Background: an optimization exercise with open tools, aiming at small area. Do not read the settings as production practice.
The RTL was checked by simulation tests, not by an equivalence proof against the original design.
Some runs may be left out. An edit can pass the tests and still lose a function that they never use.
Power and IR drop assume default switching activity.

--- design.v ---
module alu(input [15:0] src0,src1,input [2:0] opcode, output reg [15:0] dst,output reg ov,zr,n);
   localparam Add=3'h0;
   localparam Sub=3'h1;
   localparam Xor=3'h2;
   localparam Sll=3'h3;
   localparam Srl=3'h4;
   localparam Sra=3'h5;
   localparam Llb=3'h6;
   localparam Lhb=3'h7;
   reg [15:0] Sum,src_temp,dst_ARI,dst_XOR,dst_SLL,dst_SRL,dst_SRA,dst_LHB,dst_LLB;
   reg    ov_temp;
   always @(*) begin
      src_temp=src1^{16{opcode[0]}};      
      Sum=src0+src_temp+opcode[0];
      if (Sum[15]!=src0[15]) begin
		  if (src0[15]==src_temp[15]) ov_temp= 1;
		  else ov_temp=0;
      end
      else ov_temp=0;
      if (ov_temp==0) dst_ARI=Sum;
      else  dst_ARI=16'h8000^{16{Sum[15]}};
      dst_XOR=src0^src1;
      dst_SLL=src0<<src1[3:0];
      dst_SRL=src0>>src1[3:0];
      dst_SRA={{15{src0[15]}},src0}>>src1[3:0];
      dst_LHB={src1[7:0],src0[7:0]};
	  dst_LLB={8'h00, src1[7:0]};
      case (opcode)
		  Add:  dst=dst_ARI;
		  Sub:  dst=dst_ARI;
		  Xor:  dst=dst_XOR;
		  Sll:  dst=dst_SLL;
		  Srl:  dst=dst_SRL;
		  Sra:  dst=dst_SRA;
		  Lhb:  dst=dst_LHB;
		  default: dst=dst_LLB;
      endcase
      zr=~|dst;                      
      ov=ov_temp;         
      n=dst[15];         
   end
endmodule
module BR(input [2:0] condition, input z, ov, n, taken, output reg miss);
localparam Eq = 3'h0;
localparam Gr = 3'h1;
localparam GrEq = 3'h2;
localparam Le = 3'h3;
localparam LeEq = 3'h4;
localparam NEq = 3'h5;
localparam Ov = 3'h6;
always @(*) begin
	case (condition)
		Eq:
			miss = z^taken;
		Gr: 
			miss = (~(z|n))^taken;
		GrEq:
			miss = (~n)^taken;
		Le:
			miss = n ^ taken;
		LeEq:
			miss = (z|n) ^ taken;
		NEq:
			miss = (~z) ^ taken;
		Ov:
			miss = ov ^ taken;
		default:
			miss = 0;
	endcase
end	
endmodule
module Bypass(input [3:0] p0_addr_ID, p1_addr_ID, dst_addr_EX, dst_addr_MEM, p0_addr_EX, p1_addr_EX, input we_ex, we_mem, input [15:0] dst_ex, dst_mem, output reg p0_ID_bypass, p1_ID_bypass, p0_EX_bypass, p1_EX_bypass, output reg [15:0] p0_bypass_in, p1_bypass_in);
always @(*) begin
	if (~|(dst_addr_EX ^ p0_addr_ID) & we_ex) begin
		p0_ID_bypass = 1;
		p0_bypass_in = dst_ex;
	end
	else if (~|(dst_addr_MEM ^ p0_addr_ID) & we_mem) begin
		p0_ID_bypass = 1;
		p0_bypass_in = dst_mem;
	end
	else begin
		p0_ID_bypass = 0;
		p0_bypass_in = 16'h0000;
	end
	if (~|(dst_addr_EX ^ p1_addr_ID) & we_ex) begin
		p1_ID_bypass = 1;
		p1_bypass_in = dst_ex;
	end
	else if (~|(dst_addr_MEM ^ p1_addr_ID) & we_mem) begin
		p1_ID_bypass = 1;
		p1_bypass_in = dst_mem;
	end
	else begin
		p1_ID_bypass = 0;
		p1_bypass_in = 16'h0000;
	end
	if (~|(p0_addr_EX ^ dst_addr_MEM) & we_mem) 
		p0_EX_bypass = 1;
	else
		p0_EX_bypass = 0;
	if (~|(p1_addr_EX ^ dst_addr_MEM) & we_mem) 
		p1_EX_bypass = 1;
	else
		p1_EX_bypass = 0;
end
endmodule
module Flags(input clk, rst, Z, OV, N, input[1:0] Mode, input [1:0] Update, output z_out, o_out, n_out);
reg Z_I, O_I, N_I, Z_U, O_U, N_U;
	always @(posedge clk) begin
		if (rst | ~|Mode) begin
			Z_I <= 0;
			O_I <= 0;
			N_I <= 0;
			Z_U <= 0;
			O_U <= 0;
			N_U <= 0;
		end
		else begin
			Z_U <= (~Mode[1] & Update[1])? Z: Z_U;
			O_U <= (~Mode[1] & Update[0])? OV: O_U;
			N_U <= (~Mode[1] & Update[0])? N: N_U ;
			Z_I <= ( Mode[1] & Update[1])? Z: Z_I;
			O_I <= ( Mode[1] & Update[0])? OV: O_I;
			N_I <= ( Mode[1] & Update[0])? N: N_I;
		end
	end
assign z_out = (Mode[1]) ? Z_I : Z_U;
assign n_out = (Mode[1]) ? N_I : N_U;
assign o_out = (Mode[1]) ? O_I : O_U;
endmodule
module ID(input [15:0] instr, output reg we, p1_sel, output reg[3:0] p0_addr, p1_addr, dst_addr, output reg [2:0] Alu_Op, output reg [7:0] Imme, output reg[1:0] Updateflag, output reg jump, output reg[15:0] new_PC, branch_PC, input [15:0] i_addr, output reg[2:0] condition, output reg taken, output reg J_sel, output reg [1:0] source_sel, output reg Mem_re, Mem_we, output reg [1:0] Mode_Set, Mem_sel, input [1:0] Mode, output reg Bad_Instr, output reg send_sel, output reg send, output reg [2:0] spart_addr, output reg wt, output reg [1:0] Accelerator_mode, output reg[4:0] Accelerator_addr, output reg Accelerator_rst);
localparam ADD = 4'h0;
localparam SUB = 4'h1;
localparam XOR = 4'h2;
localparam LOAD = 4'h3;
localparam STORE = 4'h4;
localparam LHIGH = 4'h5;
localparam LLOW = 4'h6;
localparam SHIFT = 4'h7;
localparam BRANCH = 4'h8;
localparam JLINK = 4'h9;
localparam JREG = 4'ha;
localparam CTRL = 4'hb;
localparam SEND = 4'hc;
localparam SET = 4'hd;
localparam RECV = 4'he;
localparam ADDI = 4'hf;
reg p0_re, p1_re;
always @(*) begin
	we = 0;
	p0_addr = 0;
	p1_addr = 0;
	dst_addr = 0;
	Updateflag = 2'b00;
	Alu_Op = 3'h0;
	Imme = instr[7:0];
	p1_sel = 0;
	jump = 0;
	new_PC =16'h0000;
	branch_PC= 16'h0000;
	condition = 3'h7;
	taken = 0;
	J_sel = 0;
	source_sel = 2'b00;
	Mem_re = 0;
	Mem_we = 0;
	Mem_sel = 0;
	Mode_Set = 0;
	send_sel = 0;
	send = 0;
	spart_addr = 3'h0;
	Bad_Instr = 0;
	p0_re = 0;
	p1_re = 0;
	wt = 0;
	Accelerator_mode = 0;  
	Accelerator_addr = 0;
	Accelerator_rst = 0;  
	case (instr[15:12])
		ADD: begin
			p0_addr = instr[7:4];
			p1_addr = instr[3:0];
			dst_addr = instr[11:8];
			we = |instr[11:8];
			Updateflag = {2{|instr[11:8]}};
			p0_re = 1;
			p1_re = 1;
		end
		SUB: begin
			p0_addr = instr[7:4];
			p1_addr = instr[3:0];
			dst_addr = instr[11:8];
			we = |instr[11:8];
			Alu_Op = 3'h1;
			Updateflag = {2{|instr[11:8]}};
			p0_re = 1;
			p1_re = 1;
		end
		XOR: begin
			p0_addr = instr[7:4];
			p1_addr = instr[3:0];
			dst_addr = instr[11:8];
			Alu_Op = 3'h2;
			we = |instr[11:8];
			Updateflag = {|instr[11:8],1'b0};
			p0_re = 1;
			p1_re = 1;
		end
		ADDI: begin
			p0_addr = instr[7:4];
			dst_addr = instr[11:8];
			we = |instr[11:8];
			p0_re = 1;
			Alu_Op = instr[3];  
			if (instr[3] == 1'b1)
				Imme ={4'h0, ~instr[3:0]} + 1;
			else
				Imme = {4'h0, instr[3:0]};
			p1_sel = 1;
		end
		SHIFT: begin
			we = |instr[11:8];
			dst_addr = instr[11:8];
			p0_addr = instr[11:8];
			case (instr[5:4])
				2'h0: Alu_Op = 3'h3;  
				2'h1: Alu_Op = 3'h4;  
				default: Alu_Op = 3'h5;  
			endcase
			Imme = {4'h0,instr[3:0]};
			p1_sel = 1;
		end
		LLOW: begin
			we = |instr[11:8];
			dst_addr = instr[11:8];
			p0_addr = instr[11:8];
			Alu_Op = 3'h6;
			p1_sel = 1;
		end
		LHIGH: begin
			we = |instr[11:8];
			dst_addr = instr[11:8];
			p0_addr = instr[11:8];
			Alu_Op = 3'h7;
			p1_sel = 1;
		end
		BRANCH: begin
			if (instr[11:9] == 3'h7) begin  
				new_PC = i_addr + {{7{instr[8]}},instr[8:0]};
				branch_PC = 16'h0000;
			end
			else if (instr[8] == 1'b1) begin
				new_PC = i_addr + {7'h7f,instr[8:0]};
				branch_PC = i_addr + 1;
			end
			else begin
				new_PC = 16'h0000;
				branch_PC = i_addr + instr[7:0];
			end
			jump = &instr[11:9] | instr[8];
			taken = (~&instr[11:9]) & instr[8];
			condition = instr[11:9];
		end
		JREG: begin
			jump =1;
			J_sel = 1;
			p0_addr = instr[11:8];
			if (Mode[1] == 1) 
				Mode_Set = instr[1:0];
			else
				Mode_Set = 2'b00;
			p0_re = 1;
		end
		JLINK: begin
			jump = 1;
			new_PC = i_addr + {{4{instr[11]}},instr[11:0]};
			branch_PC = i_addr + 1;  
			we = 1;
			dst_addr = 4'hc;
			source_sel = 2'b01;
		end
		LOAD: begin
			p0_addr = instr[7:4];
			dst_addr = instr[11:8];
			Mem_re = 1;
			Mem_sel = 1;
			we = |instr[11:8];
			p0_re = 1;
		end
		STORE: begin
			Mem_we = 1;
			we = 0;
			p0_addr = instr[7:4];
			p1_addr = instr[11:8];
			p0_re = 1;
			p1_re = 1;
			wt = instr[0];
		end
		SEND: begin
			Imme = instr[11:4];
			p1_addr = instr[11:8];
			p1_sel = instr[1];
			send_sel = instr[0];
			send = 1;
			p1_re = ~instr[1];
		end
		RECV: begin
			dst_addr = instr[11:8];
			we = |instr[11:8];
			case (instr[7])
				1'b0: begin
					source_sel = 2'b10;
					spart_addr = instr[2:0];
				end
				default: begin
					source_sel = 2'b00;
					spart_addr = 3'h0;
				end
			endcase
		end
		SET: begin
			Mode_Set = instr[11:10];
		end
		CTRL: begin
			Accelerator_mode = (&instr[7:6]&instr[4:0])? 0 : instr[7:6];
			Accelerator_addr = instr[4:0];
			Accelerator_rst = &instr[7:6]&instr[4:0];  
			p0_addr = instr[11:8];
			dst_addr = instr[11:8];
			we = (instr[7:6] ==2'b10)? 1 : 0;  
			p0_re = (instr[7:6]==2'b01 && instr[4] != 1)? 1 : 0;
			Mem_sel = 0;
			source_sel = 2'b11;
		end
		default:
			we = 0;
	endcase
	if (Mode == 2'b01 && ((p0_re && p0_addr > 4'hc) || (p1_re && p1_addr > 4'hc) || (we && dst_addr >4'hc) || (instr[15:12] == RECV && instr[7] == 1'b0)))
		Bad_Instr = 1;
	else
		Bad_Instr = 0;
end
endmodule
module Memory_Check (input [1:0] Mode, input [15:0] Current_PC, input memre, memwe, J, input[15:0] p0, output reg Illegal_PC, Illegal_Memory);
parameter RESERVE_AREA = 16'h0100;
reg Illegal_Jump, Illegal_Branch;
wire illegalPC, illegal_p0;
assign illegalPC = (Current_PC < RESERVE_AREA)? 1: 0;
assign illegal_p0 = (p0 < RESERVE_AREA)? 1: 0;
always @(*) begin
	Illegal_PC = ~J & ~Mode[1] & Mode[0] & illegalPC;
	Illegal_Memory = (memre|memwe) & ~Mode[1] & Mode[0] & illegal_p0;
end
endmodule
module Monitor(input clk, rst, miss, jump, input [15:0] new_PC, branch_PC, input [1:0] Mode_Set, output reg [15:0] J_R, output reg J, output reg [1:0] Mode, input Bad_Instr_in, input Illegal_PC_in, input Illegal_Memory_in, input Spart_RCV_in, output reg Store_Current, input IFID_Stall, input Accelerator_keyfound_in);
parameter Illegal_PC_Handler = 16'h0090;
parameter Illegal_Register_Access_Handler = 16'h0090;
parameter Illegal_Memory_Access_Handler = 16'h0100;
parameter Spart_Handler = 16'h0030;
parameter Accelerator_Handler = 16'h0500;
reg bad_instr, illegal_pc, illegal_memory, spart_rcv, accelerator_keyfound;
always @(posedge clk) begin
	bad_instr <= Bad_Instr_in & ~miss ; 
	illegal_pc <= Illegal_PC_in & ~miss ; 
	illegal_memory <= Illegal_Memory_in & ~miss; 
	spart_rcv <= (Spart_RCV_in & (~Mode[1])) & ~miss;
	accelerator_keyfound <= (Accelerator_keyfound_in & (~Mode[1])) & ~miss;
end
always @(posedge clk) begin
	if (rst) 
		Mode <= 2'b11;
	else if (((Bad_Instr_in|Illegal_PC_in| Illegal_Memory_in) & |Mode) |((Spart_RCV_in  | Accelerator_keyfound_in)& ~Mode[1])) 
		Mode <= {~miss, Mode[0]};
	else if (IFID_Stall)
		Mode <= Mode;
	else
		case (Mode_Set)
			2'b01: Mode <= 2'b00;
			2'b10: Mode <= 2'b01;
			2'b11: Mode <= {1'b0, Mode[0]};
			default: Mode <= Mode;
		endcase
end
always @(*) begin
	if (miss) begin
		J = 1;
		J_R = branch_PC;
		Store_Current = 0;
	end
	else if (IFID_Stall) begin
		J = 0;
		J_R = 0;
		Store_Current = 0;
	end
	else if (spart_rcv) begin
		J = 1;
		J_R = Spart_Handler;
		Store_Current = 1;
	end
	else if (accelerator_keyfound) begin
		J = 1;
		J_R = Accelerator_Handler;
		Store_Current = 1;
	end
	else if (illegal_pc) begin
		J = 1;
		J_R = Illegal_PC_Handler;
		Store_Current = 1;
	end
	else if (illegal_memory) begin
		J = 1;
		J_R = Illegal_Memory_Access_Handler;
		Store_Current = 1;
	end
	else if (bad_instr) begin
		J = 1;
		J_R = Illegal_Register_Access_Handler;
		Store_Current = 1;
	end
	else if (jump) begin
		J = 1;
		J_R = new_PC;
		Store_Current = 0;
	end
	else begin
		J = 0;
		J_R = 16'h0000;
		Store_Current = 0;
	end
end
endmodule
module Instr_MUX(input i_hit, jump, input[15:0] instr_i, output reg [15:0] instr_o);
	always @(*)
		if (jump)
			instr_o = 16'h0000;
		else
			instr_o = instr_i;
endmodule
module P1_MUX(input sel, input [7:0] imme, input [15:0] p1, output reg [15:0] data);
	always @(*) begin
		if (sel) 
			data = {8'h00,imme};
		else
			data = p1;
	end
endmodule
module JR_MUX(input sel, input [15:0] imme, input [15:0] Reg, output reg [15:0] J_R);
always @(*)
	if (sel)
		J_R = Reg;
	else 
		J_R = imme;
endmodule
module Source_MUX(input[1:0] sel, input [15:0] JL_PC, input[15:0] alu, input [15:0] spart, output reg [15:0] data, input [15:0] Acc);
always @(*)
	case (sel)
		2'b00:
			data = alu;
		2'b01:
			data = JL_PC;
		2'b10:
			data = spart;
		default:
			data = Acc;
	endcase
endmodule
module Memory_MUX(input[1:0] sel, input [15:0]  alu, input [15:0] mem, input [15:0] Acc, output reg [15:0] data);
always @(*)
	if (sel == 1)
		data = mem;
	else if (sel == 2)
		data = Acc;
	else
		data = alu;
endmodule
module Bypass_MUX(input sel, input [15:0] in, input [15:0] bypass, output reg [15:0] out);
always @(*)
	if (sel)
		out = bypass;
	else
		out = in;
endmodule
module SPART_MUX(input sel, input[15:0] p1, output reg[7:0] out);
always @(*)
	if (sel)
		out = p1[15:8];
	else
		out = p1[7:0];
endmodule
module PC(input clk, rst, i_hit, jump, stall, Mode, input [15:0] J_R, output reg[15:0] PC, output [15:0] next_PC);
	assign next_PC = (jump)? J_R:
				     (~i_hit|stall|~Mode) ? PC:
					 PC + 1;
	always @(posedge clk)
		if (rst)
			PC <= 16'h0b00;
		else
			PC <= next_PC;
endmodule
module IF_ID(clk, stall, flush, instr_in, instr_out, PC_in, PC_out, jump_in, jump_out);
	input clk, stall, jump_in, flush;
	input [15:0] instr_in, PC_in;
	output reg[15:0] instr_out, PC_out;
	output reg jump_out;
	always @(posedge clk) begin
		if (flush) begin
			PC_out <= PC_in;
			instr_out <= 0;
			jump_out <= 0;
		end
		else if (stall) begin
			PC_out <= PC_out;
			instr_out <= instr_out;
			jump_out <= jump_out;
		end
		else begin
			PC_out <= PC_in;
			instr_out <= instr_in;
			jump_out <= jump_in;
		end
	end
endmodule
module ID_EX(clk, stall, flush, full, store_current, Alu_Op_in, Alu_Op_out, we_in, we_out,
	dst_addr_in, dst_addr_out, Updateflag_in, Updateflag_out, p0_in, p0_out, p1_in, p1_out,
	condition_in, condition_out, taken_in, taken_out, branch_PC_in, branch_PC_out, source_sel_in,
	source_sel_out, Mem_re_in, Mem_re_out, Mem_we_in, Mem_we_out, Mem_sel_in, Mem_sel_out, p0_addr_in,
	p0_addr_out, p1_addr_in, p1_addr_out, Mode_in, Mode_out, send_sel_in, send_sel_out, send_in, send_out, 
	spart_addr_in, spart_addr_out, i_addr, wt_in, wt_out, Accelerator_mode_in, Accelerator_mode_out,
	Accelerator_addr_in, Accelerator_addr_out, Accelerator_rst_in, Accelerator_rst_out);
	input clk, we_in, stall, flush, full, store_current;
	input [3:0] dst_addr_in;
	input [1:0] Updateflag_in;
	input [2:0] Alu_Op_in;
	input [15:0] p0_in, p1_in, i_addr;
	output reg[3:0] dst_addr_out;
	output reg[1:0] Updateflag_out;
	output reg[2:0] Alu_Op_out;
	output reg[15:0] p0_out, p1_out;
	output reg we_out;
	input [2:0] condition_in;
	output reg[2:0] condition_out;
	input taken_in;
	output reg taken_out;
	input [15:0] branch_PC_in;
	output reg[15:0] branch_PC_out;
	input [1:0] source_sel_in, Mem_sel_in;
	output reg [1:0] source_sel_out, Mem_sel_out;
	input Mem_re_in, Mem_we_in;
	output reg Mem_re_out, Mem_we_out;
	input [3:0] p0_addr_in, p1_addr_in;
	output reg [3:0] p0_addr_out, p1_addr_out;
	input [1:0] Mode_in;
	output reg [1:0] Mode_out;
	input send_sel_in, send_in, wt_in;
	output reg send_sel_out, send_out, wt_out;
	input [2:0] spart_addr_in;
	output reg [2:0] spart_addr_out;
	input [1:0] Accelerator_mode_in;
	output reg[1:0] Accelerator_mode_out;
	input [4:0] Accelerator_addr_in;
	output reg[4:0] Accelerator_addr_out;
	input Accelerator_rst_in;
	output reg Accelerator_rst_out;
	always @(posedge clk) begin
		if (flush) begin
			Alu_Op_out <= 0;
			dst_addr_out <= 0;
			we_out <= 0;
			Updateflag_out <= 0;
			p0_out <=0;
			p1_out <=0;
			condition_out <= 3'h7;
			taken_out <= 0;
			branch_PC_out <= 16'h0000;
			source_sel_out <= 2'b00;
			Mem_re_out <= 0;
			Mem_we_out <= 0;
			Mem_sel_out <= 0;
			p0_addr_out <= 0;
			p1_addr_out <= 0;
			send_sel_out <= 0;
			send_out <= 0;
			Mode_out <= Mode_in;
			spart_addr_out <= 0;
			wt_out <= 0;
			Accelerator_mode_out <= 0;
			Accelerator_addr_out <= 0;
			Accelerator_rst_out <= 0;
		end
		else if (stall) begin
			Alu_Op_out <= Alu_Op_out;
			dst_addr_out <= dst_addr_out;
			we_out <= we_out;
			Updateflag_out <= Updateflag_out;
			p0_out <= p0_out;
			p1_out <= p1_out;
			condition_out <= condition_out;
			taken_out <= taken_out;
			branch_PC_out <= branch_PC_out;
			source_sel_out <= source_sel_out;
			Mem_re_out <= Mem_re_out;
			Mem_we_out <= Mem_we_out;
			Mem_sel_out <= Mem_sel_out;
			p0_addr_out <= p0_addr_out;
			p1_addr_out <= p1_addr_out;
			send_sel_out <= send_sel_out;
			send_out <= send_out & full;
			Mode_out <= Mode_in;
			spart_addr_out <= spart_addr_out;
			wt_out <= wt_in;
			if (Accelerator_mode_out == 2'b01 && Accelerator_addr_out == 5'h1f) begin
				Accelerator_mode_out <= 0;
				Accelerator_addr_out <= 0;
				Accelerator_rst_out <= 0;
			end
			else if (Accelerator_mode_out == 2'b10 && Accelerator_addr_out == 5'h10) begin
				Accelerator_mode_out <= 0;
				Accelerator_addr_out <= 0;
				Accelerator_rst_out <= 0;
			end
			else begin
				Accelerator_mode_out <= Accelerator_mode_out;
				Accelerator_addr_out <= Accelerator_addr_out;
				Accelerator_rst_out <= Accelerator_rst_out;
			end
		end
		else if (store_current) begin
			Alu_Op_out <= Alu_Op_in;
			dst_addr_out <= 4'hf;
			we_out <= 1;
			Updateflag_out <= 0;
			p0_out <= p0_in;
			p1_out <= p1_in;
			condition_out <= 3'h7;
			taken_out <= 0;
			branch_PC_out <= i_addr;
			source_sel_out <= 2'b01;
			Mem_re_out <= 0;
			Mem_we_out <= 0;
			Mem_sel_out <= 2'b00;
			p0_addr_out <= p0_addr_in;
			p1_addr_out <= p1_addr_in;
			send_sel_out<= 0;
			send_out <= 0;
			Mode_out <= Mode_in;
			spart_addr_out <= 0;
			wt_out <= 0;
			Accelerator_mode_out <= 0;
			Accelerator_addr_out <= 0;
			Accelerator_rst_out <= 0;
		end
		else begin
			Alu_Op_out <= Alu_Op_in;
			dst_addr_out <= dst_addr_in;
			we_out <= we_in;
			Updateflag_out <= Updateflag_in;
			p0_out <= p0_in;
			p1_out <= p1_in;
			condition_out <= condition_in;
			taken_out <= taken_in;
			branch_PC_out <= branch_PC_in;
			source_sel_out <= source_sel_in;
			Mem_re_out <= Mem_re_in;
			Mem_we_out <= Mem_we_in;
			Mem_sel_out <= Mem_sel_in;
			p0_addr_out <= p0_addr_in;
			p1_addr_out <= p1_addr_in;
			send_sel_out<= send_sel_in;
			send_out <= send_in;
			Mode_out <= Mode_in;
			spart_addr_out <= spart_addr_in;
			wt_out <= wt_in;
			Accelerator_mode_out <= Accelerator_mode_in;
			Accelerator_addr_out <= Accelerator_addr_in;
			Accelerator_rst_out <= Accelerator_rst_in;
		end
	end
endmodule
module EX_MEM(clk, stall, accelerator_stall, alu_in, alu_out, we_in, we_out, dst_addr_in, dst_addr_out, Mem_re_in, Mem_re_out, Mem_we_in, Mem_we_out, Mem_sel_in, Mem_sel_out, d_addr_in, d_addr_out, wrt_data_in, wrt_data_out, wt_in, wt_out);
	input clk, we_in, stall, accelerator_stall;
	output reg we_out;
	input [3:0] dst_addr_in;
	output reg[3:0] dst_addr_out;
	input [15:0] alu_in;
	output reg[15:0] alu_out;
	input Mem_re_in, Mem_we_in, wt_in;
	output reg Mem_re_out, Mem_we_out, wt_out;
	input [15:0] d_addr_in, wrt_data_in;
	output reg [15:0] d_addr_out, wrt_data_out;
	input [1:0] Mem_sel_in;
	output reg [1:0] Mem_sel_out;
	always @(posedge clk) begin
		if (stall) begin
			we_out <= we_out; 
			dst_addr_out <=dst_addr_out;
			alu_out <= alu_out;
			Mem_re_out <= Mem_re_out;
			Mem_we_out <= Mem_we_out;
			Mem_sel_out <= Mem_sel_out; 
			d_addr_out <= d_addr_out;
			wrt_data_out <= wrt_data_out;
			wt_out <= wt_in;
		end
		else begin
			we_out <= we_in;
			dst_addr_out <=dst_addr_in;
			alu_out <= alu_in;
			Mem_re_out <= Mem_re_in;
			Mem_we_out <= Mem_we_in;
			Mem_sel_out <= Mem_sel_in;
			d_addr_out <= d_addr_in;
			wrt_data_out <= wrt_data_in;
			wt_out <= wt_in;
		end
	end
endmodule
module RF(input clk, we, input[3:0] p0_addr, p1_addr, dst_addr, input[15:0] dst, output[15:0] p0, p1);
	reg [15:0] RF[0:15];
	assign	p0 = RF[p0_addr];
	assign 	p1 = RF[p1_addr];
	always @(posedge clk)
		if (we)
			RF[dst_addr] <= dst;
		else
			RF[dst_addr] <= RF[dst_addr];
endmodule
module Stall_Ctrl(input i_hit, d_hit, Mem_op, output reg PC_stall, IFID_stall, IDEX_stall, EXMEM_stall, MEMWB_stall, IDEX_flush, input Mem_re_EX, Mem_we_ID, input [3:0] dst_addr, p0_addr, p1_addr, input send, full, input accelerator_stall);
always @(*) begin
	if (~i_hit) begin
		PC_stall = 1;
		IFID_stall = 1;
		IDEX_stall = 1;
		EXMEM_stall = 1;
		MEMWB_stall = 1;
		IDEX_flush = 0;
	end
	else if ((Mem_op & ~d_hit) | accelerator_stall) begin  
		PC_stall = 1;
		IFID_stall = 1;
		IDEX_stall = 1;
		EXMEM_stall = 1;
		MEMWB_stall = 1;
		IDEX_flush = 0;
	end
	else if (Mem_re_EX & ~Mem_we_ID) begin  
		if (dst_addr == p0_addr || dst_addr == p1_addr) begin
			PC_stall = 1;
			IFID_stall = 1;
			IDEX_flush = 1;
		end
		else begin
			PC_stall = 0;
			IFID_stall = 0;
			IDEX_flush = 0;
		end
		IDEX_stall = 0;
		EXMEM_stall = 0;
		MEMWB_stall = 0;
	end
	else if (send & full) begin  
		PC_stall = 1;
		IFID_stall = 1;
		IDEX_stall = 1;
		IDEX_flush = 0;
		EXMEM_stall = 0;
		MEMWB_stall = 0;
	end
	else begin
		PC_stall = 0;
		IFID_stall = 0;
		IDEX_stall = 0;
		EXMEM_stall = 0;
		MEMWB_stall = 0;
		IDEX_flush = 0;
	end
end
endmodule
module Processor(clk, rst, i_hit, instr, i_addr, d_hit, d_addr, Mem_re, Mem_we, wrt_data, rd_data, send, send_data, full, Spart_RCV, spart_addr, spart_data, PC_in, d_addr_pre, wt_EXMEM_out, Accelerator_mode_out, Accelerator_rst_out, Accelerator_addr_out, Accelerator_send_data, Accelerator_receive_data, Accelerator_stall, Accelerator_keyfound);
	parameter RESERVED_AREA = 16'h1000;
	parameter Illegal_PC_Handler = 16'h0300;
	parameter Illegal_Register_Access_Handler = 16'h0200;
	parameter Illegal_Memory_Access_Handler = 16'h0400;
	parameter Spart_Handler = 16'h0030;
	parameter Accelerator_Handler = 16'h0500;
	input clk, rst, i_hit, d_hit, full, Spart_RCV, Accelerator_keyfound, Accelerator_stall;
	input [15:0] instr, rd_data, spart_data;
	output [15:0] i_addr, d_addr, wrt_data, PC_in, d_addr_pre;
	output Mem_re, Mem_we, send, wt_EXMEM_out;
	output [7:0] send_data;
	output [2:0] spart_addr;
	reg rst_cycle;
	wire miss;
	output [1:0] Accelerator_mode_out;
	output Accelerator_rst_out;
	output [4:0] Accelerator_addr_out;
	output [15:0] Accelerator_send_data;
	input [15:0] Accelerator_receive_data;
	always @(posedge clk)
		rst_cycle <= rst;
	wire Accelerator_rst, jump, wt_IDEX_in, wt_IDEX_out, PC_stall, IFID_stall, IDEX_stall, EXMEM_stall, MEMWB_stall, IDEX_flush, J, J_IFID_out, we_IDEX_in, we_IDEX_out, p1_sel, p0_ID_bypass, p1_ID_bypass, we_MEMWB_out, taken_IDEX_in, taken_IDEX_out, J_sel, Mem_re_IDEX_in, Mem_re_IDEX_out, Mem_we_IDEX_in, Mem_we_IDEX_out, Z_in, Z_out, OV_in, OV_out, N_in, N_out, p0_EX_bypass, p1_EX_bypass, we_EXMEM_out, Bad_Instr, Store_Current, jump_out, miss_out, Illegal_PC, Illegal_Memory, send_sel_IDEX_in, send_sel_IDEX_out, send_IDEX_in;
	wire [15:0] J_R, instr_IFID_out, PC_out, instr_out, p0_IDEX_in, p0_IDEX_out, p0_EXMEM_in, p0, p0_bypass_in, p1, p1_bypass_in, p1_bypass_out, p1_IDEX_in, p1_IDEX_out, alu_out, data_EXMEM_in, data_EXMEM_out, p1_EXMEM_in, data_MEMWB_out, J_PC, J_PC_out, branch_PC_IDEX_in, branch_PC_IDEX_out, data_MEMWB_in;
	wire [3:0] p0_addr, p1_addr, dst_addr_IDEX_in, dst_addr_IDEX_out, dst_addr_MEMWB_out, p0_addr_IDEX_out, p1_addr_IDEX_out, dst_addr_EXMEM_out;
	wire [2:0] Alu_Op_IDEX_in, Alu_Op_IDEX_out, condition_IDEX_in, condition_IDEX_out, spart_addr_IDEX_in;
	wire [7:0] Imme;
	wire [1:0] Updateflag_IDEX_in, Updateflag_IDEX_out, source_sel_IDEX_in, source_sel_IDEX_out, Mode_Set, Mode, Mode_IDEX_out, Accelerator_mode, Mem_sel_IDEX_in, Mem_sel_IDEX_out, Mem_sel_EXMEM_out;
	wire [4:0] Accelerator_addr;
	reg [1:0] Acc_Stall_Flag;
	reg [15:0] Acc_Data_Hold;
	assign d_addr_pre = (~d_hit & (Mem_re | Mem_we))? d_addr : p0_EXMEM_in;
	assign Accelerator_send_data = p0_IDEX_out;
	PC iPC(.clk(clk), .rst(rst), .i_hit(i_hit), .jump(J), .stall(PC_stall), .Mode(|Mode), .J_R(J_R), .PC(PC_in), .next_PC(i_addr));
	Instr_MUX iMUX1(.i_hit(i_hit), .jump(J | ~|Mode), .instr_i(instr), .instr_o(instr_out));
	IF_ID iREG1(.clk(clk), .stall(IFID_stall), .flush(miss), .instr_in(instr_out), .instr_out(instr_IFID_out), .PC_in(PC_in), .PC_out(PC_out), .jump_in(J), .jump_out(J_IFID_out));
	ID iID(.instr(instr_IFID_out), .we(we_IDEX_in), .p0_addr(p0_addr), .p1_addr(p1_addr), .dst_addr(dst_addr_IDEX_in),.Alu_Op(Alu_Op_IDEX_in), .Imme(Imme), .Updateflag(Updateflag_IDEX_in), .p1_sel(p1_sel), .jump(jump), .new_PC(J_PC), .branch_PC(branch_PC_IDEX_in), .i_addr(PC_out), .condition(condition_IDEX_in), .taken(taken_IDEX_in), .J_sel(J_sel), .source_sel(source_sel_IDEX_in), .Mem_re(Mem_re_IDEX_in), .Mem_we(Mem_we_IDEX_in), .Mem_sel(Mem_sel_IDEX_in), .Mode_Set(Mode_Set), .Mode(Mode), .Bad_Instr(Bad_Instr), .send_sel(send_sel_IDEX_in), .send(send_IDEX_in), .spart_addr(spart_addr_IDEX_in), .wt(wt_IDEX_in), .Accelerator_mode(Accelerator_mode), .Accelerator_rst(Accelerator_rst), .Accelerator_addr(Accelerator_addr));
	RF iRF(.clk(clk), .we(we_EXMEM_out& ~MEMWB_stall), .p0_addr(p0_addr), .p1_addr(p1_addr), .dst_addr(dst_addr_EXMEM_out), .dst(data_MEMWB_in), .p0(p0), .p1(p1));
	Bypass_MUX ip0IDBY(.sel(p0_ID_bypass), .in(p0), .bypass(p0_bypass_in), .out(p0_IDEX_in));
	Bypass_MUX ip1IDBY(.sel(p1_ID_bypass), .in(p1), .bypass(p1_bypass_in), .out(p1_bypass_out));
	P1_MUX iMUX2(.sel(p1_sel), .imme(Imme), .p1(p1_bypass_out), .data(p1_IDEX_in));
	JR_MUX iMUX4(.sel(J_sel), .imme(J_PC), .Reg(p0_IDEX_in), .J_R(J_PC_out));
	Memory_Check #(RESERVED_AREA) iMC(.Mode(Mode), .Current_PC(PC_out), .memre(Mem_re_IDEX_in), .memwe(Mem_we_IDEX_in), .J(J_IFID_out), .p0(p0_IDEX_in), .Illegal_PC(Illegal_PC), .Illegal_Memory(Illegal_Memory));
	Monitor #(Illegal_PC_Handler, Illegal_Register_Access_Handler, Illegal_Memory_Access_Handler, Spart_Handler, Accelerator_Handler) iMON(.clk(clk), .rst(rst_cycle), .miss(miss), .jump(jump), .new_PC(J_PC_out), .branch_PC(branch_PC_IDEX_out), .Mode_Set(Mode_Set), .J_R(J_R), .J(J), .Mode(Mode), .Bad_Instr_in(Bad_Instr), .Illegal_PC_in(Illegal_PC), .Illegal_Memory_in(Illegal_Memory), .Spart_RCV_in(Spart_RCV), .Store_Current(Store_Current), .IFID_Stall(IFID_stall), .Accelerator_keyfound_in(Accelerator_keyfound));
	ID_EX iREG2(.clk(clk), .stall(IDEX_stall), .flush((~|Mode) | miss|IDEX_flush|Bad_Instr|Illegal_PC|Illegal_Memory), .full(full), .store_current(Store_Current), .Alu_Op_in(Alu_Op_IDEX_in), .Alu_Op_out(Alu_Op_IDEX_out), .we_in(we_IDEX_in), .we_out(we_IDEX_out), .dst_addr_in(dst_addr_IDEX_in),
			.dst_addr_out(dst_addr_IDEX_out), .Updateflag_in(Updateflag_IDEX_in), .Updateflag_out(Updateflag_IDEX_out), .p0_in(p0_IDEX_in), .p0_out(p0_IDEX_out), .p1_in(p1_IDEX_in), .p1_out(p1_IDEX_out), .condition_in(condition_IDEX_in), .condition_out(condition_IDEX_out), .taken_in(taken_IDEX_in),
			.taken_out(taken_IDEX_out), .branch_PC_in(branch_PC_IDEX_in), .branch_PC_out(branch_PC_IDEX_out), .source_sel_in(source_sel_IDEX_in), .source_sel_out(source_sel_IDEX_out), .Mem_re_in(Mem_re_IDEX_in), .Mem_re_out(Mem_re_IDEX_out), .Mem_we_in(Mem_we_IDEX_in), .Mem_we_out(Mem_we_IDEX_out),
			.Mem_sel_in(Mem_sel_IDEX_in), .Mem_sel_out(Mem_sel_IDEX_out), .p0_addr_in(p0_addr), .p0_addr_out(p0_addr_IDEX_out), .p1_addr_in(p1_addr), .p1_addr_out(p1_addr_IDEX_out), .Mode_in(Mode), .Mode_out(Mode_IDEX_out), .send_sel_in(send_sel_IDEX_in), .send_sel_out(send_sel_IDEX_out), .send_in(send_IDEX_in),
			.send_out(send), .spart_addr_in(spart_addr_IDEX_in), .spart_addr_out(spart_addr), .i_addr(PC_out), .wt_in(wt_IDEX_in), .wt_out(wt_IDEX_out), .Accelerator_mode_in(Accelerator_mode), .Accelerator_mode_out(Accelerator_mode_out), .Accelerator_addr_in(Accelerator_addr), .Accelerator_addr_out(Accelerator_addr_out), .Accelerator_rst_in(Accelerator_rst), .Accelerator_rst_out(Accelerator_rst_out));
	alu iALU(.src0(p0_IDEX_out), .src1(p1_IDEX_out), .opcode(Alu_Op_IDEX_out), .dst(alu_out), .zr(Z_in), .ov(OV_in), .n(N_in));
	Flags iFLAG(.clk(clk), .rst(rst), .Z(Z_in), .OV(OV_in), .N(N_in), .Mode(Mode_IDEX_out), .Update(Updateflag_IDEX_out), .z_out(Z_out), .o_out(OV_out), .n_out(N_out));
	BR iBR(.condition(condition_IDEX_out), .z(Z_out), .ov(OV_out), .n(N_out), .taken(taken_IDEX_out), .miss(miss));
	always @(posedge clk)
		if (Accelerator_stall) Acc_Stall_Flag <= 1;
		else if (Acc_Stall_Flag == 1) Acc_Stall_Flag <= 2;
		else if (Acc_Stall_Flag == 2 & IDEX_stall) Acc_Stall_Flag <= 2;
		else Acc_Stall_Flag <= 3;
	always @(posedge clk)
		if (~Accelerator_stall & Acc_Stall_Flag) Acc_Data_Hold <= Accelerator_receive_data;
		else Acc_Data_Hold <= Acc_Data_Hold;
	Source_MUX iMUX5(.sel(source_sel_IDEX_out), .JL_PC(branch_PC_IDEX_out), .alu(alu_out), .spart(spart_data), .data(data_EXMEM_in), .Acc((Acc_Stall_Flag == 2) ? Acc_Data_Hold : Accelerator_receive_data));
	SPART_MUX iSPART(.sel(send_sel_IDEX_out), .p1(p1_IDEX_out), .out(send_data));
	Bypass_MUX ip0EX(.sel(p0_EX_bypass), .in(p0_IDEX_out), .bypass(data_MEMWB_in), .out(p0_EXMEM_in));
	Bypass_MUX ip1EX(.sel(p1_EX_bypass), .in(p1_IDEX_out), .bypass(data_MEMWB_in), .out(p1_EXMEM_in));
	EX_MEM iREG3(.clk(clk), .stall(EXMEM_stall), .accelerator_stall(Accelerator_stall), .alu_in(data_EXMEM_in), .alu_out(data_EXMEM_out), .we_in(we_IDEX_out), .we_out(we_EXMEM_out), .dst_addr_in(dst_addr_IDEX_out), .dst_addr_out(dst_addr_EXMEM_out), .Mem_re_in(Mem_re_IDEX_out), .Mem_re_out(Mem_re), .Mem_we_in(Mem_we_IDEX_out), .Mem_we_out(Mem_we), .Mem_sel_in(Mem_sel_IDEX_out), .Mem_sel_out(Mem_sel_EXMEM_out), .d_addr_in(p0_EXMEM_in), .d_addr_out(d_addr), .wrt_data_in(p1_EXMEM_in), .wrt_data_out(wrt_data), .wt_in(wt_IDEX_out), .wt_out(wt_EXMEM_out));
	Memory_MUX iMUX6(.sel(Mem_sel_EXMEM_out), .alu(data_EXMEM_out), .mem(rd_data), .Acc(Accelerator_receive_data), .data(data_MEMWB_in));
	Stall_Ctrl iSTL(.i_hit(i_hit), .d_hit(d_hit), .Mem_op(Mem_re|Mem_we), .PC_stall(PC_stall), .IFID_stall(IFID_stall), .IDEX_stall(IDEX_stall), .EXMEM_stall(EXMEM_stall), .MEMWB_stall(MEMWB_stall), .IDEX_flush(IDEX_flush), .Mem_re_EX(Mem_re_IDEX_out), .Mem_we_ID(Mem_we_IDEX_in), .dst_addr(dst_addr_IDEX_out), .p0_addr(p0_addr), .p1_addr(p1_addr), .send(send), .full(full), .accelerator_stall(Accelerator_stall));
	Bypass iBY(.p0_addr_ID(p0_addr), .p1_addr_ID(p1_addr), .dst_addr_EX(dst_addr_IDEX_out), .dst_addr_MEM(dst_addr_EXMEM_out), .p0_addr_EX(p0_addr_IDEX_out), .p1_addr_EX(p1_addr_IDEX_out), .we_ex(we_IDEX_out), .we_mem(we_EXMEM_out), .dst_ex(data_EXMEM_in), .dst_mem(data_MEMWB_in), .p0_ID_bypass(p0_ID_bypass), .p1_ID_bypass(p1_ID_bypass), .p0_bypass_in(p0_bypass_in), .p1_bypass_in(p1_bypass_in), .p0_EX_bypass(p0_EX_bypass), .p1_EX_bypass(p1_EX_bypass));
endmodule
--- run.sh ---
#!/bin/bash
# synth_recipe.tcl (not shown) runs the flow's synth.tcl, then flattens the netlist and writes it again
# the make line also repeats each setting of config.mk as NAME=value (left out here)
make -C /OpenROAD-flow-scripts/flow DESIGN_CONFIG=/design/flow/config.mk WORK_HOME=/design/flow/orfs CLKGATE_MAP_FILE= SYNTH_SCRIPT=/design/flow/synth_recipe.tcl finish
--- config.mk ---
export PLATFORM = sky130hd
export DESIGN_NAME = Processor
export DESIGN_NICKNAME = Processor
export VERILOG_FILES = /design/flow/design.v
export SDC_FILE = /design/flow/constraint.sdc
export NUM_CORES = 4
export LEC_CHECK = 0
export CAP_MARGIN = 20
export CORE_MARGIN = 2
export CORE_UTILIZATION = 40
export SLEW_MARGIN = 20
--- constraint.sdc ---
create_clock -name core_clock -period 10.0 [get_ports {clk}]
set_input_delay 2.0000 -clock core_clock [delete_from_list [all_inputs] [get_ports {clk}]]
set_output_delay 2.0000 -clock core_clock [all_outputs]
set_load 0.01 [all_outputs]
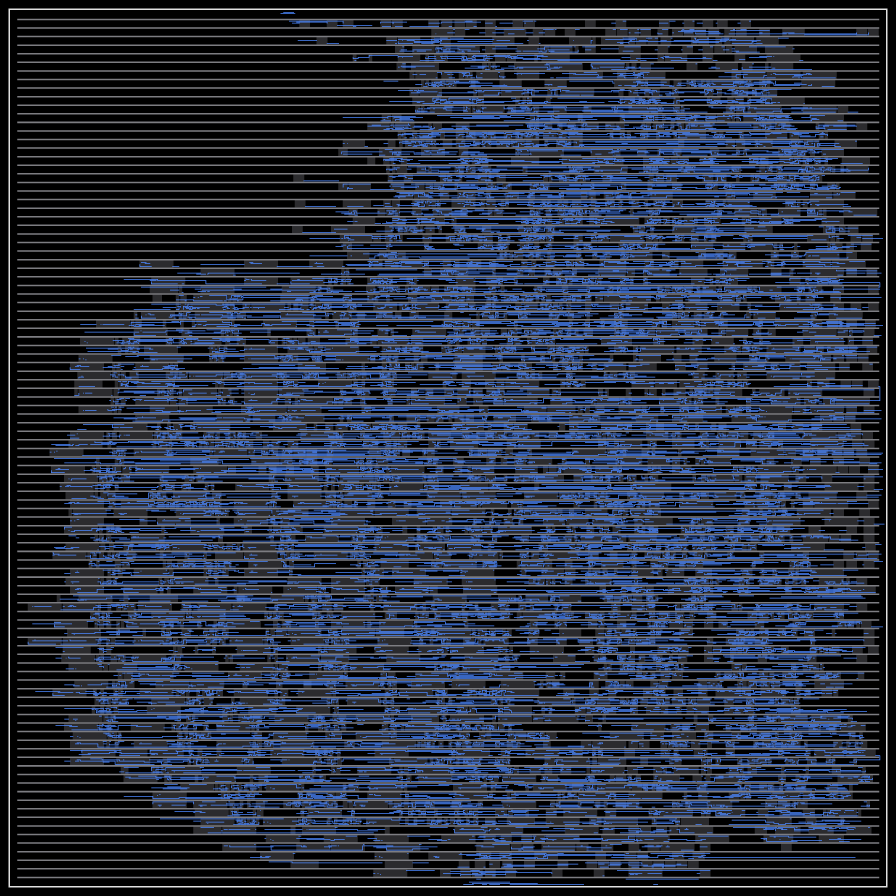
run_1/layer_met1.png
Supply wires on this layer in gray. Cells faint in the background.
share of all routed wire: 40%
longest straight run: 84.6 um
nets with wire on the layer: 3262
wire length on this layer: 47.9 mm
main direction: horizontal

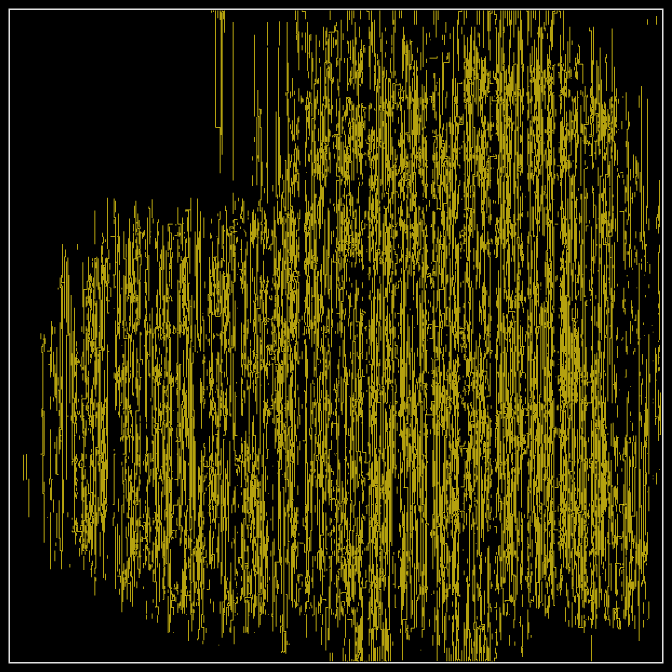
run_1/layer_met2.png
longest straight run: 161 um
nets with wire on the layer: 2769
main direction: vertical
share of all routed wire: 44%
wire length on this layer: 53.1 mm

==> flow_summary.toml, run 1 <==
[floorplan]
die_h_um = 278
dieArea_mm2 = 0.0771
num_rows = 100
die_x_um = 278
core_area_mm2 = 0.0743
tap_cells = 969
ioPinCount = 191
start_util = 0.403

[worst_setup_path]
path_class = "flop to output pin"
path_buf_inv = 3
r2r_slack_ps = 3490
cp_slowest_cell = "dfxtp_1"
worstPathArrival_ps = 6280
end_kind = "output pin"
path_common_cell = "buf_4"
crit_required_ps = 8000
crit_family = "simple AND/OR/NAND/NOR gates"
worstPathCellList = "and3b_1 -> a32oi_2 -> buf_4 -> nand2_4 -> buf_4 -> mux4_2 -> o22ai_1 -> o311ai_1 -> nand2_1 -> a221oi_1 -> or3_1 -> clkdlybuf4s50_1"

[synthesis]
syn_nets = 3409
ys_seq_elements = 483
yosys.area.top_type = "edfxtp_1"
synth_top_area_frac = 0.344
synth_area_per_cell_um2 = 9.10
synth_top_cells_by_area = "edfxtp_1 34%, dfxtp_1 9.4%, nand2_1 7.6%"
yosys_warnings = 21
synth_cells = 3293
synthFlopType = "edfxtp_1"

[clocking]
clkTransAtPathRegs_ps = 60
cts-buffers-inserted = 54
ctsHoldBuffers = 0
cts-root-buf = "clkbuf_16"
cts_tree = "yes"
cts_setup_buffers = 0
cts_max_path_buffers = 3

[cells_and_area]
layout.area.seq_mm2 = 0.0131
nets = 3469
clkCellAreaFrac = 0.0503
final_cell_area_mm2 = 0.0344
drive_gt1_frac = 0.0969
design.seq.count = 483
buffer_area_frac = 0.0755
multi_input_area_share = 0.451
seqAreaFraction = 0.381
postLayoutCoreUtil = 0.463
inv_count = 69
syn2layout_area_growth_pct = 14.9
final_cell_mix = "607 x nand2_1, 343 x edfxtp_1, 227 x nand3_1"
largest_reg_flops = 256
buffers = 283
clock_buffers = 69
multi_input_area_mm2 = 0.0155

[placement]
numPortBuffers = 190
place_ws_ps = 2110
gp_congestion = 1.02
place_inst = 4266
post_dp_cell_area_mm2 = 0.0327
dp_hpwl_um = 81500

[power_and_ir_drop]
pwr_density_cell_mw_per_mm2 = 368
ir_worst_vdd_mv = 0.236
leakagePower_nw = 12.5

[route]
ant_nets = 0
viasPerCell = 6.39
dr.pass1.iters = 6
drt_iter0_drc = 3651
wl_per_cell_um = 27.5

[timing]
relSlewSlack = 0.231
setup-tns-final_ps = 0
finalCriticalPeriod_ps = 8280
holdWs_ps = 326
rsz0062_at_grt = "false"
fmax_mhz = 121
finalSetupViolations = 0
worstMarginPinSlew_ps = 1150
fin_ws_ps = 1720
final.period_utilization = 0.828

[outcome]
status = "finished clean"

[global_routing]
grt_usage = 0.302
grt_pass1_vias = 25600
grt_pass1_wl_um = 176000
grt-ovfl-total = 0
antenna_found_initial = 2
grt_start_max_net_pins = 86

[min_path]
hold_path_class = "flop to flop"
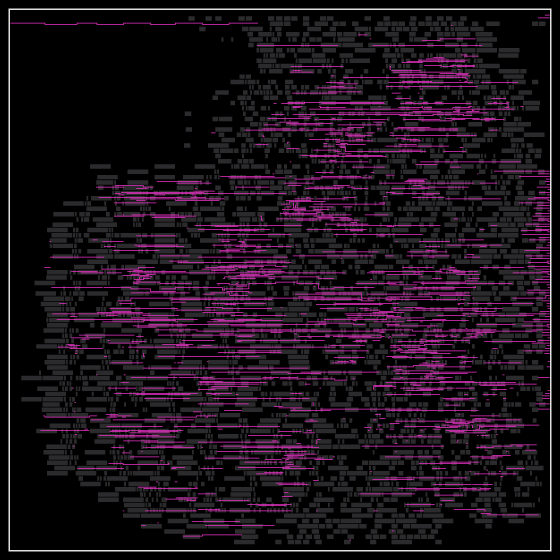
run_1/layer_met3.png
Cells faint in the background.
longest straight run: 118 um
nets with wire on the layer: 510
share of all routed wire: 11%
wire length on this layer: 12700 um
final WL: 120000 um
via count: 27900
met3 usage: 0.0491

[run 1: logic make-up (layout without fill, tap and decap cells)]
family / after synthesis / count (layout) / share of synthesized area
AO/OA/AOI/OAI: 825 / 825 / 0.196
AND/OR/NAND/NOR: 1358 / 1358 / 0.204
multiplexers: 134 / 134 / 0.0635
flip-flops: 483 / 483 / 0.437
adder cells (fa/ha/maj): 44 / 44 / 0.0189
buffers and inverters: 348 / 452 / 0.0506
XOR/XNOR: 101 / 101 / 0.0295
[run 1: routing by layer]
metal,up-vias,global-route usage,part of all wire
met1,13500,0.418,0.40
met4,2,0.137,0.051
met3,311,0.0491,0.11
met2,1678,0.463,0.44
met5,-,0,0.000075
li1,12400,-,-
[run 1: final timing paths]
| kind | from | end | depth (start not counted) |
|---|---|---|---|
| max | iREG1.instr_out[15] | i_addr[15] | 12 |
| min reg2reg | iREG2.wt_out | iREG3.wt_out | 0 |
| max reg2reg | iREG1.instr_out[15] | iREG2.wt_out | 12 |
| min | iREG2.wt_out | iREG3.wt_out | 0 |
[run 1: power by group]
part | switching [mW] | internal [mW] | total (mW)
clock | 0.891 | 1.10 | 1.99
sequential | 0.476 | 2.52 | 3.00
combinational | 5.11 | 2.58 | 7.69
## Run 2: files that changed since run 1, shown whole
==> design.v <==
module Processor(clk, rst, i_hit, instr, i_addr, d_hit, d_addr, Mem_re, Mem_we, wrt_data, rd_data, send, send_data, full, Spart_RCV, spart_addr, spart_data, PC_in, d_addr_pre, wt_EXMEM_out, Accelerator_mode_out, Accelerator_rst_out, Accelerator_addr_out, Accelerator_send_data, Accelerator_receive_data, Accelerator_stall, Accelerator_keyfound);
	parameter RESERVED_AREA = 16'h1000;
	parameter Illegal_PC_Handler = 16'h0300;
	parameter Illegal_Register_Access_Handler = 16'h0200;
	parameter Illegal_Memory_Access_Handler = 16'h0400;
	parameter Spart_Handler = 16'h0030;
	parameter Accelerator_Handler = 16'h0500;
	input clk, rst, i_hit, d_hit, full, Spart_RCV, Accelerator_keyfound, Accelerator_stall;
	input [15:0] instr, rd_data, spart_data;
	output [15:0] i_addr, d_addr, wrt_data, PC_in, d_addr_pre;
	output Mem_re, Mem_we, send, wt_EXMEM_out;
	output [7:0] send_data;
	output [2:0] spart_addr;
	output [1:0] Accelerator_mode_out;
	output Accelerator_rst_out;
	output [4:0] Accelerator_addr_out;
	output [15:0] Accelerator_send_data;
	input [15:0] Accelerator_receive_data;
	reg rst_cycle;
	reg [15:0] PC;
	reg [15:0] ifid_instr, ifid_pc;
	reg ifid_j;
	reg [2:0] ex_aluop;
	reg [3:0] ex_dst, ex_p0a, ex_p1a;
	reg ex_we, ex_taken, ex_mre, ex_mwe, ex_sendsel, ex_wt;
	reg [1:0] ex_upd, ex_srcsel, ex_mode;
	reg [2:0] ex_cond;
	reg [15:0] ex_p0;
	reg [15:0] ex_p1;           
	reg send_r;
	reg [2:0] spart_r;
	reg [1:0] accm_r;
	reg [4:0] acca_r;
	reg accr_r;
	reg mem_we, Mem_re_r, Mem_we_r, wt_r;
	reg [3:0] mem_dst;
	reg [15:0] mem_data;        
	reg [15:0] wrt_r;
	reg [2:0] intr_q;           
	reg [1:0] Mode;
	reg Z_I, O_I, N_I, Z_U, O_U, N_U;
	reg [1:0] Acc_Stall_Flag;
	reg [15:0] Acc_Data_Hold;
	reg [15:0] RF [0:15];
	wire mem_op = Mem_re_r | Mem_we_r;
	wire s_all = ~i_hit | (mem_op & ~d_hit) | Accelerator_stall;
	wire [3:0] p0_addr, p1_addr;
	wire id_mwe;
	wire lu_cond = ex_mre & ~id_mwe;
	wire lu_hit = (ex_dst == p0_addr) | (ex_dst == p1_addr);
	wire send_full = send_r & full;
	wire IFID_stall = s_all | (lu_cond ? lu_hit : send_full);
	wire IDEX_stall = s_all | (~lu_cond & send_full);
	wire IDEX_flush = ~s_all & lu_cond & lu_hit;
	wire [15:0] ins = ifid_instr;
	reg id_we, p1_sel, jump, J_sel, id_mre, id_mwe_r, send_sel, id_send, wt_in, Bad_Instr, id_br, id_jal, taken_in;
	reg [3:0] p0_addr_r, p1_addr_r;
	reg [2:0] Alu_Op, condition, id_spart;
	reg [15:0] Imme;
	reg [1:0] Updateflag, source_sel, Mode_Set, acc_mode;
	reg [4:0] acc_addr;
	reg acc_rst, p0_re, p1_re;
	assign p0_addr = p0_addr_r;
	assign p1_addr = p1_addr_r;
	assign id_mwe = id_mwe_r;
	wire [3:0] id_dst = id_jal ? 4'hc : ins[11:8];
	always @(*) begin
		id_we = 0;
		p0_addr_r = 0;
		p1_addr_r = 0;
		Updateflag = 2'b00;
		Alu_Op = 3'h0;
		Imme = {8'h00, ins[7:0]};
		p1_sel = 0;
		jump = 0;
		condition = 3'h7;
		taken_in = ins[8];
		J_sel = 0;
		source_sel = 2'b00;
		id_mre = 0;
		id_mwe_r = 0;
		Mode_Set = 0;
		send_sel = ins[0];
		id_send = 0;
		id_spart = 3'h0;
		p0_re = 0;
		p1_re = 0;
		wt_in = 0;
		acc_mode = 0;
		acc_addr = 0;
		acc_rst = 0;
		id_br = 0;
		id_jal = 0;
		case (ins[15:12])
			4'h0, 4'h1, 4'h2: begin  
				p0_addr_r = ins[7:4];
				p1_addr_r = ins[3:0];
				id_we = |ins[11:8];
				Alu_Op = {1'b0, ins[13:12]};
				Updateflag = {|ins[11:8], (|ins[11:8]) & ~ins[13]};
				p0_re = 1;
				p1_re = 1;
			end
			4'hf: begin  
				p0_addr_r = ins[7:4];
				id_we = |ins[11:8];
				p0_re = 1;
				Imme = {{12{ins[3]}}, ins[3:0]};
				p1_sel = 1;
			end
			4'h7: begin  
				id_we = |ins[11:8];
				p0_addr_r = ins[11:8];
				case (ins[5:4])
					2'h0: Alu_Op = 3'h3;
					2'h1: Alu_Op = 3'h4;
					default: Alu_Op = 3'h5;
				endcase
				p1_sel = 1;
			end
			4'h6: begin  
				id_we = |ins[11:8];
				p0_addr_r = ins[11:8];
				Alu_Op = 3'h6;
				p1_sel = 1;
			end
			4'h5: begin  
				id_we = |ins[11:8];
				p0_addr_r = ins[11:8];
				Alu_Op = 3'h7;
				p1_sel = 1;
			end
			4'h8: begin  
				jump = &ins[11:9] | ins[8];
				condition = ins[11:9];
				id_br = 1;
			end
			4'ha: begin  
				jump = 1;
				J_sel = 1;
				p0_addr_r = ins[11:8];
				if (Mode[1] == 1)
					Mode_Set = ins[1:0];
				else
					Mode_Set = 2'b00;
				p0_re = 1;
			end
			4'h9: begin  
				jump = 1;
				id_we = 1;
				source_sel = 2'b01;
				id_jal = 1;
			end
			4'h3: begin  
				p0_addr_r = ins[7:4];
				id_mre = 1;
				id_we = |ins[11:8];
				p0_re = 1;
			end
			4'h4: begin  
				id_mwe_r = 1;
				p0_addr_r = ins[7:4];
				p1_addr_r = ins[11:8];
				p0_re = 1;
				p1_re = 1;
				wt_in = ins[0];
			end
			4'hc: begin  
				Imme = {8'h00, ins[11:4]};
				p1_addr_r = ins[11:8];
				p1_sel = ins[1];
				id_send = 1;
				p1_re = ~ins[1];
			end
			4'he: begin  
				id_we = |ins[11:8];
				if (ins[7] == 1'b0) begin
					source_sel = 2'b10;
					id_spart = ins[2:0];
				end
			end
			4'hd: begin  
				Mode_Set = ins[11:10];
			end
			default: begin  
				acc_mode = (&ins[7:6] & ins[0]) ? 2'b00 : ins[7:6];
				acc_addr = ins[4:0];
				acc_rst = &ins[7:6] & ins[0];
				p0_addr_r = ins[11:8];
				id_we = (ins[7:6] == 2'b10);
				p0_re = (ins[7:6] == 2'b01 && ins[4] != 1);
				source_sel = 2'b11;
			end
		endcase
		if (Mode == 2'b01 && ((p0_re && p0_addr_r > 4'hc) || (p1_re && p1_addr_r > 4'hc) || (id_we && id_dst > 4'hc) || (ins[15:12] == 4'he && ins[7] == 1'b0)))
			Bad_Instr = 1;
		else
			Bad_Instr = 0;
	end
	wire [15:0] br_off = id_jal ? {{4{ins[11]}}, ins[11:0]} : {{7{ins[8]}}, ins[8:0]};
	wire [15:0] target = ifid_pc + br_off;
	wire [15:0] data_EXMEM_in, data_MEMWB_in;
	wire h0e = (ex_dst == p0_addr) & ex_we;
	wire h0m = (mem_dst == p0_addr) & mem_we;
	wire h1e = (ex_dst == p1_addr) & ex_we;
	wire h1m = (mem_dst == p1_addr) & mem_we;
	wire [15:0] p0v = h0e ? data_EXMEM_in : h0m ? data_MEMWB_in : RF[p0_addr];
	wire [15:0] p1r = h1e ? data_EXMEM_in : h1m ? data_MEMWB_in : RF[p1_addr];
	wire [15:0] p1v = p1_sel ? Imme : p1r;
	wire miss;
	wire Illegal_PC = ~ifid_j & (Mode == 2'b01) & (ifid_pc < RESERVED_AREA);
	wire Illegal_Memory = (id_mre | id_mwe) & (Mode == 2'b01) & (p0v < RESERVED_AREA);
	wire Store_Current = ~miss & ~IFID_stall & (|intr_q);
	reg [15:0] intr_vec;
	always @(*)
		case (intr_q)
			3'd1: intr_vec = Spart_Handler;
			3'd2: intr_vec = Accelerator_Handler;
			3'd3: intr_vec = Illegal_PC_Handler;
			3'd4: intr_vec = Illegal_Memory_Access_Handler;
			default: intr_vec = Illegal_Register_Access_Handler;
		endcase
	wire J = miss | (~IFID_stall & ((|intr_q) | jump));
	wire [15:0] J_R = miss ? ex_p1 : (|intr_q) ? intr_vec : J_sel ? p0v : target;
	wire spart_req = Spart_RCV & ~Mode[1];
	wire acc_req = Accelerator_keyfound & ~Mode[1];
	always @(posedge clk) begin
		if (miss)
			intr_q <= 3'd0;
		else if (spart_req)
			intr_q <= 3'd1;
		else if (acc_req)
			intr_q <= 3'd2;
		else if (Illegal_PC)
			intr_q <= 3'd3;
		else if (Illegal_Memory)
			intr_q <= 3'd4;
		else if (Bad_Instr)
			intr_q <= 3'd5;
		else
			intr_q <= 3'd0;
	end
	always @(posedge clk) begin
		if (rst_cycle)
			Mode <= 2'b11;
		else if (Bad_Instr | Illegal_PC | Illegal_Memory | spart_req | acc_req)
			Mode <= {~miss, Mode[0]};
		else if (IFID_stall)
			Mode <= Mode;
		else
			case (Mode_Set)
				2'b01: Mode <= 2'b00;
				2'b10: Mode <= 2'b01;
				2'b11: Mode <= {1'b0, Mode[0]};
				default: Mode <= Mode;
			endcase
	end
	always @(posedge clk)
		rst_cycle <= rst;
	wire mode0 = ~|Mode;
	assign i_addr = J ? J_R : (IFID_stall | mode0) ? PC : PC + 16'd1;
	assign PC_in = PC;
	always @(posedge clk)
		if (rst)
			PC <= 16'h0b00;
		else
			PC <= i_addr;
	always @(posedge clk) begin
		if (miss) begin
			ifid_pc <= PC;
			ifid_instr <= 0;
			ifid_j <= 0;
		end
		else if (!IFID_stall) begin
			ifid_pc <= PC;
			ifid_instr <= (J | mode0) ? 16'h0000 : instr;
			ifid_j <= J;
		end
	end
	wire flush = mode0 | miss | IDEX_flush | Bad_Instr | Illegal_PC | Illegal_Memory;
	wire sc = Store_Current;
	wire [15:0] inc = ifid_pc + {15'd0, ~sc};
	wire use_target = id_br & ~ins[8] & ~sc;
	wire use_inc = id_br | id_jal | sc;
	wire [15:0] p1_next = use_target ? target : use_inc ? inc : p1v;
	always @(posedge clk) begin
		ex_mode <= Mode;
		if (!IDEX_stall) begin
			ex_aluop <= Alu_Op;
			ex_dst <= sc ? 4'hf : id_dst;
			ex_p0a <= p0_addr;
			ex_p1a <= p1_addr;
			ex_p0 <= p0v;
			ex_p1 <= p1_next;
			ex_taken <= taken_in;
			ex_srcsel <= sc ? 2'b01 : source_sel;
			ex_sendsel <= send_sel;
		end
		if (flush) begin
			ex_we <= 0;
			ex_upd <= 0;
			ex_cond <= 3'h7;
			ex_mre <= 0;
			ex_mwe <= 0;
			send_r <= 0;
			spart_r <= 0;
			ex_wt <= 0;
			accm_r <= 0;
			acca_r <= 0;
			accr_r <= 0;
		end
		else if (IDEX_stall) begin
			send_r <= send_r & full;
			ex_wt <= wt_in;
			if ((accm_r == 2'b01 && acca_r == 5'h1f) || (accm_r == 2'b10 && acca_r == 5'h10)) begin
				accm_r <= 0;
				acca_r <= 0;
				accr_r <= 0;
			end
		end
		else if (sc) begin
			ex_we <= 1;
			ex_upd <= 0;
			ex_cond <= 3'h7;
			ex_mre <= 0;
			ex_mwe <= 0;
			send_r <= 0;
			spart_r <= 0;
			ex_wt <= 0;
			accm_r <= 0;
			acca_r <= 0;
			accr_r <= 0;
		end
		else begin
			ex_we <= id_we;
			ex_upd <= Updateflag;
			ex_cond <= condition;
			ex_mre <= id_mre;
			ex_mwe <= id_mwe;
			send_r <= id_send;
			spart_r <= id_spart;
			ex_wt <= wt_in;
			accm_r <= acc_mode;
			acca_r <= acc_addr;
			accr_r <= acc_rst;
		end
	end
	assign send = send_r;
	assign spart_addr = spart_r;
	assign Accelerator_mode_out = accm_r;
	assign Accelerator_addr_out = acca_r;
	assign Accelerator_rst_out = accr_r;
	assign Accelerator_send_data = ex_p0;
	wire [15:0] src0 = ex_p0, src1 = ex_p1;
	wire sub = (ex_aluop == 3'h1);
	wire [15:0] src_t = src1 ^ {16{sub}};
	wire [15:0] Sum = src0 + src_t + {15'd0, sub};
	wire ov = (Sum[15] != src0[15]) & (src0[15] == src_t[15]);
	wire [15:0] dst_ARI = ov ? (16'h8000 ^ {16{Sum[15]}}) : Sum;
	wire sh_left = (ex_aluop == 3'h3);
	wire sh_fill = (ex_aluop == 3'h5) & src0[15];
	wire [15:0] sh_x, sh_r;
	wire [31:0] sh_w = {{16{sh_fill}}, sh_x} >> src1[3:0];
	genvar gk;
	generate
		for (gk = 0; gk < 16; gk = gk + 1) begin : rev
			assign sh_x[gk] = sh_left ? src0[15-gk] : src0[gk];
			assign sh_r[gk] = sh_left ? sh_w[15-gk] : sh_w[gk];
		end
	endgenerate
	reg [15:0] alu_out;
	always @(*)
		case (ex_aluop)
			3'h0, 3'h1: alu_out = dst_ARI;
			3'h2: alu_out = src0 ^ src1;
			3'h3, 3'h4, 3'h5: alu_out = sh_r;
			3'h7: alu_out = {src1[7:0], src0[7:0]};
			default: alu_out = {8'h00, src1[7:0]};
		endcase
	wire Z_in = ~|alu_out;
	wire N_in = alu_out[15];
	wire OV_in = ov;
	always @(posedge clk) begin
		if (rst | ~|ex_mode) begin
			Z_I <= 0;
			O_I <= 0;
			N_I <= 0;
			Z_U <= 0;
			O_U <= 0;
			N_U <= 0;
		end
		else begin
			if (~ex_mode[1] & ex_upd[1]) Z_U <= Z_in;
			if (~ex_mode[1] & ex_upd[0]) begin O_U <= OV_in; N_U <= N_in; end
			if (ex_mode[1] & ex_upd[1]) Z_I <= Z_in;
			if (ex_mode[1] & ex_upd[0]) begin O_I <= OV_in; N_I <= N_in; end
		end
	end
	wire z = ex_mode[1] ? Z_I : Z_U;
	wire n = ex_mode[1] ? N_I : N_U;
	wire o = ex_mode[1] ? O_I : O_U;
	reg br_miss;
	always @(*)
		case (ex_cond)
			3'h0: br_miss = z ^ ex_taken;
			3'h1: br_miss = (~(z | n)) ^ ex_taken;
			3'h2: br_miss = (~n) ^ ex_taken;
			3'h3: br_miss = n ^ ex_taken;
			3'h4: br_miss = (z | n) ^ ex_taken;
			3'h5: br_miss = (~z) ^ ex_taken;
			3'h6: br_miss = o ^ ex_taken;
			default: br_miss = 0;
		endcase
	assign miss = br_miss;
	always @(posedge clk) begin
		if (Accelerator_stall) Acc_Stall_Flag <= 1;
		else if (Acc_Stall_Flag == 1) Acc_Stall_Flag <= 2;
		else if (Acc_Stall_Flag == 2 & IDEX_stall) Acc_Stall_Flag <= 2;
		else Acc_Stall_Flag <= 3;
		Acc_Data_Hold <= Accelerator_receive_data;
	end
	wire [15:0] acc_data = (Acc_Stall_Flag == 2) ? Acc_Data_Hold : Accelerator_receive_data;
	reg [15:0] src_mux;
	always @(*)
		case (ex_srcsel)
			2'b00: src_mux = alu_out;
			2'b01: src_mux = ex_p1;
			2'b10: src_mux = spart_data;
			default: src_mux = acc_data;
		endcase
	assign data_EXMEM_in = src_mux;
	assign send_data = ex_sendsel ? ex_p1[15:8] : ex_p1[7:0];
	wire b0 = (ex_p0a == mem_dst) & mem_we;
	wire b1 = (ex_p1a == mem_dst) & mem_we;
	wire [15:0] addr_in = b0 ? data_MEMWB_in : ex_p0;
	wire [15:0] wdata_in = b1 ? data_MEMWB_in : ex_p1;
	always @(posedge clk) begin
		wt_r <= ex_wt;
		if (!s_all) begin
			mem_we <= ex_we;
			mem_dst <= ex_dst;
			Mem_re_r <= ex_mre;
			Mem_we_r <= ex_mwe;
			mem_data <= (ex_mre | ex_mwe) ? addr_in : data_EXMEM_in;
			wrt_r <= wdata_in;
		end
	end
	assign Mem_re = Mem_re_r;
	assign Mem_we = Mem_we_r;
	assign d_addr = mem_data;
	assign wrt_data = wrt_r;
	assign wt_EXMEM_out = wt_r;
	assign d_addr_pre = (~d_hit & mem_op) ? mem_data : addr_in;
	assign data_MEMWB_in = Mem_re_r ? rd_data : mem_data;
	always @(posedge clk)
		if (mem_we & ~s_all)
			RF[mem_dst] <= data_MEMWB_in;
endmodule
==> config.mk <==
export PLATFORM = sky130hd
export DESIGN_NAME = Processor
export DESIGN_NICKNAME = Processor
export VERILOG_FILES = /design/flow/design.v
export SDC_FILE = /design/flow/constraint.sdc
export NUM_CORES = 4
export LEC_CHECK = 0
export ABC_AREA = 1
export CAP_MARGIN = 20
export CORE_MARGIN = 2
export CORE_UTILIZATION = 60
export SLEW_MARGIN = 20
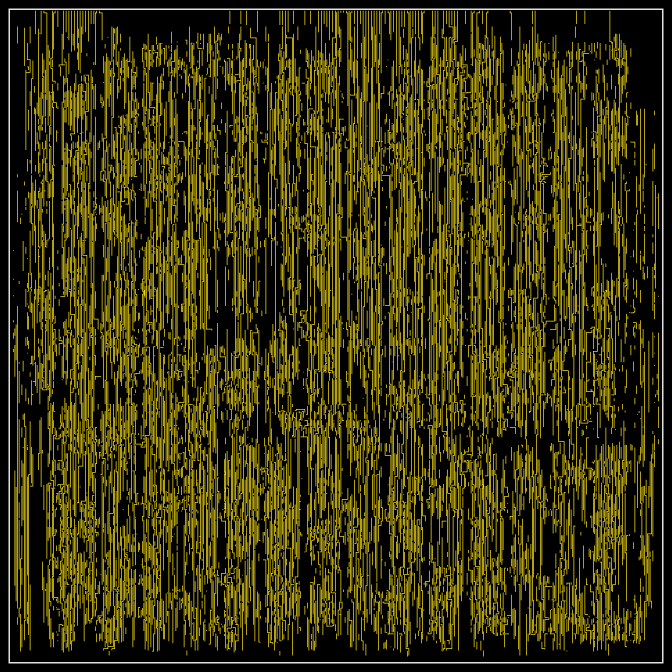
run_2/layer_met2.png
longest straight run: 100 um
wire length on this layer: 45.6 mm

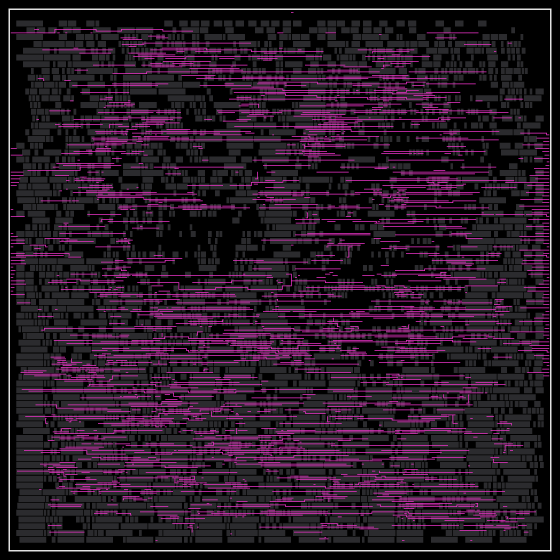
run_2/layer_met3.png
Cells faint in the background.
nets with wire on the layer: 653
wire length on this layer: 14400 um
main direction: horizontal
share of all routed wire: 14%
longest straight run: 93.1 um

==> flow_summary.toml, run 2 <==
[timing]
fmax_mhz = 124
rsz0062_at_grt = "false"
worstMarginPinSlew_ps = 1210
fin_ws_ps = 1960
final.period_utilization = 0.804
finalSetupViolations = 0
finalCriticalPeriod_ps = 8040

[min_path]
hold_path_class = "flop to flop"
hp-start = "ex_wt"

[worst_setup_path]
startpoint = "ex_aluop[2]"
worstPathCellList = "nor2_2 -> nand2_1 -> xor2_1 -> ha_1 -> nand2_1 -> inv_1 -> a21oi_1 -> nor2_1 -> nor2_1 -> nand3_1 -> nand2_1 -> nand2_2 -> nand2_1 -> nand2_1 -> nand4_1 -> nand3_1 -> o21ai_0 -> nand2_1 -> o21ai_0 -> o21ai_1 -> nand2_1 -> clkdlybuf4s50_1"
r2r-start = "ifid_instr[13]"
crit_family = "simple AND/OR/NAND/NOR gates"
path_buf_inv = 2
crit_required_ps = 8000
end_kind = "output pin"
cp_slowest_cell = "nand2_1"
path_common_cell = "nand2_1"
path_class = "flop to output pin"

[route]
ant_nets = 0
wl_met2_um = 45600
wl_per_cell_um = 26.2
dr.pass1.iters = 7
top_layer = "met5"
viasPerCell = 6.71
wl_met1_um = 38900
drt_iter0_drc = 4884
met3_length_um = 14400

[cells_and_area]
final_cell_mix = "672 x nand2_1, 422 x nand3_1, 362 x edfxtp_1"
nets = 3562
num-multi-input-gates = 2341
drive_gt1_frac = 0.0541
seqAreaFraction = 0.410
clkCellAreaFrac = 0.0491
dominant_cells = "sequential cells"
buffers = 242
clock_buffers = 67
layout.area.seq_mm2 = 0.0126
buffer_area_frac = 0.0749
syn2layout_area_growth_pct = 13.8
postLayoutCoreUtil = 0.694
design.seq.count = 449
multi_input_area_share = 0.396
final_cell_area_mm2 = 0.0308

[synthesis]
synth_area_per_cell_um2 = 8.07
muxShareOfSynthArea = 0.000741
synthFlopType = "edfxtp_1"
synth_xor_area_frac = 0.0269
ys_seq_elements = 449
yosys_warnings = 1
yosys.area.top_type = "edfxtp_1"
synthSimpleGateAreaFrac = 0.223
synth_cells = 3347
synth_top_family_by_area = "simple AND/OR/NAND/NOR gates"
synth_top_cells_by_area = "edfxtp_1 40%, nand2_1 9.3%, nand3_1 7.8%"
synthAdderAreaFrac = 0.0172
syn_nets = 3455
synth_compound_area_frac = 0.182
synth_top_area_frac = 0.402

[power_and_ir_drop]
pwr_density_cell_mw_per_mm2 = 330
leakagePower_nw = 12.0
ir_worst_vdd_mv = 0.469

[global_routing]
grt.busiest_layer = "met2"
grt_use_met3 = 0.114
met2_usage = 0.663
grt_usage = 0.446
grt_pass1_vias = 26300
grt_start_max_net_pins = 261
grt-ovfl-total = 0
antenna_found_initial = 1

[floorplan]
die_x_um = 216
tap_cells = 592
core_area_mm2 = 0.0443
ioPinCount = 191
num_rows = 77
start_util = 0.610

[clocking]
cts_max_path_buffers = 3
cts_tree = "yes"
ctsHoldBuffers = 0
cts-root-buf = "clkbuf_16"
cts_setup_buffers = 0
clkTransAtPathRegs_ps = 60
cts-buffers-inserted = 47

[placement]
place_ws_ps = 2330
numPortBuffers = 190
gp_congestion = 1.08
dp_hpwl_um = 73400
place_inst = 3997

[outcome]
status = "finished clean"
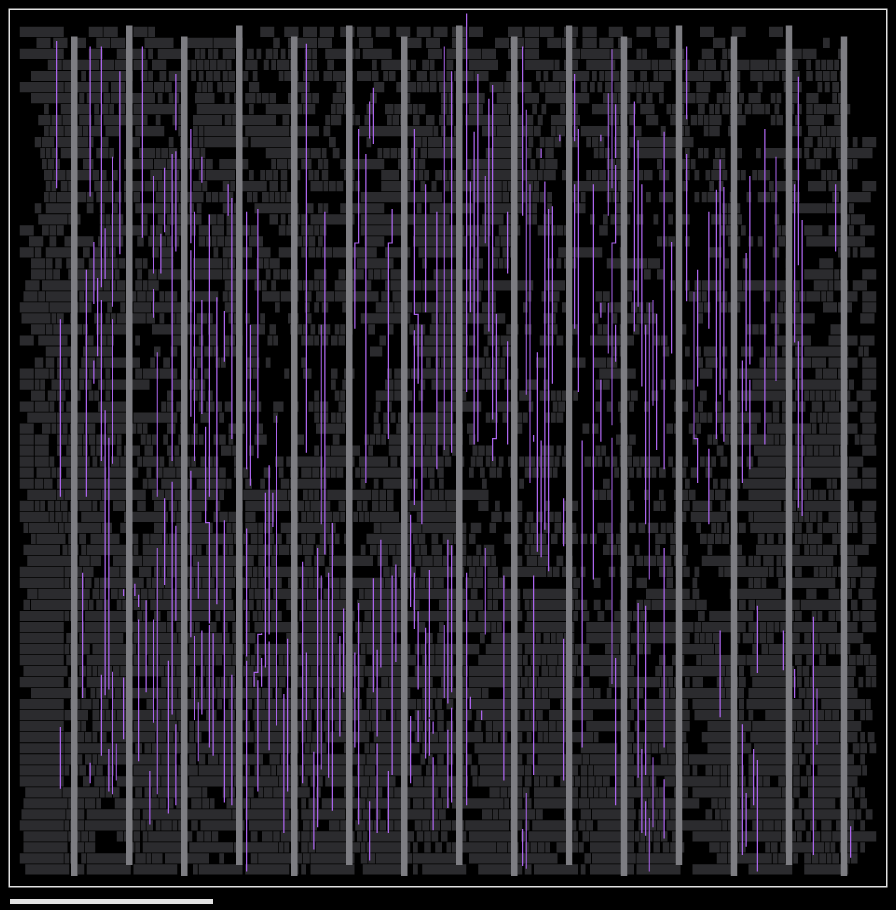
run_2/layer_met4.png
Scale bar: 50 um. Supply wires on this layer in gray. Cells faint in the background.
share of all routed wire: 7.4%
wire length on this layer: 7940 um
main direction: vertical

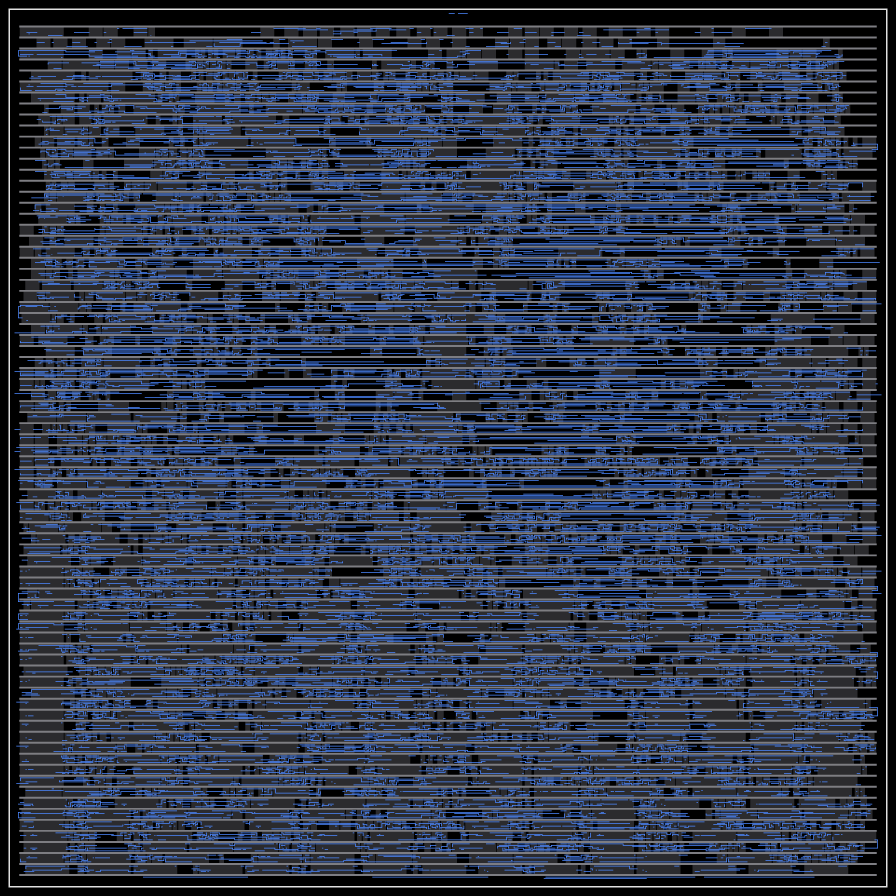
run_2/layer_met1.png
Supply wires on this layer in gray. Cells faint in the background.
main direction: horizontal
nets with wire on the layer: 3321
wire length on this layer: 38.9 mm
share of all routed wire: 36%
longest straight run: 73.6 um
GRT met1 Usage: 0.581
final WL: 107000 um
via count: 27400

## run 2: changes by cell type after synthesis, moves of 43 or more
cell	before	now
a211oi_1	68	2
a21oi_1	190	240
a311oi_1	74	2
and3_1	66	1
clkbuf_1	186	90
dfxtp_1	140	87
inv_1	65	352
mux2_2	43	0
mux2i_1	54	2
nand2_1	609	673
nand3_1	227	422
nor2_1	238	170
o211ai_1	28	159
o21ai_0	128	320
## run 2: worst paths after layout
check,endpoint,slack (ps),cells past startpoint
setup / recovery,i_addr[7],1960,22
hold / removal,wt_r,330,0
setup reg to reg,ex_p1[14],3940,28
hold reg to reg,wt_r,330,0
## run 2: power by group
part           total (mW)  leakage (nW)  switching (mW)  internal [mW]
clock network        1.76         0.730           0.766          0.990
registers            2.69          4.00           0.349           2.34
logic                5.71          7.23            3.99           1.72
## run 2: kinds of logic after synthesis
family,count (synthesis)
AO/OA/AOI/OAI,840
XOR/XNOR,83
adder cells (fa/ha/maj),36
buffers and inverters,557
flip-flops,449
multiplexers,2
AND/OR/NAND/NOR,1380
==> run 2 -> run 3 <==
--- a/design.v
+++ b/design.v
@@ -22,5 +22,6 @@
 	reg ifid_j;
 	reg [2:0] ex_aluop;
-	reg [3:0] ex_dst, ex_p0a, ex_p1a;
+	reg [3:0] ex_dst;
+	reg ex_fix0, ex_fix1;       
 	reg ex_we, ex_taken, ex_mre, ex_mwe, ex_sendsel, ex_wt;
 	reg [1:0] ex_upd, ex_srcsel, ex_mode;
@@ -199,5 +200,14 @@
 	end
 	wire [15:0] br_off = id_jal ? {{4{ins[11]}}, ins[11:0]} : {{7{ins[8]}}, ins[8:0]};
-	wire [15:0] target = ifid_pc + br_off;
+	wire [15:0] target;
+	wire [16:0] tc;
+	assign tc[0] = 1'b0;
+	genvar gt;
+	generate
+		for (gt = 0; gt < 16; gt = gt + 1) begin : tadd
+			assign target[gt] = ifid_pc[gt] ^ br_off[gt] ^ tc[gt];
+			assign tc[gt+1] = (ifid_pc[gt] & br_off[gt]) | (tc[gt] & (ifid_pc[gt] ^ br_off[gt]));
+		end
+	endgenerate
 	wire [15:0] data_EXMEM_in, data_MEMWB_in;
 	wire h0e = (ex_dst == p0_addr) & ex_we;
@@ -259,5 +269,15 @@
 		rst_cycle <= rst;
 	wire mode0 = ~|Mode;
-	assign i_addr = J ? J_R : (IFID_stall | mode0) ? PC : PC + 16'd1;
+	wire [15:0] pc_inc;
+	wire [16:0] pcc;
+	assign pcc[0] = 1'b1;
+	genvar gp;
+	generate
+		for (gp = 0; gp < 16; gp = gp + 1) begin : pinc
+			assign pc_inc[gp] = PC[gp] ^ pcc[gp];
+			assign pcc[gp+1] = PC[gp] & pcc[gp];
+		end
+	endgenerate
+	assign i_addr = J ? J_R : (IFID_stall | mode0) ? PC : pc_inc;
 	assign PC_in = PC;
 	always @(posedge clk)
@@ -280,5 +300,14 @@
 	wire flush = mode0 | miss | IDEX_flush | Bad_Instr | Illegal_PC | Illegal_Memory;
 	wire sc = Store_Current;
-	wire [15:0] inc = ifid_pc + {15'd0, ~sc};
+	wire [15:0] inc;
+	wire [16:0] ic;
+	assign ic[0] = ~sc;
+	genvar gi;
+	generate
+		for (gi = 0; gi < 16; gi = gi + 1) begin : iinc
+			assign inc[gi] = ifid_pc[gi] ^ ic[gi];
+			assign ic[gi+1] = ifid_pc[gi] & ic[gi];
+		end
+	endgenerate
 	wire use_target = id_br & ~ins[8] & ~sc;
 	wire use_inc = id_br | id_jal | sc;
@@ -289,6 +318,6 @@
 			ex_aluop <= Alu_Op;
 			ex_dst <= sc ? 4'hf : id_dst;
-			ex_p0a <= p0_addr;
-			ex_p1a <= p1_addr;
+			ex_fix0 <= h0e & ex_mre;
+			ex_fix1 <= h1e & ex_mre;
 			ex_p0 <= p0v;
 			ex_p1 <= p1_next;
@@ -355,5 +384,14 @@
 	wire sub = (ex_aluop == 3'h1);
 	wire [15:0] src_t = src1 ^ {16{sub}};
-	wire [15:0] Sum = src0 + src_t + {15'd0, sub};
+	wire [15:0] Sum;
+	wire [16:0] cy;
+	assign cy[0] = sub;
+	genvar ga;
+	generate
+		for (ga = 0; ga < 16; ga = ga + 1) begin : aadd
+			assign Sum[ga] = src0[ga] ^ src_t[ga] ^ cy[ga];
+			assign cy[ga+1] = (src0[ga] & src_t[ga]) | (cy[ga] & (src0[ga] ^ src_t[ga]));
+		end
+	endgenerate
 	wire ov = (Sum[15] != src0[15]) & (src0[15] == src_t[15]);
 	wire [15:0] dst_ARI = ov ? (16'h8000 ^ {16{Sum[15]}}) : Sum;
@@ -431,8 +469,6 @@
 	assign data_EXMEM_in = src_mux;
 	assign send_data = ex_sendsel ? ex_p1[15:8] : ex_p1[7:0];
-	wire b0 = (ex_p0a == mem_dst) & mem_we;
-	wire b1 = (ex_p1a == mem_dst) & mem_we;
-	wire [15:0] addr_in = b0 ? data_MEMWB_in : ex_p0;
-	wire [15:0] wdata_in = b1 ? data_MEMWB_in : ex_p1;
+	wire [15:0] addr_in = ex_fix0 ? data_MEMWB_in : ex_p0;
+	wire [15:0] wdata_in = ex_fix1 ? data_MEMWB_in : ex_p1;
 	always @(posedge clk) begin
 		wt_r <= ex_wt;
==> flow/run.sh (new file) <==
#!/bin/bash
# Own layout flow: the standard ORFS flow, with three changes:
#  - synthesis maps the logic with an area-oriented ABC script (flow/area.abc);
#    everything else in synthesis, registers included, is the standard synthesis;
#  - ports are buffered with the smallest buffer (buf_1);
#  - clock tree with small clock buffers and no dummy loads.
# Each tool's full output stays in orfs/logs/...; make's output goes to flow_make.log here.
set -euo pipefail
W=$(pwd)
F="$W/flow"
{
  printf 'proc abc {args} { set i [lsearch $args -script]; if {$i >= 0} {lset args [expr {$i + 1}] %s}; yosys abc {*}$args }\n' "$F/area.abc"
  cat "$W/synth_recipe.tcl"
} > "$W/own_synth.tcl"
sed "s#SYNTH_SCRIPT=[^ ]*synth_recipe.tcl#SYNTH_SCRIPT=$W/own_synth.tcl#" "$W/standard.sh" > "$W/own_standard.sh"
grep -q own_synth.tcl "$W/own_standard.sh"
export BUFFER_PORTS_ARGS="-buffer_cell sky130_fd_sc_hd__buf_1"
export CTS_ARGS="-sink_clustering_enable -repair_clock_nets -dont_use_dummy_load -buf_list sky130_fd_sc_hd__clkbuf_8"
bash "$W/own_standard.sh" finish > "$W/flow_make.log" 2>&1
==> flow/area.abc (new file) <==
strash
&get -n
&fraig -x
&put
scorr
dc2
dretime
strash
dch -f
amap -F 6 -A 20
==> standard.sh (new file) <==
#!/bin/bash
# synth_recipe.tcl (not shown) runs the flow's synth.tcl, then flattens the netlist and writes it again
# the make line also repeats each setting of config.mk as NAME=value (left out here)
make -C /OpenROAD-flow-scripts/flow DESIGN_CONFIG=/design/flow/config.mk WORK_HOME=/design/flow/orfs CLKGATE_MAP_FILE= SYNTH_SCRIPT=/design/flow/synth_recipe.tcl "${@:-finish}"
--- a/config.mk
+++ b/config.mk
@@ -6,5 +6,4 @@
 export NUM_CORES = 4
 export LEC_CHECK = 0
-export ABC_AREA = 1
 export CAP_MARGIN = 20
 export CORE_MARGIN = 2
removed: run.sh
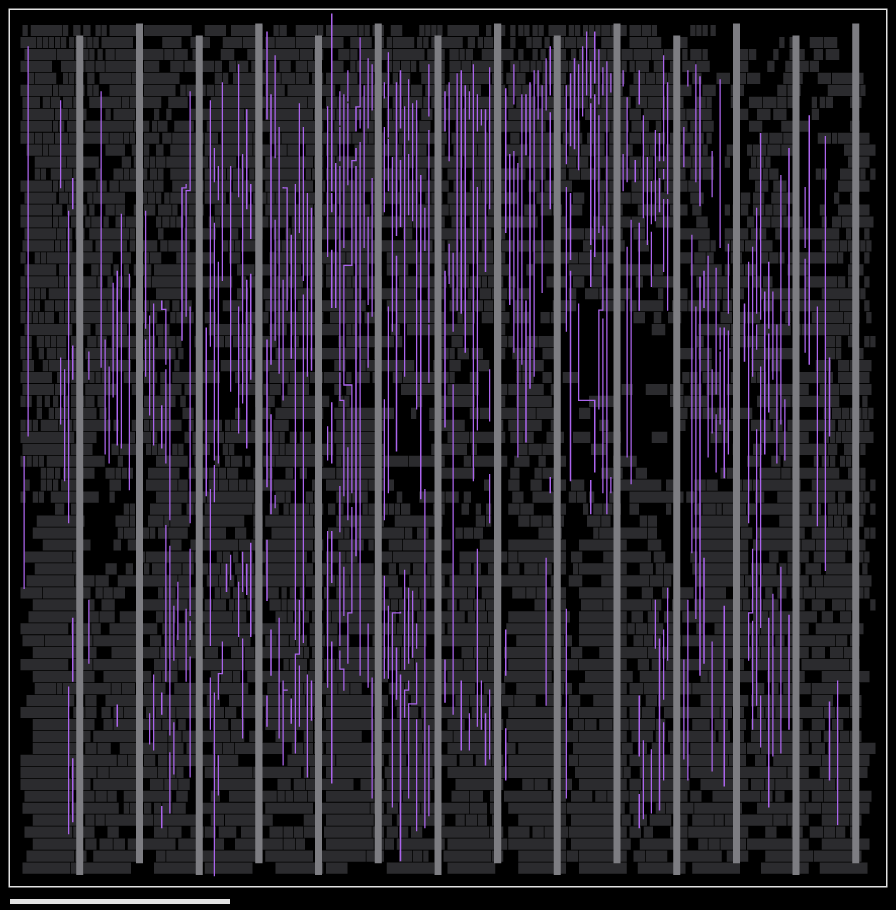
run_3/layer_met4.png
Scale bar: 50 um. Supply wires on this layer in gray. Cells faint in the background.
wire length on this layer: 8820 um
share of all routed wire: 8.5%
nets with wire on the layer: 245
via count: 24300
final WL: 103000 um

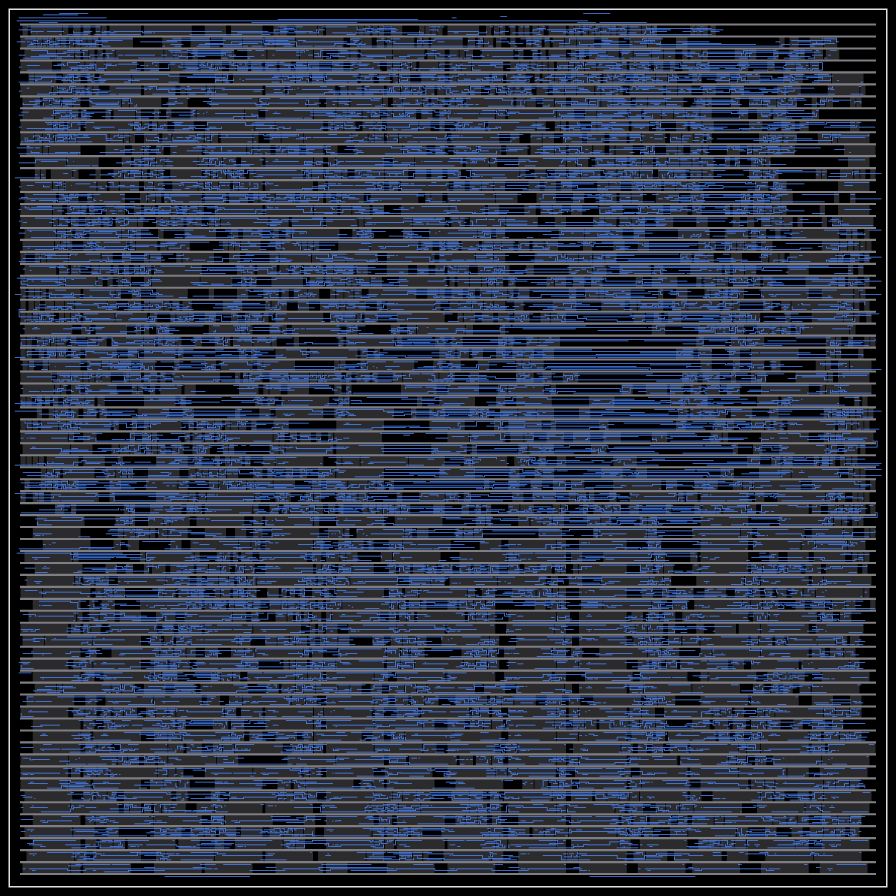
run_3/layer_met1.png
Supply wires on this layer in gray. Cells faint in the background.
GRT met1 Usage: 0.660

==> flow_summary.toml, run 3 <==
[outcome]
status = "failed layout checks"
failed_checks = "setup timing"

[worst_setup_path]
end_kind = "output pin"
r2r_cells = 64
crit_family = "adder cells"
path_class = "flop to output pin"
cp_slowest_cell = "a221oi_2"
worstPathArrival_ps = 8840
path_buf_inv = 8
crit_required_ps = 8000
path_common_cell = "fa_2"
critical_path_depth = 35

[timing]
rsz0062_at_grt = "true"
relSlewSlack = 0.121
holdWs_ps = 339
fin_ws_ps = -839
finalCriticalPeriod_ps = 10840
finalSetupViolations = 18
worstMarginPinSlew_ps = 1320
final.period_utilization = 1.08
setup-tns-final_ps = -12210
fmax_mhz = 92.3

[route]
wl_met2_um = 42200
drt_iter0_drc = 4558
wl_per_cell_um = 33.4
viasPerCell = 7.86
ant_nets = 0
wl_met1_um = 33800
top_layer = "met5"
dr.pass1.iters = 12
met3_length_um = 18400

[floorplan]
core_area_mm2 = 0.0376
die_x_um = 199
die_h_um = 199
start_util = 0.608

[cells_and_area]
nets = 2716
drive_gt1_frac = 0.186
syn2layout_area_growth_pct = 23.1
layout.area.seq_mm2 = 0.0124
largest_reg_flops = 256
multi_input_area_mm2 = 0.0103
top_register = "RF"
final_cell_mix = "356 x edfxtp_1, 296 x o22ai_1, 241 x buf_4"

[synthesis]
yosys.area.top_type = "edfxtp_1"
syn_nets = 2178
synth_cells = 2046
synth_top_cells_by_area = "edfxtp_1 47%, o22ai_1 8.7%, dfxtp_1 7.6%"
synth_top_area_frac = 0.468
ys_seq_elements = 443
synthFlopType = "edfxtp_1"
yosysSeqAreaShare = 0.544
synth.distinct_cells = 49

[clocking]
cts-buffers-inserted = 72
cts_setup_buffers = 151
cts_max_path_buffers = 3
cts-root-buf = "clkbuf_8"
ctsHoldBuffers = 0
cts_tree = "yes"
clkTransAtPathRegs_ps = 60

[placement]
place_ws_ps = -600
numPortBuffers = 190
post_dp_cell_area_mm2 = 0.0253
dp_hpwl_um = 67400
gp_congestion = 1.02
place_inst = 2872

[global_routing]
grt_pass1_vias = 22800
grt_start_max_net_pins = 89
grt_pass1_wl_um = 148000
grt_use_met3 = 0.207
grt-ovfl-total = 0
grt.busiest_layer = "met2"
antenna_found_initial = 4

[min_path]
hold_depth = 0
hold_path_class = "flop to flop"

[power_and_ir_drop]
fin_total_pwr_mw = 10.6
pwr_density_cell_mw_per_mm2 = 378
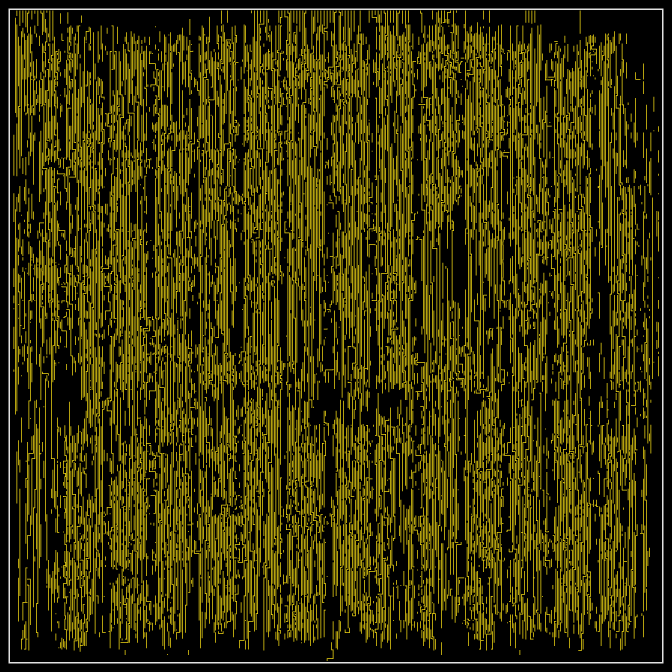
run_3/layer_met2.png
nets with wire on the layer: 2435
longest straight run: 77.5 um
met2 Track Usage GR: 0.731

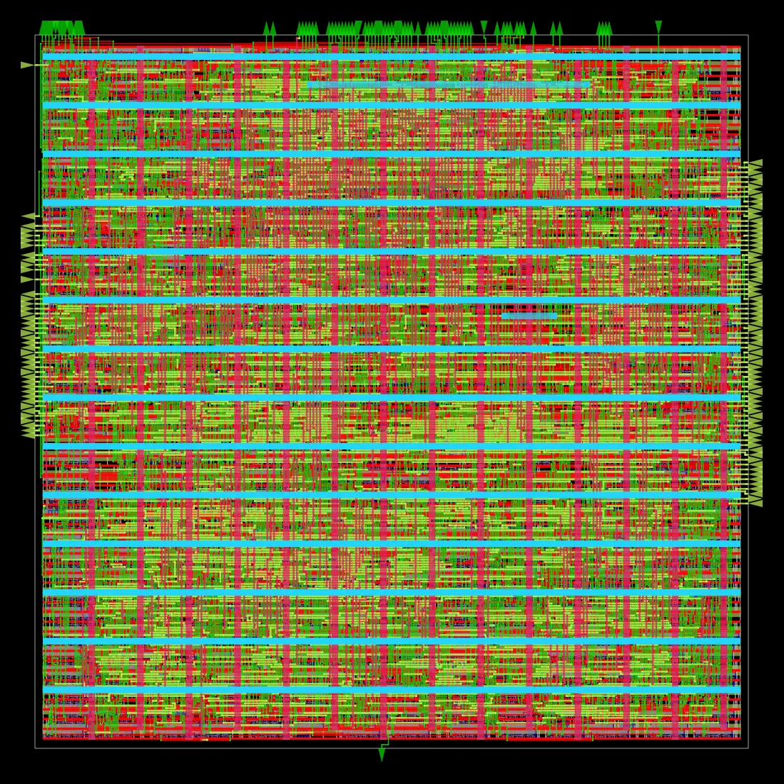
run_3/layout.png
fin cells: 3095
design area: 0.0281 mm2
Site Rows: 71
final core occ: 0.749
die area: 0.0397 mm2

run 3: cell types whose count changed after synthesis, moves of 146 or more:
cell      before  now
o21ai_0      320  112
a21oi_1      240   79
nand3_1      422   19
clkinv_1      10  218
o211ai_1     159   13
o22ai_1       23  317
inv_1        352    0
nand2_1      673   60
run 3: worst paths after layout:
path,slack (ps),to,start
hold / removal,340,wt_r,ex_wt
setup / recovery,-840,i_addr[8],ex_aluop[2]
setup reg to reg,-730,Z_U,ex_aluop[2]
hold reg to reg,340,wt_r,ex_wt
run 3: cell type report:
class | instances | share of cell area
sequential | 443 | 0.442
multi-input combinational | 1385 | 0.366
timing repair buffer | 464 | 0.104
clock buffer | 72 | 0.0352
inverter | 218 | 0.0298
tap | 511 | 0.0227
antenna | 2 | 0.000178
run 3: where the power goes:
group          switching [mW]  internal, mW  leakage (nW)
clock                   0.670         0.634         0.518
sequential              0.273          2.31          3.94
combinational            4.34          2.40          4.95
total                    5.28          5.34          9.41
run 3: cells by family after synthesis:
group,Yosys count,share of synthesized area
compound gates,1019,0.319
flops,443,0.544
simple gates,305,0.0588
buf+inv,218,0.0358
fa+ha+maj,60,0.0421
xor+xnor,1,0.000383
==> run 3 -> run 4 <==
--- a/design.v
+++ b/design.v
@@ -215,6 +215,17 @@
 	wire h1e = (ex_dst == p1_addr) & ex_we;
 	wire h1m = (mem_dst == p1_addr) & mem_we;
-	wire [15:0] p0v = h0e ? data_EXMEM_in : h0m ? data_MEMWB_in : RF[p0_addr];
-	wire [15:0] p1r = h1e ? data_EXMEM_in : h1m ? data_MEMWB_in : RF[p1_addr];
+	wire [15:0] s0, s1;
+	wire [255:0] rf_flat;
+	genvar gs;
+	generate
+		for (gs = 0; gs < 16; gs = gs + 1) begin : rsel
+			assign s0[gs] = (p0_addr == gs) & ~h0e & ~h0m;
+			assign s1[gs] = (p1_addr == gs) & ~h1e & ~h1m;
+			assign rf_flat[16*gs +: 16] = RF[gs];
+		end
+	endgenerate
+	wire [15:0] p0v, p1r;
+	RF_read rd0(.sel(s0), .sel_e(h0e), .sel_m(h0m & ~h0e), .rf(rf_flat), .d_e(data_EXMEM_in), .d_m(data_MEMWB_in), .q(p0v));
+	RF_read rd1(.sel(s1), .sel_e(h1e), .sel_m(h1m & ~h1e), .rf(rf_flat), .d_e(data_EXMEM_in), .d_m(data_MEMWB_in), .q(p1r));
 	wire [15:0] p1v = p1_sel ? Imme : p1r;
 	wire miss;
@@ -279,5 +290,14 @@
 		end
 	endgenerate
-	assign i_addr = J ? J_R : (IFID_stall | mode0) ? PC : pc_inc;
+	wire hold_pc = IFID_stall | mode0;
+	wire nj = ~miss & ~IFID_stall;
+	wire s_miss = miss;
+	wire s_intr = nj & (|intr_q);
+	wire s_jr = nj & ~(|intr_q) & jump & J_sel;
+	wire s_tgt = nj & ~(|intr_q) & jump & ~J_sel;
+	wire s_hold = ~J & hold_pc;
+	wire s_inc = ~J & ~hold_pc;
+	assign i_addr = ({16{s_miss}} & ex_p1) | ({16{s_intr}} & intr_vec) | ({16{s_jr}} & p0v)
+		| ({16{s_tgt}} & target) | ({16{s_hold}} & PC) | ({16{s_inc}} & pc_inc);
 	assign PC_in = PC;
 	always @(posedge clk)
@@ -384,14 +404,5 @@
 	wire sub = (ex_aluop == 3'h1);
 	wire [15:0] src_t = src1 ^ {16{sub}};
-	wire [15:0] Sum;
-	wire [16:0] cy;
-	assign cy[0] = sub;
-	genvar ga;
-	generate
-		for (ga = 0; ga < 16; ga = ga + 1) begin : aadd
-			assign Sum[ga] = src0[ga] ^ src_t[ga] ^ cy[ga];
-			assign cy[ga+1] = (src0[ga] & src_t[ga]) | (cy[ga] & (src0[ga] ^ src_t[ga]));
-		end
-	endgenerate
+	wire [15:0] Sum = src0 + src_t + {15'd0, sub};
 	wire ov = (Sum[15] != src0[15]) & (src0[15] == src_t[15]);
 	wire [15:0] dst_ARI = ov ? (16'h8000 ^ {16{Sum[15]}}) : Sum;
@@ -493,2 +504,12 @@
 			RF[mem_dst] <= data_MEMWB_in;
 endmodule
+module RF_read(input [15:0] sel, input sel_e, sel_m, input [255:0] rf, input [15:0] d_e, d_m, output [15:0] q);
+	reg [15:0] o;
+	integer i;
+	always @(*) begin
+		o = (d_e & {16{sel_e}}) | (d_m & {16{sel_m}});
+		for (i = 0; i < 16; i = i + 1)
+			o = o | (rf[16*i +: 16] & {16{sel[i]}});
+	end
+	assign q = o;
+endmodule
--- a/flow/run.sh
+++ b/flow/run.sh
@@ -16,4 +16,4 @@
 grep -q own_synth.tcl "$W/own_standard.sh"
 export BUFFER_PORTS_ARGS="-buffer_cell sky130_fd_sc_hd__buf_1"
-export CTS_ARGS="-sink_clustering_enable -repair_clock_nets -dont_use_dummy_load -buf_list sky130_fd_sc_hd__clkbuf_8"
+export CTS_ARGS="-sink_clustering_enable -repair_clock_nets -dont_use_dummy_load -buf_list sky130_fd_sc_hd__clkbuf_8 -sink_clustering_size 10 -sink_clustering_max_diameter 50"
 bash "$W/own_standard.sh" finish > "$W/flow_make.log" 2>&1
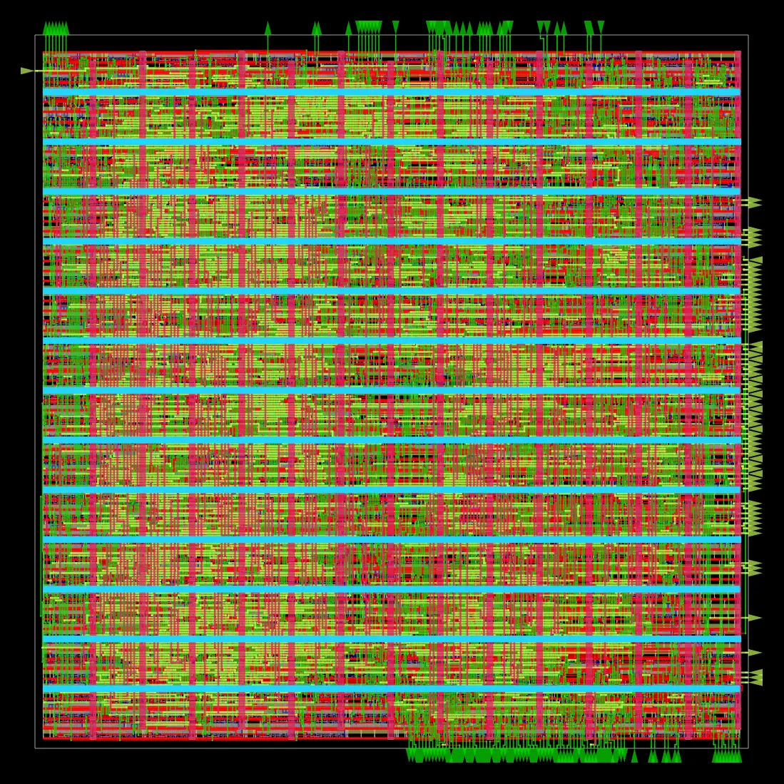
run_4/layout.png
design area: 0.0249 mm2
Die X: 195 um

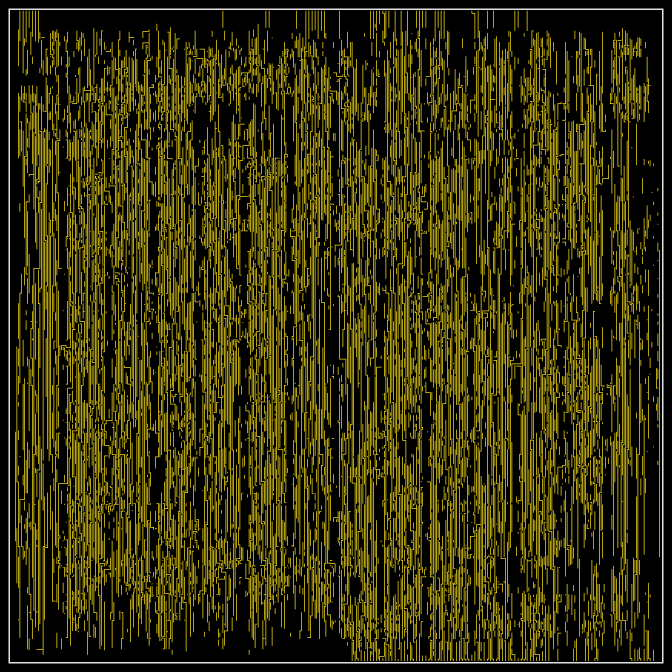
run_4/layer_met2.png
nets with wire on the layer: 2201
wire length on this layer: 39.0 mm
longest straight run: 98.3 um
main direction: vertical

==> flow_summary.toml, run 4 <==
[cells_and_area]
syn2layout_area_growth_pct = 13.6
largest_reg_flops = 256
fin_cells = 2793
final_cell_mix = "356 x edfxtp_1, 245 x nor2_1, 198 x clkinv_1"
final_common_cell = "edfxtp_1"
nets = 2466
top_register = "RF"
drive_gt1_frac = 0.0824
postLayoutCoreUtil = 0.697

[placement]
post_dp_cell_area_mm2 = 0.0241
numPortBuffers = 190
gp_congestion = 1.08
place_inst = 2739
place_ws_ps = 646
dp_hpwl_um = 66600

[route]
viasPerCell = 7.97
wl_met2_um = 39000
route.detailed.drc = 0
wl_per_cell_um = 34.7
wl_met1_um = 31400
top_layer = "met4"
dr.pass1.iters = 15
drt_iter0_drc = 4486
met3_length_um = 18000
ant_nets = 0

[worst_setup_path]
cp-endpoint = "i_addr[10]"
startpoint = "ex_aluop[2]"
crit_required_ps = 8000
r2r-start = "ifid_instr[15]"
path_buf_inv = 8
slowest_delay_ps = 510
cp_slowest_cell = "a221oi_1"
worstSetupStartpointType = "flop"
r2r_end = "ex_p1[15]"
path_common_cell = "nor2_1"
end_kind = "output pin"
r2r_slack_ps = 920
r2r_cells = 29
critical_path_depth = 43
worstPathArrival_ps = 7370
crit_family = "simple AND/OR/NAND/NOR gates"
cp_max_fo = 16
path_class = "flop to output pin"

[timing]
fmax_mhz = 107
setup-tns-final_ps = 0
fin_ws_ps = 631
relSlewSlack = 0.0726
finalHoldViolations = 0
holdWs_ps = 339
report.final.slew_viol_count = 0
worstMarginPinSlew_ps = 1380
finalCriticalPeriod_ps = 9370
skew_ps = 69.1
final.period_utilization = 0.937
finalSetupViolations = 0

[outcome]
status = "finished clean"

[flow_run]
drv_cap = 0

[clocking]
cts-buffers-inserted = 51
ctsHoldBuffers = 0
cts_tree = "yes"
clkTransAtPathRegs_ps = 70
h-tree-depth = 2
cts-root-buf = "clkbuf_8"
cts_sinks = 443
cts_setup_buffers = 0
cts_max_path_buffers = 3
clk_latency_ps = 680
cts_resized = 2

[min_path]
hp-start = "ex_wt"
worstHoldEndpoint = "wt_r"
hold_depth = 0
hold_path_class = "flop to flop"

[global_routing]
met2_usage = 0.710
antenna_found_initial = 2
grt-ovfl-total = 0
grt_pass1_wl_um = 138000
grt.busiest_layer = "met2"
grt_pass1_vias = 20700
grt_start_max_net_pins = 59
grt_usage = 0.500

[synthesis]
synth_common_cells = "356 x edfxtp_1, 251 x nor2_1, 201 x clkinv_1"
async_flop_share = 0
syn_nets = 2120
synth.distinct_cells = 53
synth_edf_count = 356
synth_top_cells_by_area = "edfxtp_1 49%, dfxtp_1 7.9%, a222oi_1 5.0%"
synth.most_common_cell = "edfxtp_1"
synth_cells = 1987
synth_top_area_frac = 0.488
synthesis.area_mm2 = 0.0219
yosys_warnings = 2
synthFlopType = "edfxtp_1"
synth_area_per_cell_um2 = 11.0
yosys.area.top_type = "edfxtp_1"
ys_seq_elements = 443
yosysSeqAreaShare = 0.567

[floorplan]
num_rows = 69
start_util = 0.613
core_area_mm2 = 0.0357
ioPinCount = 191
dieArea_mm2 = 0.0381

[power_and_ir_drop]
leakagePower_nw = 8.15
pwr_density_cell_mw_per_mm2 = 320
fin_total_pwr_mw = 7.97
ir_worst_vdd_mv = 0.236
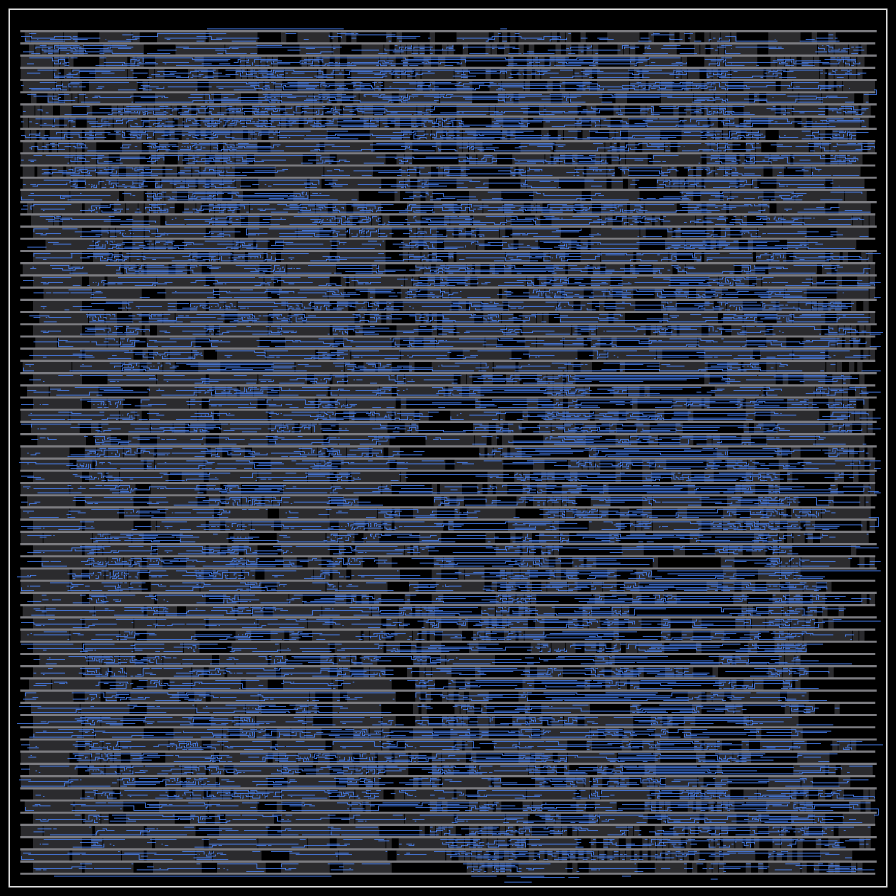
run_4/layer_met1.png
Supply wires on this layer in gray. Cells faint in the background.
main direction: horizontal
share of all routed wire: 32%
longest straight run: 61.6 um
nets with wire on the layer: 2305
GRT met1 Usage: 0.634
via count: 22300
final WL: 96900 um

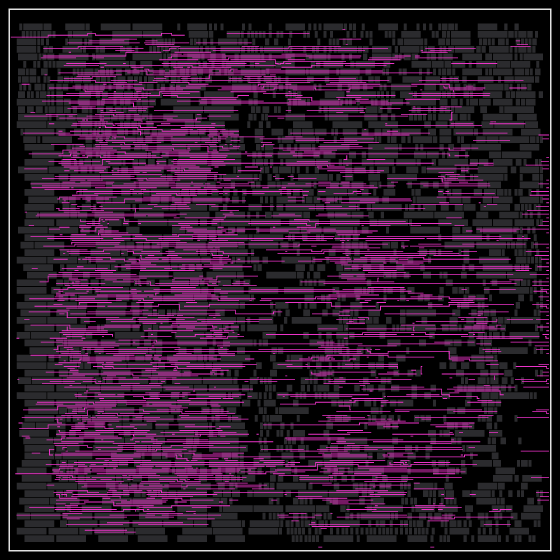
run_4/layer_met3.png
Cells faint in the background.
met3 usage: 0.201

## run 4: changes by cell type after synthesis, moves of 19 or more
cell,delta
o21a_1,-20
a221oi_1,+21
o22ai_1,-152
o221ai_1,-77
o22a_1,-26
nor2_1,+104
nand2_1,+44
a22oi_1,-34
a222oi_1,+82
nand4_1,+19
o221a_1,-25
## run 4: final cells by class
cell class,count,area [um2]
well taps,461,577
multi-input cells,1343,8940
diodes,1,2.50
fillers,2674,10800
clock buffers,51,702
inverters,201,761
flip-flops and latches,443,12400
repair buffers,293,1480
## run 4: report_power, final
part	internal (mW)	leakage (nW)	total [mW]	switching (mW)
Combinational	1.30	3.84	4.26	2.96
Clock	0.450	0.367	1.07	0.624
Sequential	2.31	3.94	2.64	0.329
Total	4.06	8.15	7.97	3.92
## run 4: logic make-up (layout without fill, tap and decap cells)
family / count (synthesis) / count (layout) / synth area share
AOI/OAI and AO/OA: 771 / 771 / 0.256
and+or+nand+nor: 510 / 510 / 0.102
DFF: 443 / 443 / 0.567
buffers and inverters: 201 / 545 / 0.0344
adders and majority gates: 61 / 61 / 0.0400
xor gates and xnor gates: 1 / 1 / 0.000400
other: 0 / 1 / 0
==> run 4 -> run 5 <==
--- a/design.v
+++ b/design.v
@@ -24,5 +24,5 @@
 	reg [3:0] ex_dst;
 	reg ex_fix0, ex_fix1;       
-	reg ex_we, ex_taken, ex_mre, ex_mwe, ex_sendsel, ex_wt;
+	reg ex_we, ex_taken, ex_mre, ex_mwe, ex_wt;
 	reg [1:0] ex_upd, ex_srcsel, ex_mode;
 	reg [2:0] ex_cond;
@@ -55,5 +55,5 @@
 	wire IDEX_flush = ~s_all & lu_cond & lu_hit;
 	wire [15:0] ins = ifid_instr;
-	reg id_we, p1_sel, jump, J_sel, id_mre, id_mwe_r, send_sel, id_send, wt_in, Bad_Instr, id_br, id_jal, taken_in;
+	reg id_we, p1_sel, jump, J_sel, id_mre, id_mwe_r, id_send, wt_in, Bad_Instr, id_br, id_jal, id_lhb, taken_in;
 	reg [3:0] p0_addr_r, p1_addr_r;
 	reg [2:0] Alu_Op, condition, id_spart;
@@ -82,5 +82,5 @@
 		id_mwe_r = 0;
 		Mode_Set = 0;
-		send_sel = ins[0];
+		id_lhb = 0;
 		id_send = 0;
 		id_spart = 3'h0;
@@ -123,5 +123,5 @@
 				id_we = |ins[11:8];
 				p0_addr_r = ins[11:8];
-				Alu_Op = 3'h6;
+				source_sel = 2'b01;  
 				p1_sel = 1;
 			end
@@ -129,6 +129,8 @@
 				id_we = |ins[11:8];
 				p0_addr_r = ins[11:8];
-				Alu_Op = 3'h7;
+				source_sel = 2'b01;  
+				Imme = {ins[7:0], 8'h00};
 				p1_sel = 1;
+				id_lhb = 1;
 			end
 			4'h8: begin  
@@ -228,5 +230,7 @@
 	RF_read rd0(.sel(s0), .sel_e(h0e), .sel_m(h0m & ~h0e), .rf(rf_flat), .d_e(data_EXMEM_in), .d_m(data_MEMWB_in), .q(p0v));
 	RF_read rd1(.sel(s1), .sel_e(h1e), .sel_m(h1m & ~h1e), .rf(rf_flat), .d_e(data_EXMEM_in), .d_m(data_MEMWB_in), .q(p1r));
-	wire [15:0] p1v = p1_sel ? Imme : p1r;
+	wire [15:0] p1v0 = p1_sel ? Imme : p1r;
+	wire [7:0] p1v_lo = id_lhb ? p0v[7:0] : (id_send & ins[0]) ? p1v0[15:8] : p1v0[7:0];
+	wire [15:0] p1v = {p1v0[15:8], p1v_lo};
 	wire miss;
 	wire Illegal_PC = ~ifid_j & (Mode == 2'b01) & (ifid_pc < RESERVED_AREA);
@@ -332,5 +336,6 @@
 	wire use_target = id_br & ~ins[8] & ~sc;
 	wire use_inc = id_br | id_jal | sc;
-	wire [15:0] p1_next = use_target ? target : use_inc ? inc : p1v;
+	wire id_sub = (ins[15:12] == 4'h1);
+	wire [15:0] p1_next = use_target ? target : use_inc ? inc : (p1v ^ {16{id_sub}});
 	always @(posedge clk) begin
 		ex_mode <= Mode;
@@ -344,5 +349,4 @@
 			ex_taken <= taken_in;
 			ex_srcsel <= sc ? 2'b01 : source_sel;
-			ex_sendsel <= send_sel;
 		end
 		if (flush) begin
@@ -403,5 +407,5 @@
 	wire [15:0] src0 = ex_p0, src1 = ex_p1;
 	wire sub = (ex_aluop == 3'h1);
-	wire [15:0] src_t = src1 ^ {16{sub}};
+	wire [15:0] src_t = src1;
 	wire [15:0] Sum = src0 + src_t + {15'd0, sub};
 	wire ov = (Sum[15] != src0[15]) & (src0[15] == src_t[15]);
@@ -423,7 +427,5 @@
 			3'h0, 3'h1: alu_out = dst_ARI;
 			3'h2: alu_out = src0 ^ src1;
-			3'h3, 3'h4, 3'h5: alu_out = sh_r;
-			3'h7: alu_out = {src1[7:0], src0[7:0]};
-			default: alu_out = {8'h00, src1[7:0]};
+			default: alu_out = sh_r;
 		endcase
 	wire Z_in = ~|alu_out;
@@ -479,7 +481,10 @@
 		endcase
 	assign data_EXMEM_in = src_mux;
-	assign send_data = ex_sendsel ? ex_p1[15:8] : ex_p1[7:0];
-	wire [15:0] addr_in = ex_fix0 ? data_MEMWB_in : ex_p0;
-	wire [15:0] wdata_in = ex_fix1 ? data_MEMWB_in : ex_p1;
+	assign send_data = ex_p1[7:0];
+	wire [15:0] addr_in = ex_fix0 ? rd_data : ex_p0;
+	wire [15:0] wdata_in = ex_fix1 ? rd_data : ex_p1;
+	wire [15:0] mem_data_next = s_all ? mem_data : (ex_mre | ex_mwe) ? addr_in : data_EXMEM_in;
+	always @(posedge clk)
+		mem_data <= mem_data_next;
 	always @(posedge clk) begin
 		wt_r <= ex_wt;
@@ -489,5 +494,4 @@
 			Mem_re_r <= ex_mre;
 			Mem_we_r <= ex_mwe;
-			mem_data <= (ex_mre | ex_mwe) ? addr_in : data_EXMEM_in;
 			wrt_r <= wdata_in;
 		end
@@ -498,5 +502,5 @@
 	assign wrt_data = wrt_r;
 	assign wt_EXMEM_out = wt_r;
-	assign d_addr_pre = (~d_hit & mem_op) ? mem_data : addr_in;
+	assign d_addr_pre = mem_data_next;
 	assign data_MEMWB_in = Mem_re_r ? rd_data : mem_data;
 	always @(posedge clk)
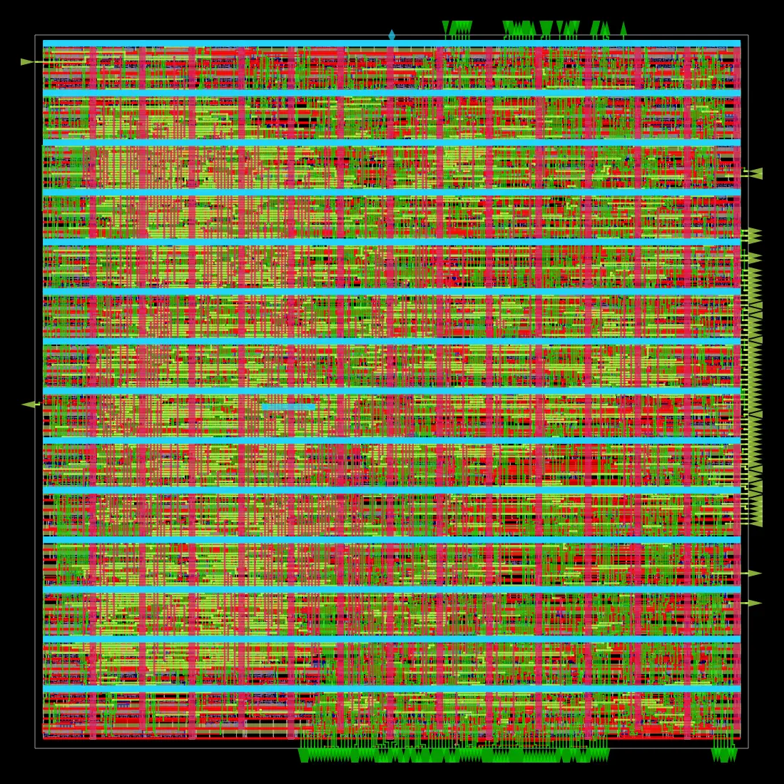
run_5/layout.png
final core occ: 0.680
Die X: 195 um
Site Rows: 70
die area: 0.0382 mm2

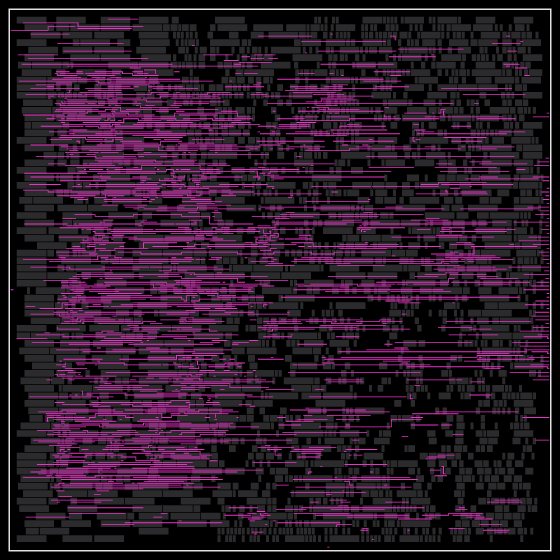
run_5/layer_met3.png
Cells faint in the background.
main direction: horizontal
share of all routed wire: 16%

==> flow_summary.toml, run 5 <==
[outcome]
status = "finished clean"

[synthesis]
synthesis.area_mm2 = 0.0220
synth_top_family_by_area = "compound AO/OA/AOI/OAI gates"
synthSimpleGateAreaFrac = 0.109
synth_top_cells_by_area = "edfxtp_1 46%, dfxtp_1 9.4%, a222oi_1 5.3%"
yosys_warnings = 2
synth.most_common_cell = "edfxtp_1"
synth_common_cells = "339 x edfxtp_1, 248 x nor2_1, 215 x clkinv_1"
synth_cells = 2042
synthAdderAreaFrac = 0.0413
synth_top_area_frac = 0.463
synth.distinct_cells = 51
yosysSeqAreaShare = 0.557
muxShareOfSynthArea = 0
syn_nets = 2177
ys_seq_elements = 442
synth_area_per_cell_um2 = 10.8
synth_xor_area_frac = 0.000398
synth_edf_count = 339
synthFlopType = "edfxtp_1"
async_flop_share = 0
synth_compound_area_frac = 0.253
yosys.area.top_type = "edfxtp_1"

[timing]
finalCriticalPeriod_ps = 9380
relSlewSlack = 0.225
rsz0062_at_grt = "false"
worstMarginPinSlew_ps = 1160
setup-tns-final_ps = 0
finalHoldViolations = 0
holdWs_ps = 361
fmax_mhz = 107
finalSetupViolations = 0
skew_ps = 81.6
final.period_utilization = 0.938
report.final.slew_viol_count = 0

[worst_setup_path]
path_class = "flop to output pin"
end_kind = "output pin"
r2r_end = "ex_p1[14]"
path_buf_inv = 9
startpoint = "ex_p1[0]"
r2r_cells = 34
path_common_cell = "nor2_1"
critical_path_depth = 46
cp_slowest_cell = "o211ai_1"
cp-endpoint = "i_addr[12]"
cp_max_fo = 21
r2r_slack_ps = 1590
worstPathArrival_ps = 7380
worstSetupStartpointType = "flop"
r2r-start = "ifid_instr[13]"
crit_family = "simple AND/OR/NAND/NOR gates"
crit_required_ps = 8000
slowest_delay_ps = 550

[cells_and_area]
largest_reg_flops = 256
multi_input_area_mm2 = 0.00896
final_common_cell = "edfxtp_1"
syn2layout_area_growth_pct = 12.4
nets = 2503
n_fill_cell = 2834
layout.area.seq_mm2 = 0.0122
fin_cells = 2836
drive_gt1_frac = 0.0689
final_cell_mix = "339 x edfxtp_1, 238 x nor2_1, 213 x clkinv_1"
top_register = "RF"

[power_and_ir_drop]
leakagePower_nw = 8.18
pwr_density_cell_mw_per_mm2 = 332
ir_worst_vdd_mv = 0.196
fin_total_pwr_mw = 8.20

[global_routing]
met2_usage = 0.682
grt_pass1_wl_um = 130000
antenna_found_initial = 3
grt_usage = 0.465
grt-ovfl-total = 0
grt_use_met3 = 0.147
grt.busiest_layer = "met2"
grt_pass1_vias = 20100
grt_start_max_net_pins = 58

[route]
wl_met2_um = 37500
route.detailed.drc = 0
drt_iter0_drc = 4312
wl_met1_um = 30600
dr.pass1.iters = 13
ant_nets = 0
met3_length_um = 14200
top_layer = "met5"
viasPerCell = 7.52
wl_per_cell_um = 31.6

[clocking]
cts_sinks = 442
cts_resized = 0
cts_tree = "yes"
clk_latency_ps = 670
cts-buffers-inserted = 53
clkTransAtPathRegs_ps = 80
cts_setup_buffers = 0
cts_max_path_buffers = 3
cts-root-buf = "clkbuf_8"
h-tree-depth = 2
ctsHoldBuffers = 0

[floorplan]
ioPinCount = 191
core_area_mm2 = 0.0363
start_util = 0.605

[min_path]
hp-start = "ex_wt"
worstHoldEndpoint = "wt_r"
hold_depth = 0
hold_path_class = "flop to flop"

[placement]
gp_congestion = 1.05
numPortBuffers = 190
dp_hpwl_um = 61200
place_inst = 2781

[flow_run]
drv_cap = 0
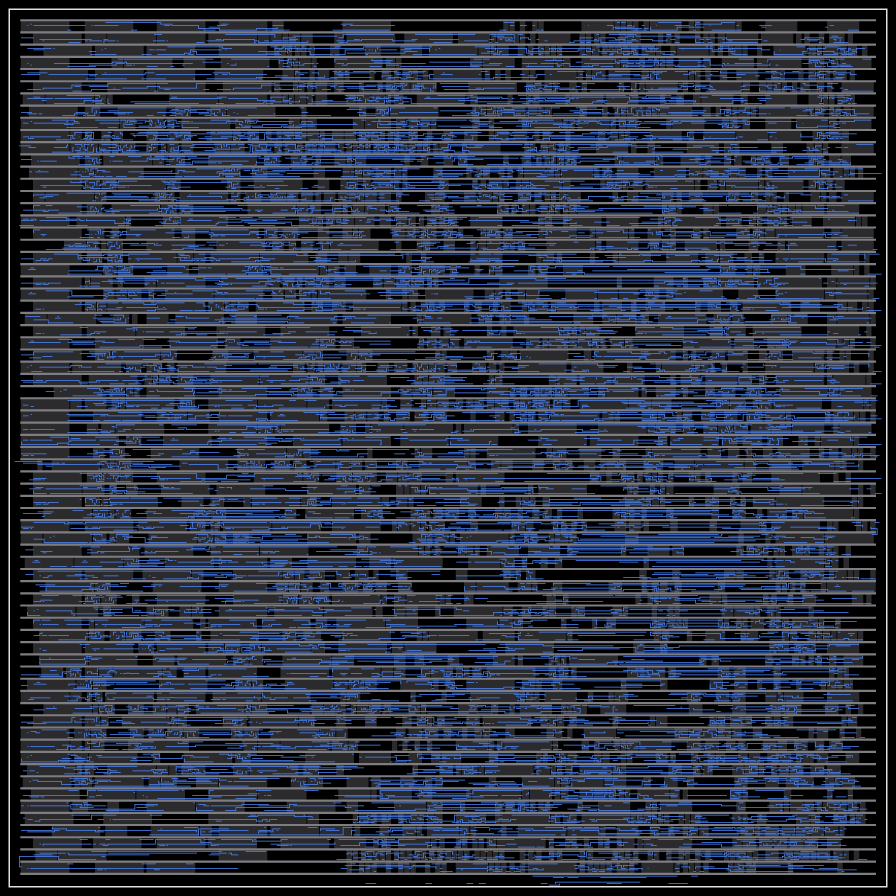
run_5/layer_met1.png
Supply wires on this layer in gray. Cells faint in the background.
wire length on this layer: 30.6 mm
longest straight run: 50.0 um
final WL: 89500 um
GRT met1 Usage: 0.601
via count: 21300

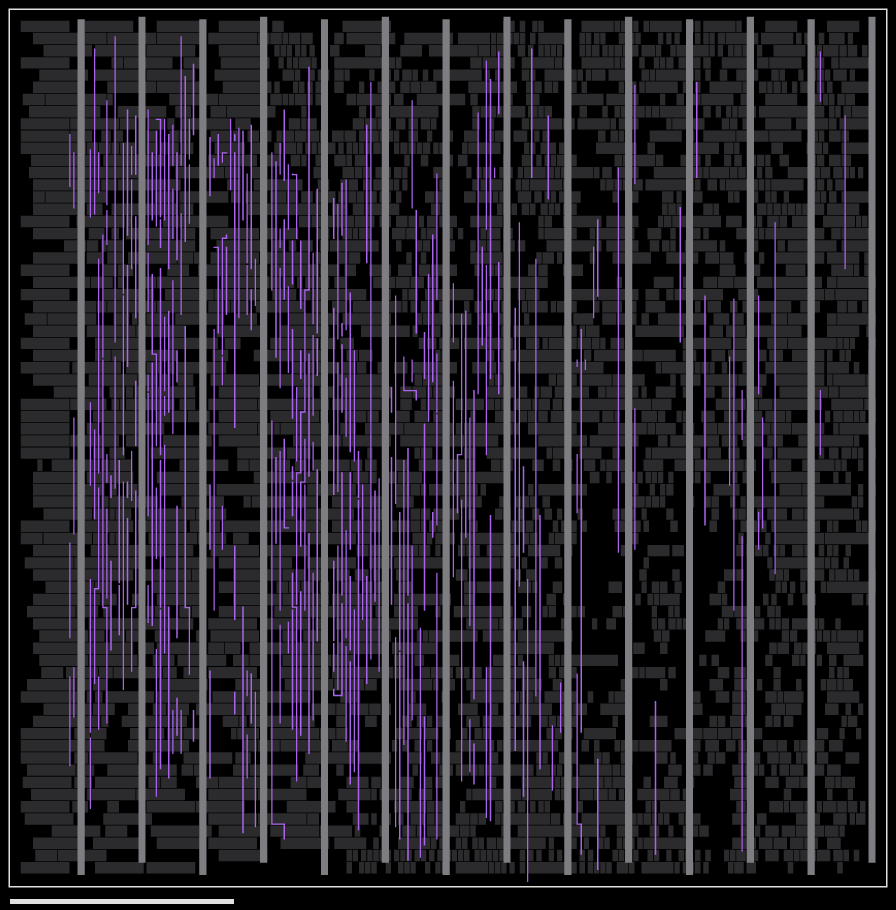
run_5/layer_met4.png
Scale bar: 50 um. Supply wires on this layer in gray. Cells faint in the background.
nets with wire on the layer: 145
wire length on this layer: 7200 um
share of all routed wire: 8.0%

run 5: changes by cell type after synthesis, sizes merged, moves of 18 or more:
| cell | previous run | this run |
|---|---|---|
| nand2 | 104 | 130 |
| o22ai | 165 | 103 |
| a21oi | 86 | 104 |
| o32ai | 4 | 24 |
| a22oi | 98 | 68 |
| a221oi | 50 | 29 |
| o21ai | 104 | 143 |
run 5: layout make-up:
cell class,instances,share of cell area
Multi-Input combinational cell,1377,0.363
Sequential cell,442,0.495
Timing Repair Buffer,279,0.0559
Tap cell,468,0.0237
Clock buffer,53,0.0295
Antenna cell,2,0.000203
Inverter,215,0.0327
run 5: report_power, final:
part           internal [mW]  total [mW]  leakage (nW)  switching (mW)
Clock                  0.467        1.09         0.381           0.622
Combinational           1.38        4.44          3.85            3.06
Sequential              2.35        2.67          3.94           0.324
run 5: metrics by stage:
stage          instance area, um2  setup slack [ps]  utilization
5_1_grt                     24700               112        0.680
2_1_floorplan               22000               162            -
3_3_place_gp                24000              1280        0.659
3_5_place_dp                24000              1210        0.659
6_report                    24700               622        0.680
4_1_cts                     24700               439        0.679

afterwards: timing with drivers on the ports:
How much do the figures lean on ideal ports? The routed layouts below were timed once more, with nothing changed but the port constraints. Step 1, drivers: a clkbuf_16 drives clk and a buf_2 each remaining input, both assumed. Step 2, shift: input delay + t, output delay - t, t = (earliest + latest rising clock arrival at the registers) / 2. This alone moves slack from input paths to output paths. Slacks: ideal / step 1 / step 2; pairs: ideal / step 1.
run | t (ns) | setup WS [ns] | worst setup path after step 2 | worst slew at a driven data input, ns | pins driven straight from the clock port
run 1 | 0.701 | 1.724 / 1.658 / 2.081 | input to output | 0.10 | 1
run 2 | 0.663 | 1.960 / 1.899 / 2.174 | input to output | 0.05 | 1
run 3 | 0.698 | -0.839 / -0.896 / -0.726 | register to register | 0.06 | 1
run 4 | 0.705 | 0.631 / 0.576 / 0.919 | register to register | 0.04 | 1
run 5 | 0.684 | 0.622 / 0.567 / 1.251 | register to output | 0.09 | 1
